What follows belongs to an exercise in optimizing a design on an open flow for small area and a short achievable clock period; a production flow would make more cautious choices. Function was checked by simulation only, so behaviour that the tests miss may differ from the original. The series may have gaps, and a smaller design here may also do less where the tests do not look.

==> flow/design.v, too long to show whole: its modules and the start of the top module <==
// module FA: 10 lines
// module conv2d: 2716 lines
module conv2d #(  parameter DATA_WIDTH = 8,  parameter KERNEL_WIDTH = 8,  parameter IMG_WIDTH = 32,  parameter OUT_WIDTH = 21) (
    input  wire                    CLK,
    input  wire                    RST,
    input  wire                    data_valid_in,
    input  wire [DATA_WIDTH-1:0]   data_in,
    input  wire                    load_kernel,
    input  wire [KERNEL_WIDTH-1:0] kernel,
    output wire [OUT_WIDTH-1:0]    data_out,
    output wire                    valid_out,
    output reg                     load_kernel_done);
  // ...
==> flow/flow/run.sh <==
#!/bin/bash
# Own layout flow: the standard ORFS flow (standard.sh), with these changes.
#  2. Repair steps aim for extra setup slack (SETUP_SLACK_MARGIN, from
#     flow/margin.txt), so that the resizer also works on paths that
#     already meet the 35 ns clock.  Gate cloning is off, so that each input
#     port keeps driving its one input buffer only.
#  3. Port buffers are inserted as buf_1; the resizer sizes them up where
#     timing needs it.
# Every tool's output goes to own_flow.log in this folder and to orfs/logs.
set -euo pipefail
W=$(pwd)
bash flow/mksynth.sh synth_recipe.tcl "$W/flow/abc.script" > own_synth.tcl
MARGIN=$(cat flow/margin.txt)
bash standard.sh SYNTH_SCRIPT="$W/own_synth.tcl" SETUP_SLACK_MARGIN="$MARGIN" \
    SKIP_GATE_CLONING=1 BUFFER_PORTS_ARGS="-buffer_cell sky130_fd_sc_hd__buf_1" finish \
    > own_flow.log 2>&1
==> flow/flow/abc.script <==
&get -n
&st
&nf
&put
==> flow/flow/margin.txt <==
20.7
==> flow/flow/mksynth.sh <==
#!/bin/bash
# usage: mksynth.sh synth_recipe.tcl ABC_SCRIPT > own_synth.tcl
# synth_recipe.tcl with -noabc added to every "synth" call and the final ABC
# mapping run with ABC_SCRIPT instead of ORFS's abc_speed/abc_area script.
sed '1s/.*/proc synth {args} { yosys synth -nofsm -noshare -noabc {*}$args }/' "$1" | {
  IFS= read -r first; printf '%s\n' "$first"
  cat <<EOT
proc abc {args} {
  set i [lsearch -exact \$args -script]
  if {\$i >= 0} { set args [lreplace \$args [expr {\$i + 1}] [expr {\$i + 1}] {$2}] }
  yosys abc {*}\$args
}
EOT
  cat; }
==> flow/standard.sh <==
#!/bin/bash
# synth_recipe.tcl (not shown) runs the flow's synth.tcl, then flattens the netlist and writes it again
# the make line also repeats each setting of config.mk as NAME=value (left out here)
make -C /OpenROAD-flow-scripts/flow DESIGN_CONFIG=/design/flow/config.mk WORK_HOME=/design/flow/orfs CLKGATE_MAP_FILE= SYNTH_SCRIPT=/design/flow/synth_recipe.tcl "${@:-finish}"
==> flow/config.mk <==
export PLATFORM = sky130hd
export DESIGN_NAME = conv2d
export DESIGN_NICKNAME = conv2d
export VERILOG_FILES = /design/flow/design.v
export SDC_FILE = /design/flow/constraint.sdc
export NUM_CORES = 4
export LEC_CHECK = 0
export CAP_MARGIN = 20
export CORE_MARGIN = 2
export CORE_UTILIZATION = 40
export CTS_BUF_LIST = sky130_fd_sc_hd__clkbuf_8
export CTS_CLUSTER_DIAMETER = 60
export CTS_CLUSTER_SIZE = 20
export PLACE_DENSITY = 0.45
export SLEW_MARGIN = 20
==> flow/constraint.sdc <==
create_clock -name core_clock -period 35.0 [get_ports {CLK}]
set_input_delay 7.0000 -clock core_clock [delete_from_list [all_inputs] [get_ports {CLK}]]
set_output_delay 7.0000 -clock core_clock [all_outputs]
set_load 0.01 [all_outputs]
==> run_1/closeup.png <==
The bar under the picture is 10 um long. Window x 196 to 236, y 110 to 150 um. Cells in gray, sequential cells in the stronger gray; small squares are vias.
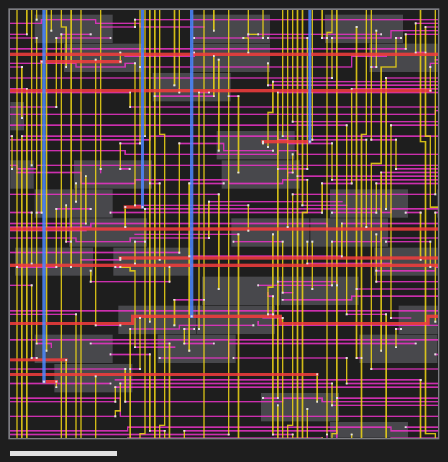
| color | layer |
|---|---|
| blue | M4 |
| yellow | M2 |
| red | M3 |
| magenta | M1 |
most frequent: fa_1 (29)
sequential cells in the window: 0
cells with their middle in the window: 29

==> run_1/m4.png <==
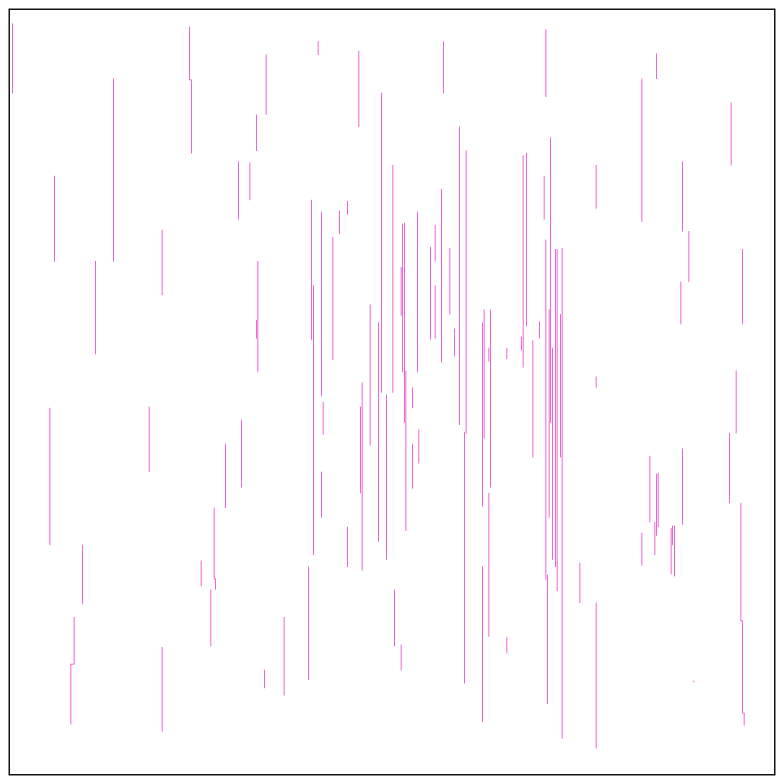
longest straight run: 277 um
share of all routed wire: 3.0%
main direction: vertical
wire length on this layer: 6,700 um

==> run_1/chip.png <==
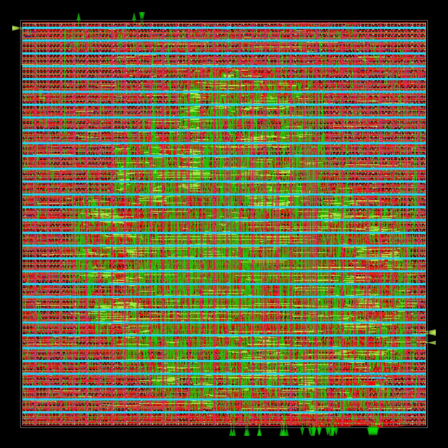
Post-Layout Inst Area: 79,400 sq um
Vert. Die Dim: 432 um

==> impl_metrics.yaml, run 1 <==
final_layout:
  syn2layout_area_growth_pct: 8.25
  largest_register_ffs: 1056
  fillers: 16000
  mostFrequentLayoutCells: "edfxtp_1 (1,277), fa_1 (1,120), a222oi_1 (700)"
  multi_input_area_sq_um: 34600
  utilization_pct: 43.5
  layout.cells.most_common: "edfxtp_1"
  seq_area_sq_um: 38700
  final_cells: 6598
  fin_nets: 5322
  layout-drive-gt1-share_pct: 5.18
timing:
  setup_viol: 0
  period_needed_ns: 14.36
  timing.final.crit_share_pct: 41.0
  max_freq_mhz: 69.6
  hold_ws_ns: 0.394
  rsz0062_at_grt: "true"
  relSlewSlack_pct: 31.5
  fin_worst_skew_ns: 0.0531
  setup_tns_ns: 0
  finalHoldViolations: 0
  fin_ws_ns: 20.64
  maxSlewViolCount: 0
  tightest_slew_ns: 1.03
setup_path:
  critical_path.max_fanout: 2
  path_class: "primary input to primary output"
  r2r_cells: 29
  endpoint_kind: "primary output"
  r2r_slack_ns: 21.38
  cp-start-kind: "primary input"
  worstPathArrival_ns: 7.36
  required_ns: 28.00
placement:
  port_buffers: 42
  post-place-cells: 6383
  place_area_sq_um: 76600
  dp_hpwl_um: 175000
  dp_slack_ns: 19.80
  gp_congestion: 0.954
floorplanning:
  dieArea_sq_um: 187000
  core_sq_um: 183000
  rows: 157
  fp.dieW_um: 432
  start_util_pct: 40.2
  pin_count: 43
job:
  max_cap_violations: 0
grt:
  grt_pass1_vias: 42100
  grt_max_degree: 170
  grt_antenna_before_repair: 4
  grt_pass1_wl_um: 320000
  globalRouteTotalUtil_pct: 24.1
  overflow: 0
cts:
  clock_sinks: 1292
  cts_resized: 6
  cts_tree: "built"
  post_cts_buffers: 3
  hold_buffers: 0
  cts_htree_levels: 3
  clkTransAtPathRegs_ns: 0.11
  clock_latency_ns: 0.96
  cts_made_buffers: 115
  clock_path_buffers: 3
  cts-root-buf: "clkbuf_8"
drt:
  wl_um: 225000
  antenna_left: 0
  drt-wirelength-per-cell_um: 34.1
  via_per_inst: 6.35
  route.detailed.drc: 0
  drt_iter0_markers: 8066
  first_pass_iters: 15
  vias: 41900
synthesis:
  synth.distinct_cells: 40
  synth.ff_latch_count: 1292
  syn_inst: 3941
  syn-num-nets: 5145
  syn-cell-area_sq_um: 73400
  synth-seq-area-share_pct: 52.8
  synth-warning-count: 1
  syn-mean-instance-area_sq_um: 18.6
hold_path:
  hp-class: "register to register"
  hold_depth: 0
run_status:
  outcome: "no timing/DRC/antenna violations"
==> run 1: cells in the mapped netlist <==
master     count  area (sq um)
fa_1        1120         22400
o21ai_0       20           100
a21o_1         2          15.0
nand2_1      213           800
nor3b_1        1          7.51
nand2b_1      11          68.8
nor2b_1      204          1280
nand4bb_1      1          11.3
xnor2_1       14           123
and4b_1        1          10.0
o211ai_1       1          7.51
o311ai_0       1          8.76
a221oi_1       2          17.5
nand3_1        4          20.0
a22oi_1      100           751
edfxtp_1    1277         38300
or3_1          3          18.8
nor4b_1        1          8.76
a31oi_1        1          6.26
xor2_1        14           123
nor2_1        15          56.3
and2_0       103           644
a21oi_1       11          55.1
or4_1          1          7.51
a2111oi_0      2          17.5
clkinv_1      13          48.8
a211oi_1       2          15.0
dfrtp_1       15           375
mux2_1         3          33.8
nor4_1         2          12.5
nor3_1         4          20.0
nor4bb_1       1          10.0
or4b_1         1          10.0
o21a_1         3          22.5
ha_1          64           801
a41o_1         3          30.0
nand4_1        4          25.0
a222oi_1     700          7010
mux2i_1        1          10.0
o31ai_1        2          15.0
==> run 1: layout make-up <==
class / count / share of cell area [%]
Sequential cell: 1292 / 48.8
Multi-Input combinational cell: 2636 / 43.6
Tap cell: 2385 / 3.76
Clock buffer: 115 / 1.99
Clock inverter: 92 / 1.36
Timing Repair Buffer: 60 / 0.482
Inverter: 13 / 0.0615
Antenna cell: 5 / 0.0158
==> run 1: critical path, cell delays in order <==
cell and delay (ns):
clkbuf_16 0.12, and2_4 0.13, buf_6 0.11
==> run 1: per-layer routing <==
layer	vias to the layer above	track usage, %	share of wire (%)
met5	-	0	0.0058
met4	2	6.52	3.0
met3	269	4.12	7.0
met2	1961	36.1	45
met1	22900	36.4	45
li1	16800	-	-
==> run 1: cell families after synthesis <==
logic type      share of synthesized area [%]
compound gates                           11.0
xor+xnor                                0.334
fa+ha+maj                                31.7
buf+inv                                0.0665
flops                                    52.8
mux                                    0.0597
simple gates                             4.10
==> run_1/ff_map.png <==
Other sequential cells in the stronger gray, the rest of the logic in the fainter gray.
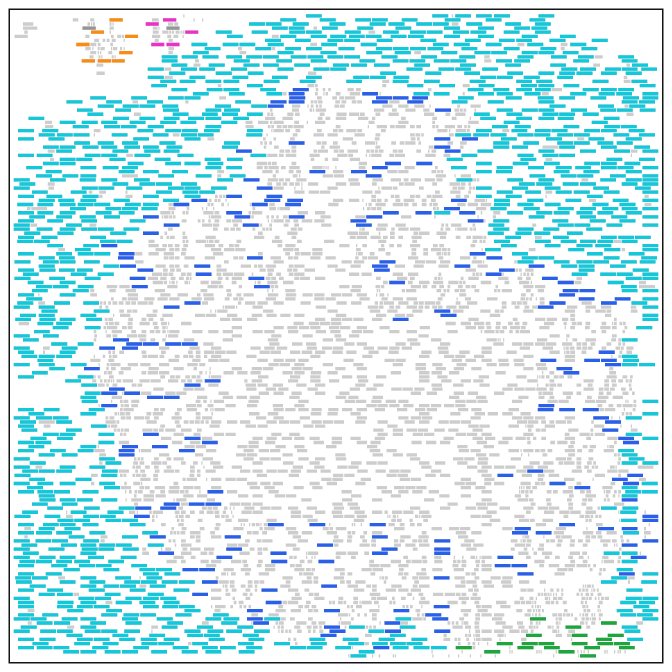

## Run 2: what changed since run 1
==> flow/flow/margin.txt (replaced) <==
21.0
==> run_2/ff_map.png <==
Other sequential cells in the stronger gray, the rest of the logic in the fainter gray.
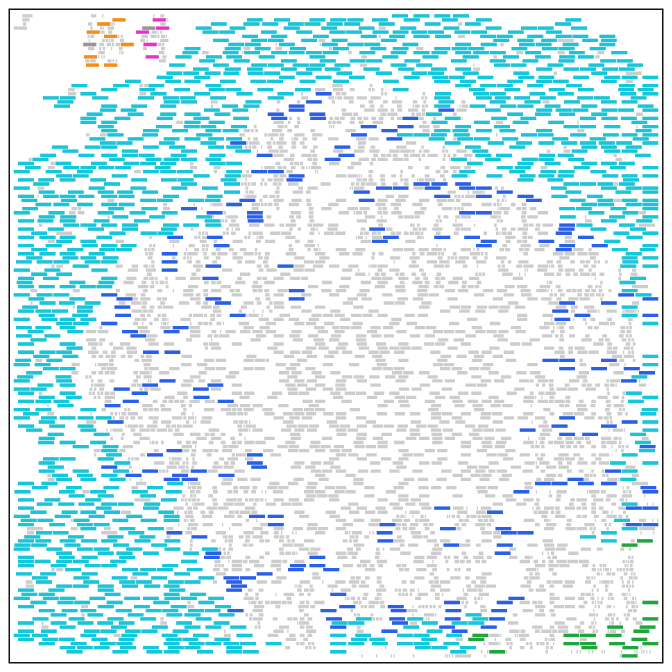
| color | netlist name | placed flops | where |
|---|---|---|---|
| magenta | counter_load | 5 | top left |
| orange | cnt | 8 | top left |
| cyan | pv | 1,056 | spread over the die |
| green | out_r | 21 | bottom right |
| blue | kr | 200 | spread over the die |
not colored: 2

==> run_2/m4.png <==
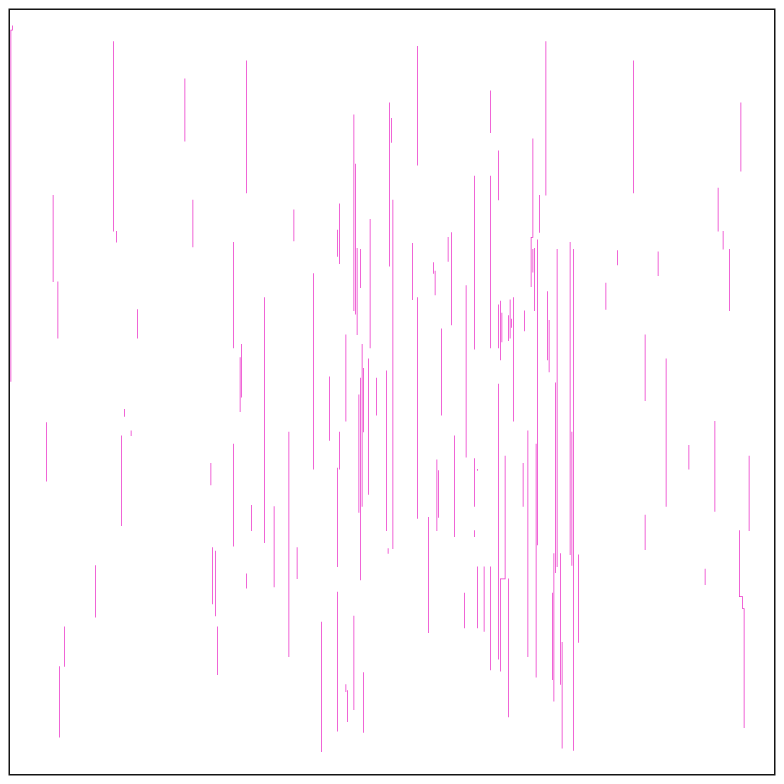
main direction: vertical
longest straight run: 284 um
wire length on this layer: 7,240 um
share of all routed wire: 3.2%
nets with wire on the layer: 97

==> impl_metrics.yaml, run 2 <==
drt:
  first_pass_iters: 17
  wl_met2_um: 102000
  vias: 42300
  via_per_inst: 6.36
  drt_iter0_markers: 8580
  antenna_left: 0
  drt-wirelength-per-cell_um: 34.0
  wl_um: 226000
  route.detailed.drc: 0
  wl_met3_um: 16900
  wirelength_met1_um: 99400
final_layout:
  fin_nets: 5365
  layout.cells.most_common: "edfxtp_1"
  mostFrequentLayoutCells: "edfxtp_1 (1,277), fa_1 (1,120), a222oi_1 (700)"
  syn2layout_area_growth_pct: 8.91
  largest_register_ffs: 1056
  layout-drive-gt1-share_pct: 6.29
  fillers: 15900
  final_area_sq_um: 79900
synthesis:
  synth-edff-count: 1277
  ys_top_cells_by_count: "edfxtp_1 (1,277), fa_1 (1,120), a222oi_1 (700)"
  synth_top_area_cell: "edfxtp_1"
  synth.ff_latch_count: 1292
  synthTopCellsByArea: "edfxtp_1 (52%), fa_1 (31%), a222oi_1 (9.6%), nor2b_1 (1.7%), ha_1 (1.1%)"
  synth-seq-area-share_pct: 52.8
  synth-warning-count: 1
  syn-num-nets: 5145
  yosys.area.top_type_share_pct: 52.3
  synth.most_common_cell: "edfxtp_1"
  syn-mean-instance-area_sq_um: 18.6
  async_reset_ff_share_pct: 1.16
  synth.distinct_cells: 40
  synth_ff_type: "edfxtp_1"
cts:
  clock_sinks: 1292
  cts_made_buffers: 116
  cts_htree_levels: 3
  clkTransAtPathRegs_ns: 0.11
  cts_tree: "built"
  clock_latency_ns: 0.97
  cts-root-buf: "clkbuf_8"
grt:
  grt_antenna_before_repair: 5
  grt_max_degree: 168
  overflow: 0
  grt_pass1_wl_um: 321000
  globalRouteTotalUtil_pct: 24.2
timing:
  timing.final.crit_share_pct: 41.0
  rsz0062_at_grt: "true"
  maxSlewViolCount: 0
  setup_viol: 0
  tightest_slew_ns: 1.05
  fin_worst_skew_ns: 0.0759
  max_freq_mhz: 69.6
  period_needed_ns: 14.36
  finalHoldViolations: 0
  relSlewSlack_pct: 30.2
run_status:
  outcome: "no timing/DRC/antenna violations"
placement:
  place_area_sq_um: 76600
  port_buffers: 42
  dp_hpwl_um: 176000
setup_path:
  r2r_cells: 31
  cp-start-kind: "primary input"
  path_class: "primary input to primary output"
  worstPathArrival_ns: 7.36
  endpoint_kind: "primary output"
  critical_path.max_fanout: 2
  r2r_slack_ns: 21.37
floorplanning:
  rows: 157
  die-height_um: 432
  core_sq_um: 183000
hold_path:
  hp-class: "register to register"
  hold_depth: 0
==> run_2/chip.png <==
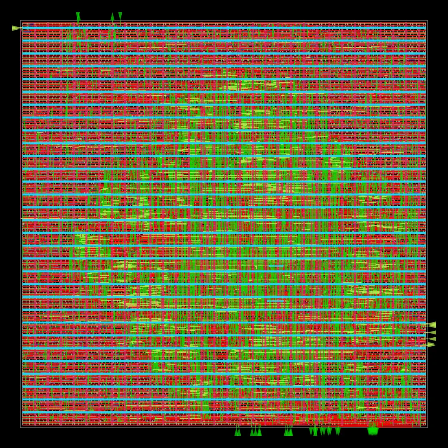
I/O pin count: 43
final non-filler cell total: 6,650

-- run 2: cell types whose count changed in the layout (fill, tap and decap cells not counted), sizes merged --
cell      previous run  this run
clkbuf             116       117
clkinv              42        46
clkinvlp             9        12
bufinv               6        11
diode                5         7
buf                 59       101
inv                 48        43
-- run 2: per-layer routing --
layer	vias up	global-route usage, %
met2	2170	36.3
met5	-	0
met4	4	7.01
li1	16900	-
met3	304	4.43
met1	22900	36.1
-- run 2: metrics by stage --
step           hold slack (ns)  std cells  util (%)  setup WS, ns
4_1_cts                  0.373       6602      43.5         20.64
3_5_place_dp             0.405       6384      42.0         19.85
6_report                 0.368       6650      43.7         20.64
5_1_grt                  0.370       6649      43.7         20.63
2_1_floorplan            0.400       3941         -         20.88
3_3_place_gp             0.400       6384      42.0         19.81
-- run 2: cell type report --
| class | count | area, sq um | share of cell area [%] |
|---|---|---|---|
| multi-input combinational | 2636 | 34600 | 43.3 |
| clock inverter | 99 | 1250 | 1.57 |
| clock buffer | 116 | 1600 | 2.00 |
| timing repair buffer | 102 | 669 | 0.838 |
| sequential | 1292 | 38700 | 48.5 |
| antenna | 7 | 17.5 | 0.0219 |
| inverter | 13 | 48.8 | 0.0611 |
| tap | 2385 | 2980 | 3.74 |
-- run 2: what timing repair did --
action,4_1_cts,5_1_grt
endpoints found under the setup margin,1,2
buffers inserted,3,41
hold endpoints to repair,0,0
resized for setup,4,1
hold buffers,0,0
-- run 2: cell families (layout without fill, tap and decap cells) --
family                     Yosys count  count (layout)  synth area share [%]
DFF                               1292            1292                  52.8
adders and majority gates         1184            1184                  31.7
AOI/OAI and AO/OA                  850             850                  11.0
and+or+nand+nor                    570             570                  4.10
xor gates and xnor gates            28              28                 0.334
buffers and inverters               13             330                0.0665
muxes                                4               4                0.0597
other                                0               7                     0
-- run 2: worst max-delay path, cell delays in order --
cell	delay, ns
clkbuf_16	0.12
and2_4	0.13
buf_6	0.11
==> run_2/closeup.png <==
The bar under the picture is 10 um long. Window x 196 to 236, y 110 to 150 um. Cells in gray, sequential cells in the stronger gray; small squares are vias.
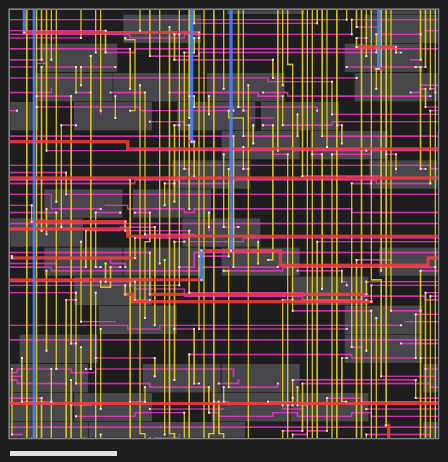

## Run 3: what changed since run 2
==> flow/flow/margin.txt (replaced) <==
20.7
--- a/flow/config.mk
+++ b/flow/config.mk
@@ -6,10 +6,11 @@
 export NUM_CORES = 4
 export LEC_CHECK = 0
 export CAP_MARGIN = 20
+export CELL_PAD_IN_SITES_DETAIL_PLACEMENT = 1
+export CELL_PAD_IN_SITES_GLOBAL_PLACEMENT = 1
 export CORE_MARGIN = 2
 export CORE_UTILIZATION = 40
 export CTS_BUF_LIST = sky130_fd_sc_hd__clkbuf_8
 export CTS_CLUSTER_DIAMETER = 60
 export CTS_CLUSTER_SIZE = 20
-export PLACE_DENSITY = 0.45
 export SLEW_MARGIN = 20
==> run_3/closeup.png <==
The bar under the picture is 10 um long. Window x 196 to 236, y 110 to 150 um. Cells in gray, sequential cells in the stronger gray; small squares are vias.
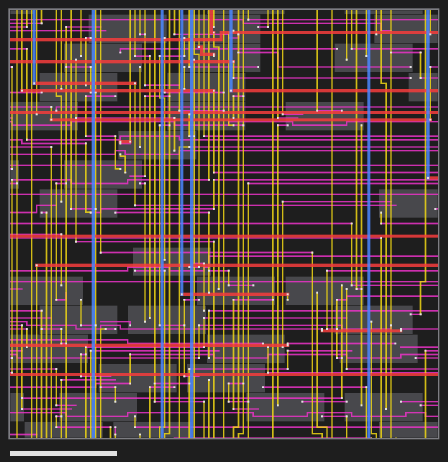
| color | layer |
|---|---|
| yellow | M2 |
| magenta | M1 |
| blue | M4 |
| red | M3 |
cells with their middle in the window: 33
most frequent: fa_1 (33)
sequential cells in the window: 0

==> run_3/m4.png <==
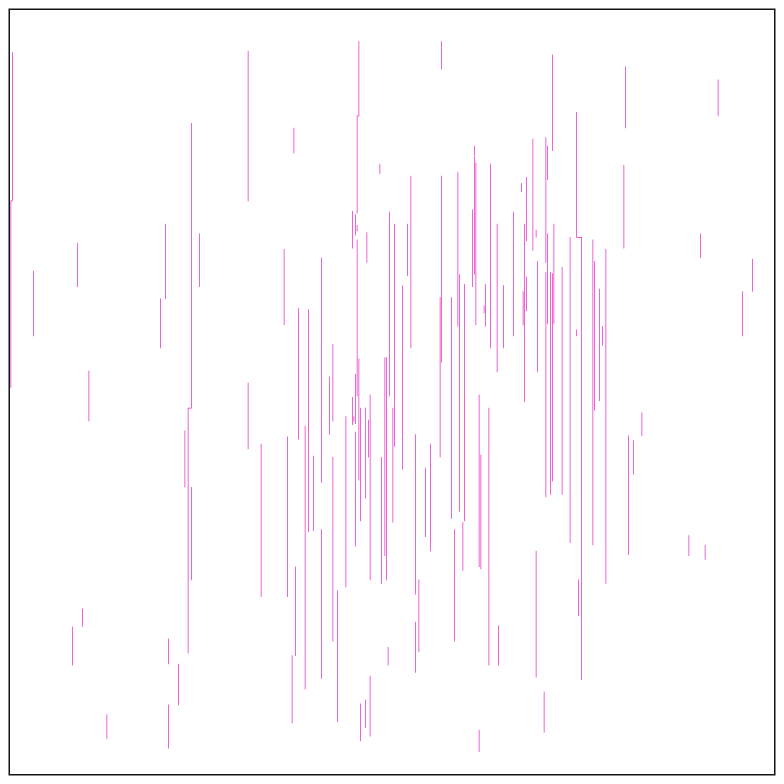
nets with wire on the layer: 97
longest straight run: 250 um

==> run_3/ff_map.png <==
Other sequential cells in the stronger gray, the rest of the logic in the fainter gray.
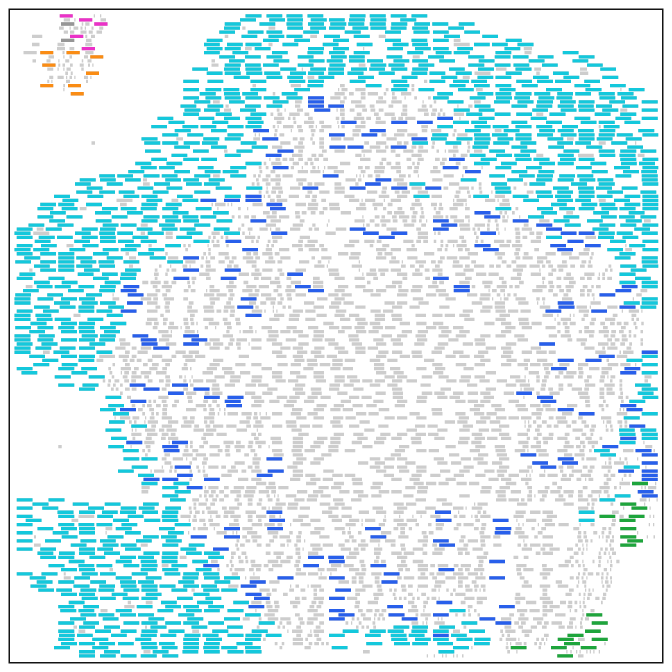
| color | netlist name | placed flops | where |
|---|---|---|---|
| green | out_r | 21 | bottom right |
| magenta | counter_load | 5 | top left |
| orange | cnt | 8 | top left |
| cyan | pv | 1,056 | spread over the die |
| blue | kr | 200 | spread over the die |
not colored: 2

==> impl_metrics.yaml, run 3 <==
run_status:
  outcome: "no timing/DRC/antenna violations"
grt:
  grt_max_degree: 204
  grt_pass1_wl_um: 324000
  globalRouteTotalUtil_pct: 24.2
  overflow: 0
  grt_pass1_vias: 44100
  grt_antenna_before_repair: 5
final_layout:
  syn2layout_area_growth_pct: 8.20
  fin_nets: 5319
  utilization_pct: 43.4
  layout.cells.most_common: "edfxtp_1"
setup_path:
  r2r_cells: 29
  cp-start-kind: "primary input"
  endpoint_kind: "primary output"
  worstPathArrival_ns: 7.37
  critical_path.max_fanout: 2
synthesis:
  syn_inst: 3941
  async_reset_ff_share_pct: 1.16
  synth.most_common_cell: "edfxtp_1"
  ys_top_cells_by_count: "edfxtp_1 (1,277), fa_1 (1,120), a222oi_1 (700)"
  synth_ff_type: "edfxtp_1"
  syn-mean-instance-area_sq_um: 18.6
  synth-edff-count: 1277
  yosys.area.top_type_share_pct: 52.3
  synth-seq-area-share_pct: 52.8
  synth.ff_latch_count: 1292
  synth-warning-count: 1
placement:
  port_buffers: 42
  gp_congestion: 0.994
  dp_hpwl_um: 175000
timing:
  setup_viol: 0
  tightest_slew_ns: 1.03
  fin_worst_skew_ns: 0.0606
  relSlewSlack_pct: 31.5
  period_needed_ns: 14.37
  timing.final.crit_share_pct: 41.0
  setup_tns_ns: 0
  max_freq_mhz: 69.6
  rsz0062_at_grt: "true"
  maxSlewViolCount: 0
  finalHoldViolations: 0
floorplanning:
  dieArea_sq_um: 187000
  fp.dieW_um: 432
  die-height_um: 432
  core_sq_um: 183000
cts:
  clock_sinks: 1292
  clock_path_buffers: 3
  cts-root-buf: "clkbuf_8"
  clkTransAtPathRegs_ns: 0.12
  cts_made_buffers: 110
  cts_tree: "built"
hold_path:
  hold_depth: 0
  hp-class: "register to register"
job:
  max_cap_violations: 0
drt:
  via_per_inst: 6.40
  antenna_left: 0
  wl_um: 224000
  route.detailed.drc: 0
  first_pass_iters: 14
  vias: 42100
  drt-wirelength-per-cell_um: 34.0
run 3: cell counts after synthesis:
Identical to the previous run, type by type.
run 3: cell families (layout without fill, tap and decap cells):
logic type	after synthesis	after routing	share of synthesized area (%)
flip-flops	1292	1292	52.8
multiplexers	4	4	0.0597
other	0	3	0
adder cells (fa/ha/maj)	1184	1184	31.7
buffers and inverters	13	264	0.0665
AO/OA/AOI/OAI	850	850	11.0
AND/OR/NAND/NOR	570	570	4.10
XOR/XNOR	28	28	0.334
run 3: repair_timing:
item | 4_1_cts | 5_1_grt
buffers inserted | 3 | 0
setup endpoints to repair | 1 | 1
endpoints found under the hold margin | 0 | 0
gates resized for setup | 6 | 0
run 3: area by class of cell:
type / count / area (sq um)
fill: 17300 / 103000
sequential: 1292 / 38700
multi-input combinational: 2636 / 34600
tap: 2385 / 2980
clock buffer: 111 / 1530
clock inverter: 78 / 1110
timing repair buffer: 62 / 382
inverter: 13 / 48.8
antenna: 3 / 7.51
run 3: layer usage:
layer  part of all wire [%]  vias to the layer above  track usage (%)
li1                       -                    16800                -
met1                     42                    22900             34.9
met2                     46                     2097             37.2
met3                    7.7                      308             3.97
met4                    3.7                        2             8.44
met5                 0.0085                        -                0
run 3: stage by stage:
step | instances | worst slack, ns | instance area (sq um) | hold slack, ns
2_1_floorplan | 3941 | 20.83 | 73400 | 0.400
3_3_place_gp | 6384 | 19.84 | 76600 | 0.400
3_5_place_dp | 6384 | 19.87 | 76600 | 0.405
4_1_cts | 6576 | 20.63 | 79300 | 0.397
5_1_grt | 6578 | 20.63 | 79400 | 0.413
6_report | 6580 | 20.63 | 79400 | 0.396
run 3: worst max-delay path, cell delays in order:
cell	delay, ns
clkbuf_16	0.12
and2_4	0.13
buf_6	0.11
==> run_3/placed.png <==
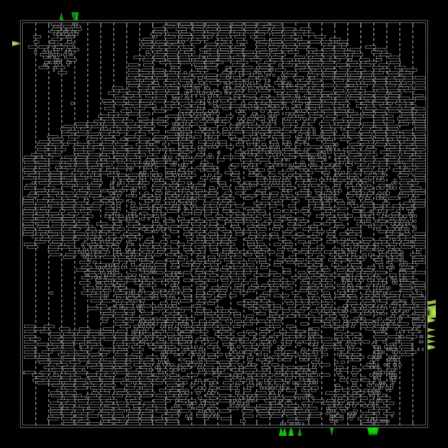

## Run 4: what changed since run 3
==> flow/config.mk (replaced) <==
export PLATFORM = sky130hd
export DESIGN_NAME = conv2d
export DESIGN_NICKNAME = conv2d
export VERILOG_FILES = /design/flow/design.v
export SDC_FILE = /design/flow/constraint.sdc
export NUM_CORES = 4
export LEC_CHECK = 0
export CAP_MARGIN = 10
export CORE_MARGIN = 2
export CORE_UTILIZATION = 40
export CTS_BUF_LIST = sky130_fd_sc_hd__clkbuf_8
export CTS_CLUSTER_DIAMETER = 60
export CTS_CLUSTER_SIZE = 20
export PLACE_DENSITY = 0.45
export SLEW_MARGIN = 10
==> run_4/placed.png <==
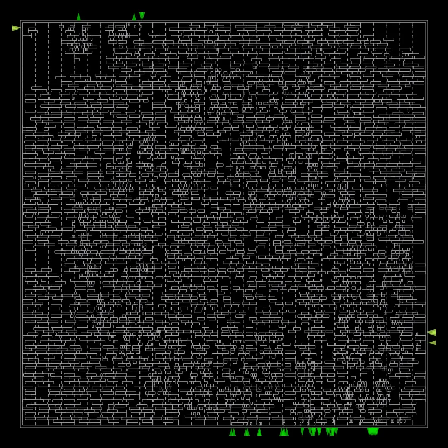
Core Rows: 157
Tapcells: 2,385
final non-filler cell total: 6,598
Placeable Area: 183,000 sq um
fraction of area in registers: 48.8%

==> run_4/chip.png <==
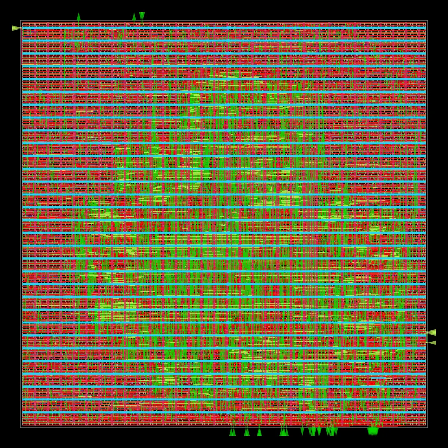
routed wire length: 225,000 um
Die ar.: 187,000 sq um
die width: 432 um
Post-Layout Inst Area: 79,400 sq um

==> run_4/m4.png <==
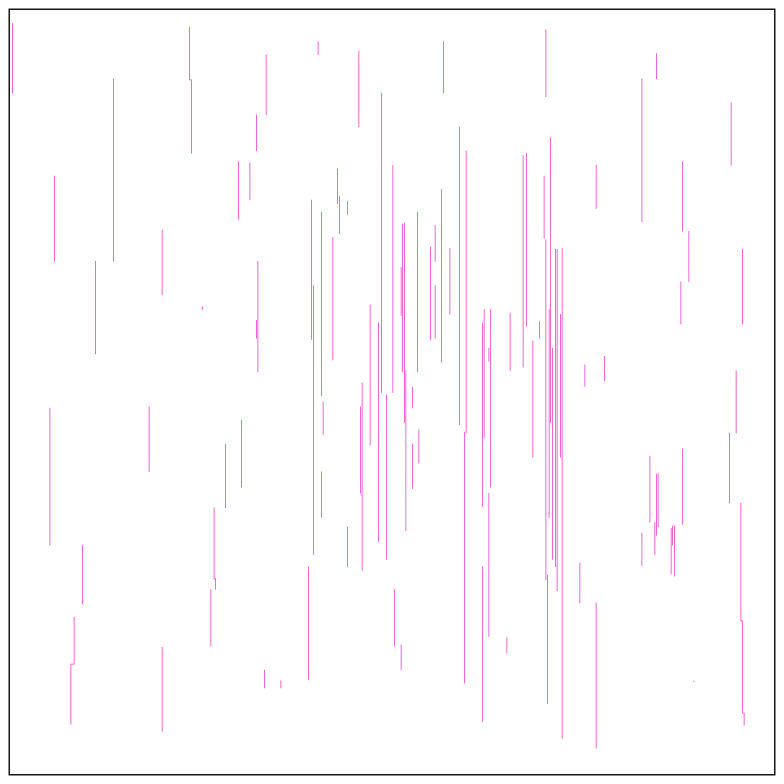
nets with wire on the layer: 72
main direction: vertical
share of all routed wire: 3.0%

==> impl_metrics.yaml, run 4 <==
synthesis:
  syn-mean-instance-area_sq_um: 18.6
  synth-edff-count: 1277
  synth-warning-count: 1
  async_reset_ff_share_pct: 1.16
  syn-cell-area_sq_um: 73400
  ys_top_cells_by_count: "edfxtp_1 (1,277), fa_1 (1,120), a222oi_1 (700)"
  syn-num-nets: 5145
  synth.distinct_cells: 40
  synth_ff_type: "edfxtp_1"
  synth.most_common_cell: "edfxtp_1"
  syn_inst: 3941
  yosys.area.top_type_share_pct: 52.3
  synthTopCellsByArea: "edfxtp_1 (52%), fa_1 (31%), a222oi_1 (9.6%), nor2b_1 (1.7%), ha_1 (1.1%)"
  synth_top_area_cell: "edfxtp_1"
  synth.ff_latch_count: 1292
  synth-seq-area-share_pct: 52.8
job:
  max_cap_violations: 0
cts:
  cts_tree: "built"
  hold_buffers: 0
  clkTransAtPathRegs_ns: 0.11
  clock_path_buffers: 3
  cts_htree_levels: 3
  clock_sinks: 1292
  cts_made_buffers: 115
  clock_latency_ns: 0.96
  cts-root-buf: "clkbuf_8"
final_layout:
  layout-drive-gt1-share_pct: 5.18
  fin_nets: 5322
  layout.cells.most_common: "edfxtp_1"
  utilization_pct: 43.5
  multi_input_area_sq_um: 34600
  fillers: 16000
  largest_register_ffs: 1056
  syn2layout_area_growth_pct: 8.24
  seq_area_sq_um: 38700
  mostFrequentLayoutCells: "edfxtp_1 (1,277), fa_1 (1,120), a222oi_1 (700)"
timing:
  tightest_slew_ns: 1.12
  setup_tns_ns: 0
  setup_viol: 0
  fin_worst_skew_ns: 0.0532
  maxSlewViolCount: 0
  relSlewSlack_pct: 25.0
  hold_ws_ns: 0.394
  max_freq_mhz: 69.6
  period_needed_ns: 14.36
  finalHoldViolations: 0
  timing.final.crit_share_pct: 41.0
  fin_ws_ns: 20.64
  rsz0062_at_grt: "true"
grt:
  grt_antenna_before_repair: 4
  globalRouteTotalUtil_pct: 24.1
  grt_pass1_wl_um: 320000
  overflow: 0
  grt_max_degree: 170
  grt_pass1_vias: 42100
placement:
  dp_hpwl_um: 175000
  gp_congestion: 0.954
  port_buffers: 42
  dp_slack_ns: 19.80
  post-place-cells: 6383
  place_area_sq_um: 76600
setup_path:
  critical_path.max_fanout: 2
  endpoint_kind: "primary output"
  r2r_cells: 30
  worstPathArrival_ns: 7.36
  cp-start-kind: "primary input"
  path_class: "primary input to primary output"
  required_ns: 28.00
  r2r_slack_ns: 21.37
drt:
  route.detailed.drc: 0
  drt_iter0_markers: 8066
  via_per_inst: 6.36
  antenna_left: 0
  first_pass_iters: 17
  vias: 41900
  drt-wirelength-per-cell_um: 34.0
floorplanning:
  start_util_pct: 40.2
  pin_count: 43
run_status:
  outcome: "no timing/DRC/antenna violations"
hold_path:
  hp-class: "register to register"
  hold_depth: 0
[run 4: cell count changes in the layout (fill, tap and decap cells not counted), moves of 2 or more]
cell / previous run / this run
buf_4: 16 / 14
inv_16: 9 / 3
diode_2: 3 / 5
inv_8: 8 / 14
clkbuf_8: 111 / 115
clkinvlp_4: 6 / 9
inv_6: 4 / 16
inv_12: 14 / 7
clkinv_4: 3 / 6
inv_1: 3 / 8
clkinv_1: 18 / 16
[run 4: cell type report]
| type | count | area share [%] |
|---|---|---|
| antenna | 5 | 0.0158 |
| clock buffer | 115 | 1.99 |
| clock inverter | 92 | 1.36 |
| inverter | 13 | 0.0615 |
| multi-input combinational | 2636 | 43.6 |
| sequential | 1292 | 48.8 |
| tap | 2385 | 3.76 |
| timing repair buffer | 60 | 0.477 |
[run 4: layer usage]
layer  GRT usage, %  wire length, um  up-vias
li1               -                -    16800
met1           36.4           100000    22900
met2           36.1           102000     2026
met3           4.12            15700      270
met4           6.52             6710        2
met5              0               13        -
[run 4: cells by family after synthesis]
| group | synth area share, % |
|---|---|
| DFF | 52.8 |
| adders and majority gates | 31.7 |
| AOI/OAI and AO/OA | 11.0 |
| and+or+nand+nor | 4.10 |
| xor gates and xnor gates | 0.334 |
| buffers and inverters | 0.0665 |
| muxes | 0.0597 |
[run 4: repair_timing]
item	4_1_cts	5_1_grt
setup buffers	3	0
setup endpoints to repair	1	1
resized for setup	6	0
pin swaps	0	0
[run 4: worst max-delay path, stage by stage]
cell and delay (ns):
clkbuf_16 0.12, and2_4 0.13, buf_6 0.11
==> run_4/ff_map.png <==
Other sequential cells in the stronger gray, the rest of the logic in the fainter gray.
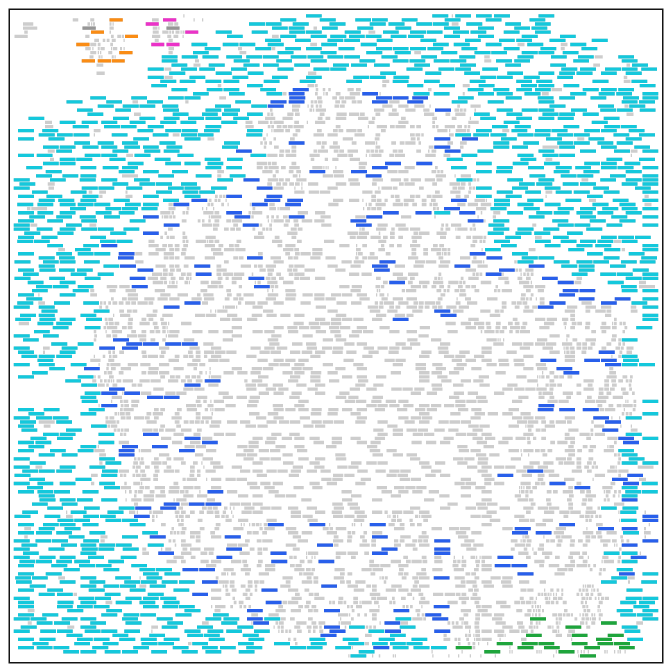

## Run 5: what changed since run 4
==> flow/config.mk (replaced) <==
export PLATFORM = sky130hd
export DESIGN_NAME = conv2d
export DESIGN_NICKNAME = conv2d
export VERILOG_FILES = /design/flow/design.v
export SDC_FILE = /design/flow/constraint.sdc
export NUM_CORES = 4
export LEC_CHECK = 0
export CAP_MARGIN = 20
export CELL_PAD_IN_SITES_DETAIL_PLACEMENT = 1
export CELL_PAD_IN_SITES_GLOBAL_PLACEMENT = 1
export CORE_MARGIN = 2
export CORE_UTILIZATION = 40
export CTS_BUF_LIST = sky130_fd_sc_hd__clkbuf_16
export CTS_CLUSTER_DIAMETER = 80
export CTS_CLUSTER_SIZE = 30
export SLEW_MARGIN = 20
==> run_5/ff_map.png <==
Other sequential cells in the stronger gray, the rest of the logic in the fainter gray.
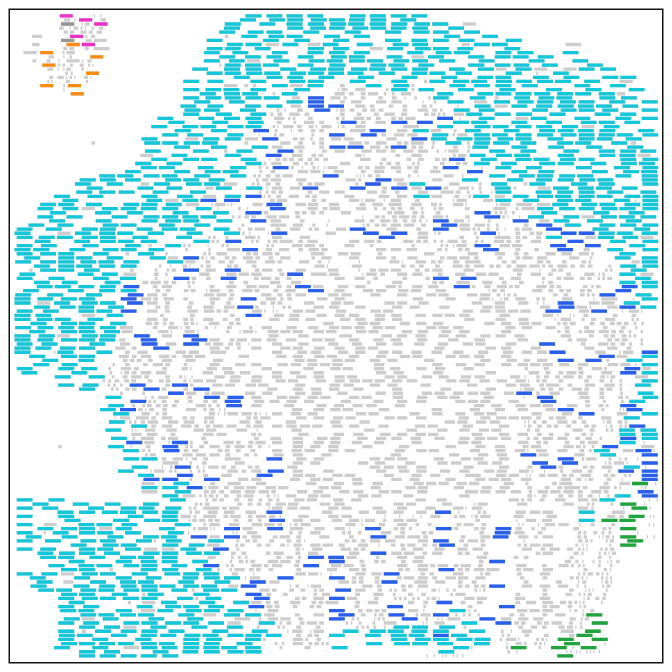
| color | netlist name | placed flops | where |
|---|---|---|---|
| blue | kr | 200 | spread over the die |
| green | out_r | 21 | bottom right |
| cyan | pv | 1,056 | spread over the die |
| magenta | counter_load | 5 | top left |
| orange | cnt | 8 | top left |
not colored: 2

==> run_5/chip.png <==
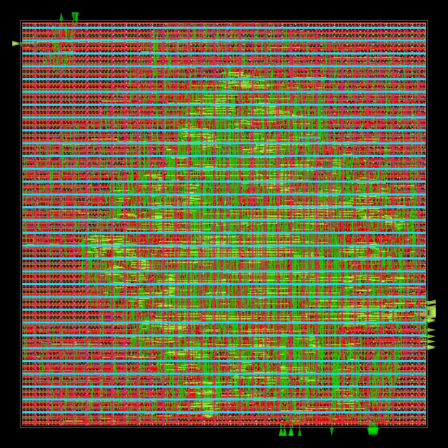
final non-filler cell total: 6,528
Post-Layout Inst Area: 79,800 sq um
routed wire length: 223,000 um
Core Util, Final: 43.7%

==> run_5/placed.png <==
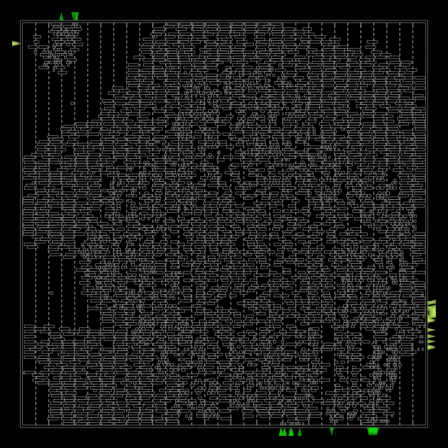
fillers: 17,200
fraction of area in registers: 48.5%
Seq cells: 1,292

==> impl_metrics.yaml, run 5 <==
drt:
  via_per_inst: 6.44
  route.detailed.drc: 0
  drt-wirelength-per-cell_um: 34.2
  maxUsedRoutingLayer: "met5"
  wirelength_met1_um: 94600
  antenna_left: 0
  wl_met2_um: 104000
  first_pass_iters: 14
  wl_met3_um: 17000
  drt_iter0_markers: 8371
  vias: 42000
setup_path:
  path_depth: 3
  critical_path.max_fanout: 2
  critical-path-top-delay-family: "buffers and inverters"
  path_buf_inv: 2
  r2r_slack_ns: 21.27
  r2r_cells: 29
  cpPeakStageDelay_ns: 0.13
  required_ns: 28.00
  path_class: "primary input to primary output"
  slowest_stage: "and2_4"
  worstPathArrival_ns: 7.37
  endpoint_kind: "primary output"
  cp_cell_sequence: "clkbuf_16 -> and2_4 -> buf_6"
  cp-start-kind: "primary input"
final_layout:
  syn2layout_area_growth_pct: 8.83
  mostFrequentLayoutCells: "edfxtp_1 (1,277), fa_1 (1,120), a222oi_1 (700)"
  layout.cells.most_common: "edfxtp_1"
  fin_nets: 5289
  largest_register_ffs: 1056
  layout-drive-gt1-share_pct: 3.89
hold_path:
  hp-class: "register to register"
  hold_depth: 0
job:
  max_cap_violations: 0
timing:
  max_freq_mhz: 69.6
  maxSlewViolCount: 0
  fin_worst_skew_ns: 0.0531
  setup_tns_ns: 0
  tightest_slew_ns: 1.05
  rsz0062_at_grt: "true"
  finalHoldViolations: 0
  relSlewSlack_pct: 30.2
  period_needed_ns: 14.37
  timing.final.crit_share_pct: 41.0
  setup_viol: 0
floorplanning:
  rows: 157
  pin_count: 43
  dieArea_sq_um: 187000
  core_sq_um: 183000
  fp.dieW_um: 432
  start_util_pct: 40.2
  die-height_um: 432
grt:
  grt_pass1_vias: 43900
  grt_antenna_before_repair: 3
  grt_max_degree: 204
  overflow: 0
  grt_pass1_wl_um: 323000
  globalRouteTotalUtil_pct: 24.1
placement:
  gp_congestion: 0.994
  port_buffers: 42
  dp_hpwl_um: 175000
cts:
  clock_sinks: 1292
  cts_made_buffers: 80
  clock_path_buffers: 3
  hold_buffers: 0
  cts_tree: "built"
  cts_htree_levels: 3
  clock_latency_ns: 0.78
  clkTransAtPathRegs_ns: 0.10
  cts-root-buf: "clkbuf_16"
synthesis:
  synth-edff-count: 1277
  synthTopCellsByArea: "edfxtp_1 (52%), fa_1 (31%), a222oi_1 (9.6%), nor2b_1 (1.7%), ha_1 (1.1%)"
  ys_top_cells_by_count: "edfxtp_1 (1,277), fa_1 (1,120), a222oi_1 (700)"
  syn-num-nets: 5145
  synth-seq-area-share_pct: 52.8
  synthSimpleGateAreaFrac_pct: 4.10
  async_reset_ff_share_pct: 1.16
  synth_xor_area_share_pct: 0.334
  synth_mux_area_share_pct: 0.0597
  synth.most_common_cell: "edfxtp_1"
  syn_inst: 3941
  synth_compound_gate_area_share_pct: 11.0
  synth-warning-count: 1
  synth.ff_latch_count: 1292
  synth_top_family_by_area: "adder cells"
  synthAdderAreaFrac_pct: 31.7
  synth_top_area_cell: "edfxtp_1"
  synth_ff_type: "edfxtp_1"
  yosys.area.top_type_share_pct: 52.3
  syn-cell-area_sq_um: 73400
  syn-mean-instance-area_sq_um: 18.6
  synth.distinct_cells: 40
run_status:
  outcome: "no timing/DRC/antenna violations"
==> run 5: cell count changes in the layout (fill, tap and decap cells not counted), moves of 4 or more <==
cell,delta
clkbuf_8,-115
clkbuf_16,+81
clkinv_16,+17
inv_6,-12
inv_8,-11
clkinvlp_4,-7
inv_1,-7
bufinv_16,-4
clkinv_4,-4
clkinv_8,-4
diode_2,-4
==> run 5: logic make-up (layout without fill, tap and decap cells) <==
kind of cell	Yosys count	after routing
flops	1292	1292
buf+inv	13	214
other cells	0	1
xor+xnor	28	28
mux	4	4
compound gates	850	850
fa+ha+maj	1184	1184
simple gates	570	570
==> run 5: final cells by class <==
class	count	area (sq um)	area share, %
repair buffers	62	389	0.487
well taps	2385	2980	3.74
diodes	1	2.50	0.00313
inverters	13	48.8	0.0611
clock buffers	81	2030	2.54
clock inverters	58	1070	1.34
flip-flops and latches	1292	38700	48.5
multi-input cells	2636	34600	43.3
==> run 5: through the flow <==
step / instance area [sq um] / worst slack [ns] / cells / hold WS [ns]
after global routing: 79800 / 20.63 / 6527 / 0.406
after detailed placement: 76600 / 19.87 / 6384 / 0.405
after global placement: 76600 / 19.84 / 6384 / 0.400
after CTS: 79800 / 20.63 / 6526 / 0.405
final: 79800 / 20.63 / 6528 / 0.408
after floorplan: 73400 / 20.83 / 3941 / 0.400
==> run 5: what timing repair did <==
| item | in CTS | in global routing |
|---|---|---|
| setup endpoints to repair | 1 | 1 |
| buffers inserted | 3 | 0 |
| pin swaps | 0 | 0 |
| resized for setup | 6 | 0 |
==> run 5: per-layer routing <==
metal | GRT usage, % | vias up
met3 | 3.85 | 253
met5 | 0 | -
met1 | 34.9 | 22900
met4 | 8.40 | 2
li1 | - | 16700
met2 | 37.1 | 2123
==> run_5/closeup.png <==
The bar under the picture is 10 um long. Window x 196 to 236, y 110 to 150 um. Cells in gray, sequential cells in the stronger gray; small squares are vias.
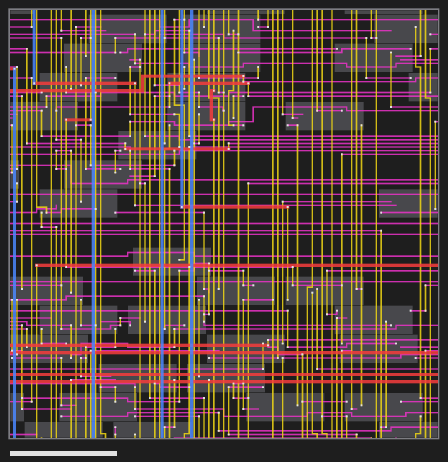

## Run 6: what changed since run 5
--- a/flow/config.mk
+++ b/flow/config.mk
@@ -10,7 +10,7 @@
 export CELL_PAD_IN_SITES_GLOBAL_PLACEMENT = 1
 export CORE_MARGIN = 2
 export CORE_UTILIZATION = 40
-export CTS_BUF_LIST = sky130_fd_sc_hd__clkbuf_16
-export CTS_CLUSTER_DIAMETER = 80
-export CTS_CLUSTER_SIZE = 30
+export CTS_BUF_LIST = sky130_fd_sc_hd__clkbuf_4
+export CTS_CLUSTER_DIAMETER = 40
+export CTS_CLUSTER_SIZE = 12
 export SLEW_MARGIN = 20
==> run_6/closeup.png <==
The bar under the picture is 10 um long. Window x 196 to 236, y 110 to 150 um. Cells in gray, sequential cells in the stronger gray; small squares are vias.
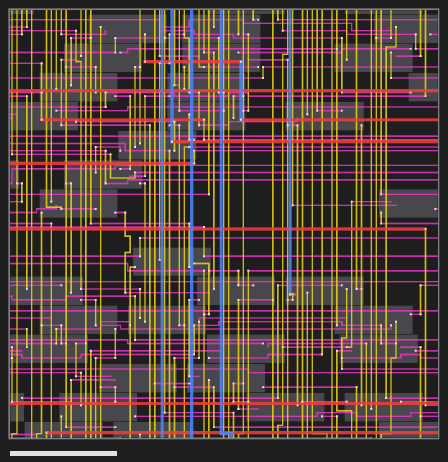
| color | layer |
|---|---|
| blue | M4 |
| red | M3 |
| yellow | M2 |
| magenta | M1 |
sequential cells in the window: 0
cells with their middle in the window: 33
most frequent: fa_1 (33)

==> run_6/ff_map.png <==
Other sequential cells in the stronger gray, the rest of the logic in the fainter gray.
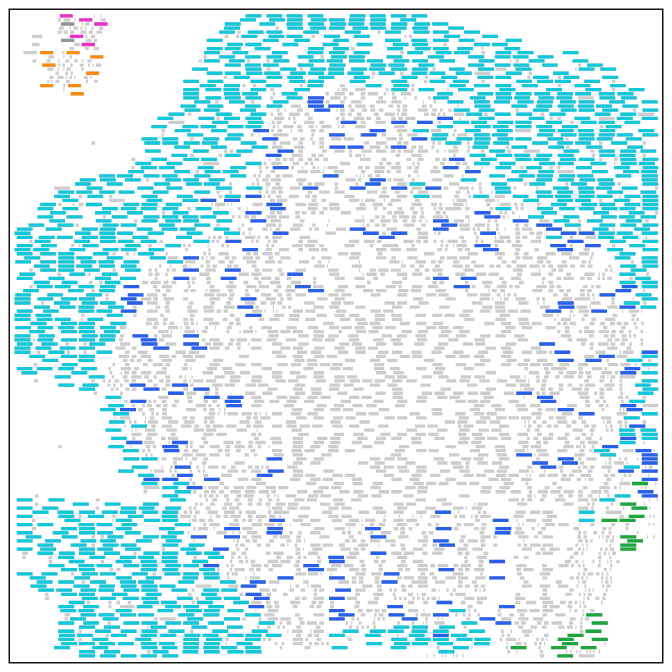
| color | netlist name | placed flops | where |
|---|---|---|---|
| orange | cnt | 8 | top left |
| green | out_r | 21 | bottom right |
| cyan | pv | 1,056 | spread over the die |
| magenta | counter_load | 5 | top left |
| blue | kr | 200 | spread over the die |

==> run_6/placed.png <==
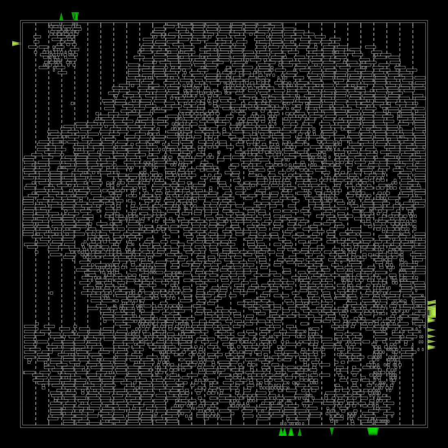
final non-filler cell total: 6,769
fillers: 17,400

==> impl_metrics.yaml, run 6 <==
run_status:
  outcome: "no timing/DRC/antenna violations"
cts:
  clock_path_buffers: 3
  cts-root-buf: "clkbuf_4"
  cts_tree: "built"
  clock_latency_ns: 1.33
  clkTransAtPathRegs_ns: 0.11
  cts_made_buffers: 202
  clock_sinks: 1292
  cts_htree_levels: 4
timing:
  period_needed_ns: 14.37
  setup_tns_ns: 0
  setup_viol: 0
  finalHoldViolations: 0
  timing.final.crit_share_pct: 41.0
  relSlewSlack_pct: 29.1
  hold_ws_ns: 0.378
  fin_worst_skew_ns: 0.114
  tightest_slew_ns: 1.06
  max_freq_mhz: 69.6
  maxSlewViolCount: 0
  rsz0062_at_grt: "true"
setup_path:
  critical_path.max_fanout: 2
  r2r_slack_ns: 21.31
  endpoint_kind: "primary output"
  path_depth: 3
  cp-start-kind: "primary input"
  r2r_cells: 29
  path_class: "primary input to primary output"
  cp_cell_sequence: "clkbuf_16 -> and2_4 -> buf_6"
  critical-path-top-delay-family: "buffers and inverters"
  path_buf_inv: 2
  cpPeakStageDelay_ns: 0.13
  required_ns: 28.00
  worstPathArrival_ns: 7.37
  slowest_stage: "and2_4"
placement:
  post-place-cells: 6384
  dp_hpwl_um: 175000
  port_buffers: 42
  gp_congestion: 0.994
synthesis:
  synth-seq-area-share_pct: 52.8
  synth.ff_latch_count: 1292
  synth.most_common_cell: "edfxtp_1"
  synth_ff_type: "edfxtp_1"
  syn-mean-instance-area_sq_um: 18.6
  synthTopCellsByArea: "edfxtp_1 (52%), fa_1 (31%), a222oi_1 (9.6%), nor2b_1 (1.7%), ha_1 (1.1%)"
  ys_top_cells_by_count: "edfxtp_1 (1,277), fa_1 (1,120), a222oi_1 (700)"
  synth-warning-count: 1
  synth_top_area_cell: "edfxtp_1"
  syn-num-nets: 5145
  yosys.area.top_type_share_pct: 52.3
  syn-cell-area_sq_um: 73400
  synth-edff-count: 1277
  async_reset_ff_share_pct: 1.16
  syn_inst: 3941
  synth.distinct_cells: 40
floorplanning:
  rows: 157
  die-height_um: 432
  pin_count: 43
  core_sq_um: 183000
  start_util_pct: 40.2
  fp.dieW_um: 432
  dieArea_sq_um: 187000
final_layout:
  seq_area_sq_um: 38700
  fin_nets: 5411
  mostFrequentLayoutCells: "edfxtp_1 (1,277), fa_1 (1,120), a222oi_1 (700)"
  layout-drive-gt1-share_pct: 8.55
  utilization_pct: 43.9
  syn2layout_area_growth_pct: 9.23
  multi_input_area_sq_um: 34600
  largest_register_ffs: 1056
  layout.cells.most_common: "edfxtp_1"
grt:
  grt_max_degree: 204
  grt_pass1_vias: 44900
  grt_pass1_wl_um: 327000
  grt_antenna_before_repair: 8
  overflow: 0
  globalRouteTotalUtil_pct: 24.4
drt:
  drt-wirelength-per-cell_um: 33.4
  via_per_inst: 6.34
  vias: 42900
  drt_iter0_markers: 8147
  first_pass_iters: 15
  wl_um: 226000
  route.detailed.drc: 0
  antenna_left: 0
hold_path:
  hold_depth: 0
  hp-class: "register to register"
job:
  max_cap_violations: 0
## run 6: cell counts after synthesis
No cell type changed its count.
## run 6: cell type report
| class | count | share of cell area (%) |
|---|---|---|
| multi-input cells | 2636 | 43.2 |
| diodes | 10 | 0.0312 |
| clock inverters | 147 | 2.10 |
| flip-flops and latches | 1292 | 48.3 |
| well taps | 2385 | 3.72 |
| repair buffers | 62 | 0.486 |
| clock buffers | 224 | 2.10 |
| inverters | 13 | 0.0609 |
## run 6: through the flow
| step | cell area [sq um] | worst slack [ns] |
|---|---|---|
| floorplan | 73400 | 20.83 |
| finish | 80100 | 20.63 |
| CTS | 80100 | 20.63 |
| detailed placement | 76600 | 19.87 |
| global placement | 76600 | 19.84 |
| global route | 80100 | 20.63 |
## run 6: cell families after synthesis
family,synth area share (%)
simple gates,4.10
buf+inv,0.0665
fa+ha+maj,31.7
compound gates,11.0
mux,0.0597
xor+xnor,0.334
flops,52.8
## run 6: what timing repair did
action | CTS | global route
gates cloned | 0 | 0
endpoints found under the setup margin | 1 | 1
gates resized for setup | 6 | 0
hold buffers | 0 | 0
buffers inserted | 3 | 0
## run 6: metal layers
metal,up-vias,global-route usage (%),part of all wire (%)
met4,8,7.98,3.4
met5,-,0,0.028
met2,2179,37.6,46
met3,334,4.61,7.7
li1,17100,-,-
met1,23300,35.0,42
==> run_6/m4.png <==
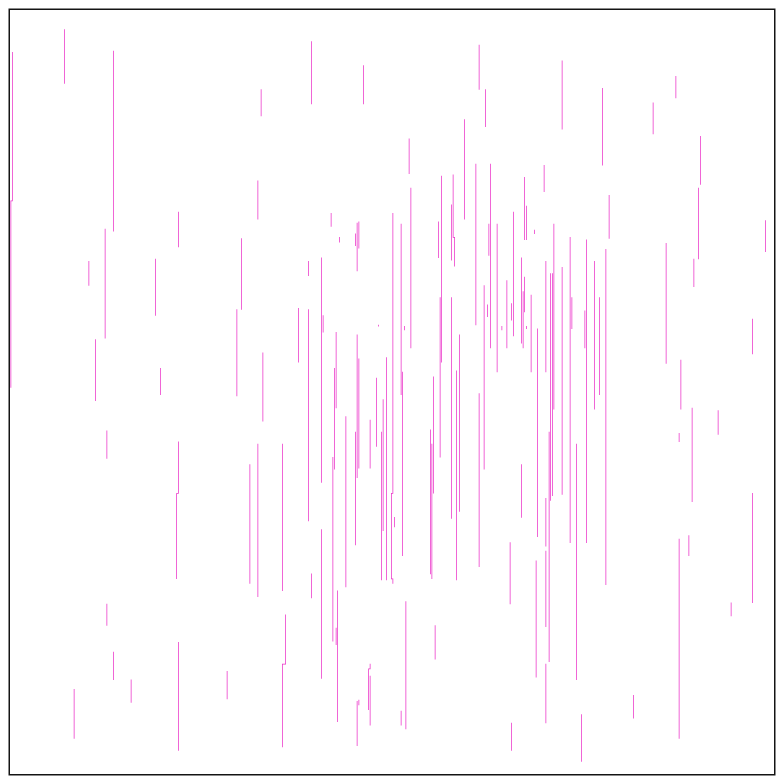

## Run 7: what changed since run 6
--- a/flow/design.v
+++ b/flow/design.v
@@ -23,9 +23,11 @@
 localparam KW   = KERNEL_WIDTH*25;
 reg [KW-1:0] kr;
 reg [4:0]    counter_load;
-wire         k_we = load_kernel & (counter_load < 5'd25);
+integer      w;
 always @(posedge CLK)
-    if (k_we) kr <= {kr[KW-KERNEL_WIDTH-1:0], kernel};
+    for (w = 0; w < 25; w = w + 1)
+        if (load_kernel && counter_load == w)
+            kr[KERNEL_WIDTH*(24-w) +: KERNEL_WIDTH] <= kernel;
 always @(posedge CLK or negedge RST)
     if (!RST) counter_load <= 5'd0;
     else if (load_kernel) counter_load <= counter_load + 5'd1;
--- a/flow/config.mk
+++ b/flow/config.mk
@@ -10,7 +10,7 @@
 export CELL_PAD_IN_SITES_GLOBAL_PLACEMENT = 1
 export CORE_MARGIN = 2
 export CORE_UTILIZATION = 40
-export CTS_BUF_LIST = sky130_fd_sc_hd__clkbuf_4
-export CTS_CLUSTER_DIAMETER = 40
-export CTS_CLUSTER_SIZE = 12
+export CTS_BUF_LIST = sky130_fd_sc_hd__clkbuf_8
+export CTS_CLUSTER_DIAMETER = 60
+export CTS_CLUSTER_SIZE = 20
 export SLEW_MARGIN = 20
==> run_7/m4.png <==
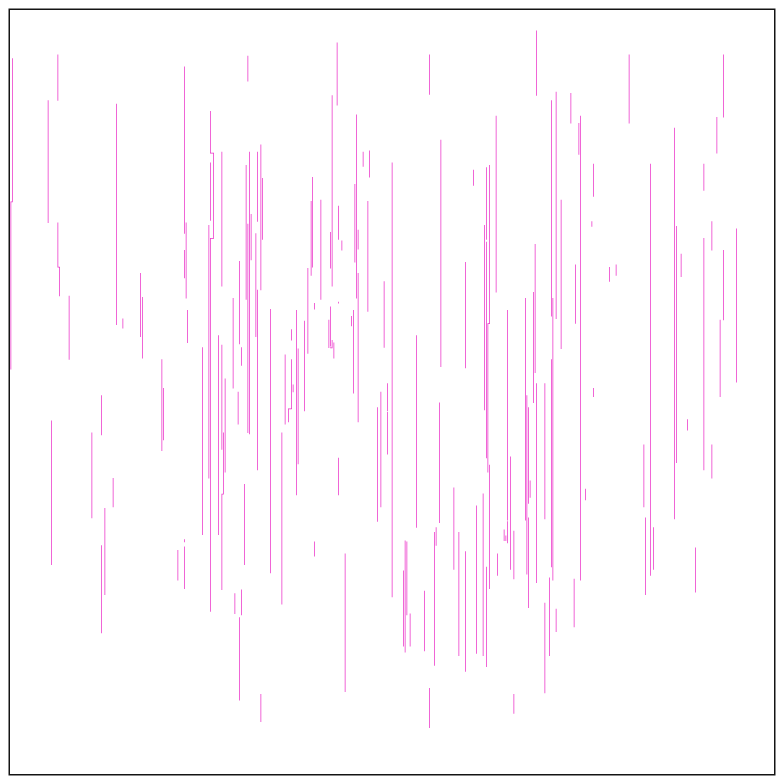
nets with wire on the layer: 126
wire length on this layer: 9,980 um

==> run_7/ff_map.png <==
Other sequential cells in the stronger gray, the rest of the logic in the fainter gray.
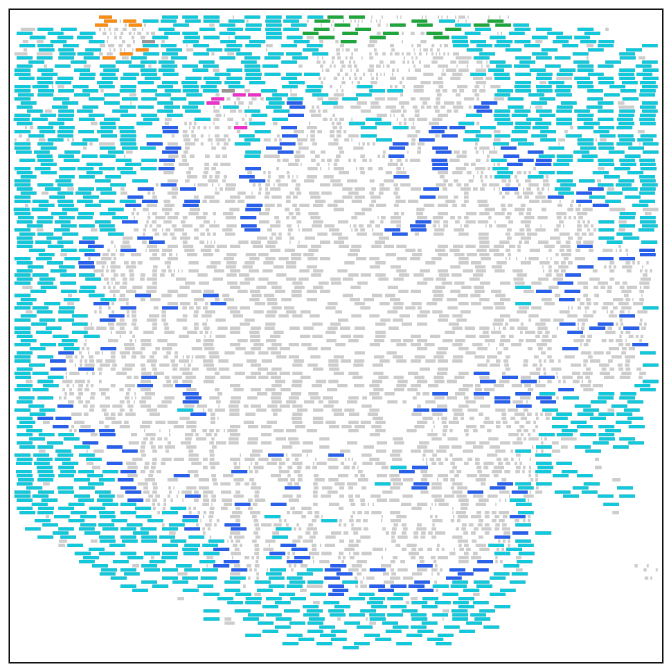
| color | netlist name | placed flops |
|---|---|---|
| magenta | counter_load | 5 |
| green | out_r | 21 |
| cyan | pv | 1,056 |
| orange | cnt | 8 |
| blue | kr | 200 |

==> run_7/closeup.png <==
The bar under the picture is 10 um long. Window x 197 to 237, y 110 to 150 um. Cells in gray, sequential cells in the stronger gray; small squares are vias.
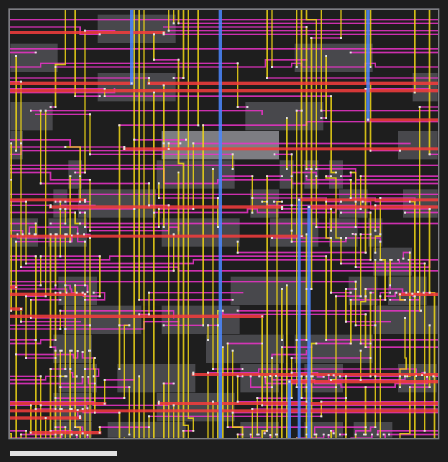
| color | layer |
|---|---|
| magenta | M1 |
| red | M3 |
| yellow | M2 |
| blue | M4 |
cells with their middle in the window: 47
sequential cells in the window: 1
most frequent: fa_1 (19), a222oi_1 (15), nand2_1 (7)

==> impl_metrics.yaml, run 7 <==
final_layout:
  layout.cells.most_common: "edfxtp_1"
  syn2layout_area_growth_pct: 8.27
  mostFrequentLayoutCells: "edfxtp_1 (1,277), fa_1 (1,120), a222oi_1 (700)"
  largest_register_ffs: 1056
setup_path:
  r2r_cells: 29
  slowest_stage: "and2_4"
  path_buf_inv: 2
  r2r_slack_ns: 21.23
  path_class: "primary input to primary output"
  path_depth: 3
  cpPeakStageDelay_ns: 0.14
  worstPathArrival_ns: 7.39
  critical_path.max_fanout: 2
  required_ns: 28.00
  endpoint_kind: "primary output"
  critical-path-top-delay-family: "buffers and inverters"
timing:
  tightest_slew_ns: 1.12
  rsz0062_at_grt: "true"
  setup_tns_ns: 0
  fin_ws_ns: 20.61
  relSlewSlack_pct: 25.4
  setup_viol: 0
  fin_worst_skew_ns: 0.100
  timing.final.crit_share_pct: 41.1
  period_needed_ns: 14.39
  maxSlewViolCount: 0
synthesis:
  synthSimpleGateAreaFrac_pct: 4.43
  syn-cell-area_sq_um: 73600
  synth_compound_gate_area_share_pct: 10.9
  synth_top_area_cell: "edfxtp_1"
  ys_top_cells_by_count: "edfxtp_1 (1,277), fa_1 (1,120), a222oi_1 (700)"
  synth.most_common_cell: "edfxtp_1"
  yosys.area.top_type_share_pct: 52.1
  synthTopCellsByArea: "edfxtp_1 (52%), fa_1 (30%), a222oi_1 (9.5%), nor2b_1 (1.8%), ha_1 (1.1%)"
  synth_xor_area_share_pct: 0.333
  syn_inst: 3971
  synthAdderAreaFrac_pct: 31.6
  synth.distinct_cells: 40
  synth-warning-count: 1
  synth_top_family_by_area: "adder cells"
  synth_ff_type: "edfxtp_1"
  async_reset_ff_share_pct: 1.16
  synth-seq-area-share_pct: 52.6
  synth_mux_area_share_pct: 0.0612
job:
  max_cap_violations: 0
floorplanning:
  start_util_pct: 40.2
  dieArea_sq_um: 188000
  pin_count: 43
  fp.dieW_um: 433
  core_sq_um: 183000
  die-height_um: 433
hold_path:
  hold_depth: 0
  hp-class: "register to register"
drt:
  wl_um: 244000
  antenna_left: 0
  via_per_inst: 6.46
  first_pass_iters: 17
  route.detailed.drc: 0
  drt-wirelength-per-cell_um: 36.5
  vias: 43200
placement:
  gp_congestion: 0.998
  place_area_sq_um: 77100
  dp_slack_ns: 20.00
  port_buffers: 42
  dp_hpwl_um: 191000
grt:
  grt_pass1_wl_um: 345000
  overflow: 0
  globalRouteTotalUtil_pct: 26.3
  grt_pass1_vias: 44100
  grt_max_degree: 169
  grt_antenna_before_repair: 17
cts:
  clock_path_buffers: 3
  clock_latency_ns: 0.99
  clock_sinks: 1292
  cts_tree: "built"
  cts_htree_levels: 3
  clkTransAtPathRegs_ns: 0.12
  hold_buffers: 0
  cts_made_buffers: 105
  cts-root-buf: "clkbuf_8"
run_status:
  outcome: "no timing/DRC/antenna violations"
==> run 7: cell count changes after synthesis <==
cell      before  now
mux2_1         3    4
and4_1         0    9
a31o_1         0    1
nand2_1      213  214
a41o_1         3    2
and4b_1        1   17
o311ai_0       1    0
mux2i_1        1    0
nor2_1        15   16
ha_1          64   67
nor2b_1      204  206
nand3_1        4    3
==> run 7: cell type report <==
type / count / area (sq um)
Inverter: 13 / 48.8
Clock inverter: 77 / 1070
Timing Repair Buffer: 71 / 454
Tap cell: 2464 / 3080
Sequential cell: 1292 / 38700
Fill cell: 17500 / 103000
Clock buffer: 106 / 1460
Antenna cell: 9 / 22.5
Multi-Input combinational cell: 2666 / 34900
==> run 7: cell families (layout without fill, tap and decap cells) <==
logic type,Yosys count,in the layout
simple gates,598,598
buf+inv,13,267
fa+ha+maj,1187,1187
xor+xnor,28,28
mux,4,4
compound gates,849,849
other cells,0,9
flops,1292,1292
==> run 7: per-layer routing <==
layer	up-vias	wire (um)	global-route usage (%)	share of wire (%)
met4	2	9980	9.26	4.1
met1	23500	103000	38.8	42
met5	-	13	0	0.0053
met2	2432	109000	38.8	44
li1	16900	-	-	-
met3	391	22500	5.29	9.2
==> run 7: worst reg2reg max path, delay by kind of cell (launching register included) <==
| family | cells | cell delay (ns) |
|---|---|---|
| compound gates | 2 | 0.67 |
| xor+xnor | 1 | 0.11 |
| fa+ha+maj | 23 | 10.85 |
| flops | 1 | 0.58 |
| simple gates | 3 | 1.34 |
==> run 7: stage by stage <==
| stage | std cells | hold slack (ns) |
|---|---|---|
| after floorplan | 3971 | 0.400 |
| after global placement | 6503 | 0.400 |
| after detailed placement | 6503 | 0.405 |
| after CTS | 6689 | 0.376 |
| after global routing | 6696 | 0.388 |
| final | 6698 | 0.378 |
==> run 7: repair_timing <==
| action | CTS | global route |
|---|---|---|
| resized for setup | 6 | 0 |
| setup buffers | 3 | 0 |
| setup endpoints to repair | 1 | 1 |

## separate check: timing with driven ports
In the flow no input, the clock included, has a driving cell. The finished layouts below were timed again as built, in two steps. Step 1 assumes that a clkbuf_16 drives the clock port and a buf_2 every other input. Step 2 adds t to the input delays and takes it off the output delays; t is the mean of the earliest and latest rising clock arrival at the registers after step 1. Input paths then give back, and output paths get back, about the clock's delay inside the block. Three values: ideal ports, drivers, drivers and shift; two values: the first two.
| run | t (ns) | slack for setup (ns) | pins driven straight from the clock port |
|---|---|---|---|
| run 1 | 1.023 | 20.636 / 20.594 / 20.594 | 1 |
| run 2 | 0.998 | 20.640 / 20.600 / 20.600 | 1 |
| run 3 | 0.997 | 20.633 / 20.591 / 20.591 | 1 |
| run 4 | 1.022 | 20.636 / 20.594 / 20.594 | 1 |
| run 5 | 0.840 | 20.635 / 20.593 / 20.593 | 1 |
| run 6 | 1.349 | 20.634 / 20.592 / 20.592 | 1 |
| run 7 | 1.017 | 20.613 / 20.574 / 20.574 | 1 |
After both steps every run listed still meets setup and hold.
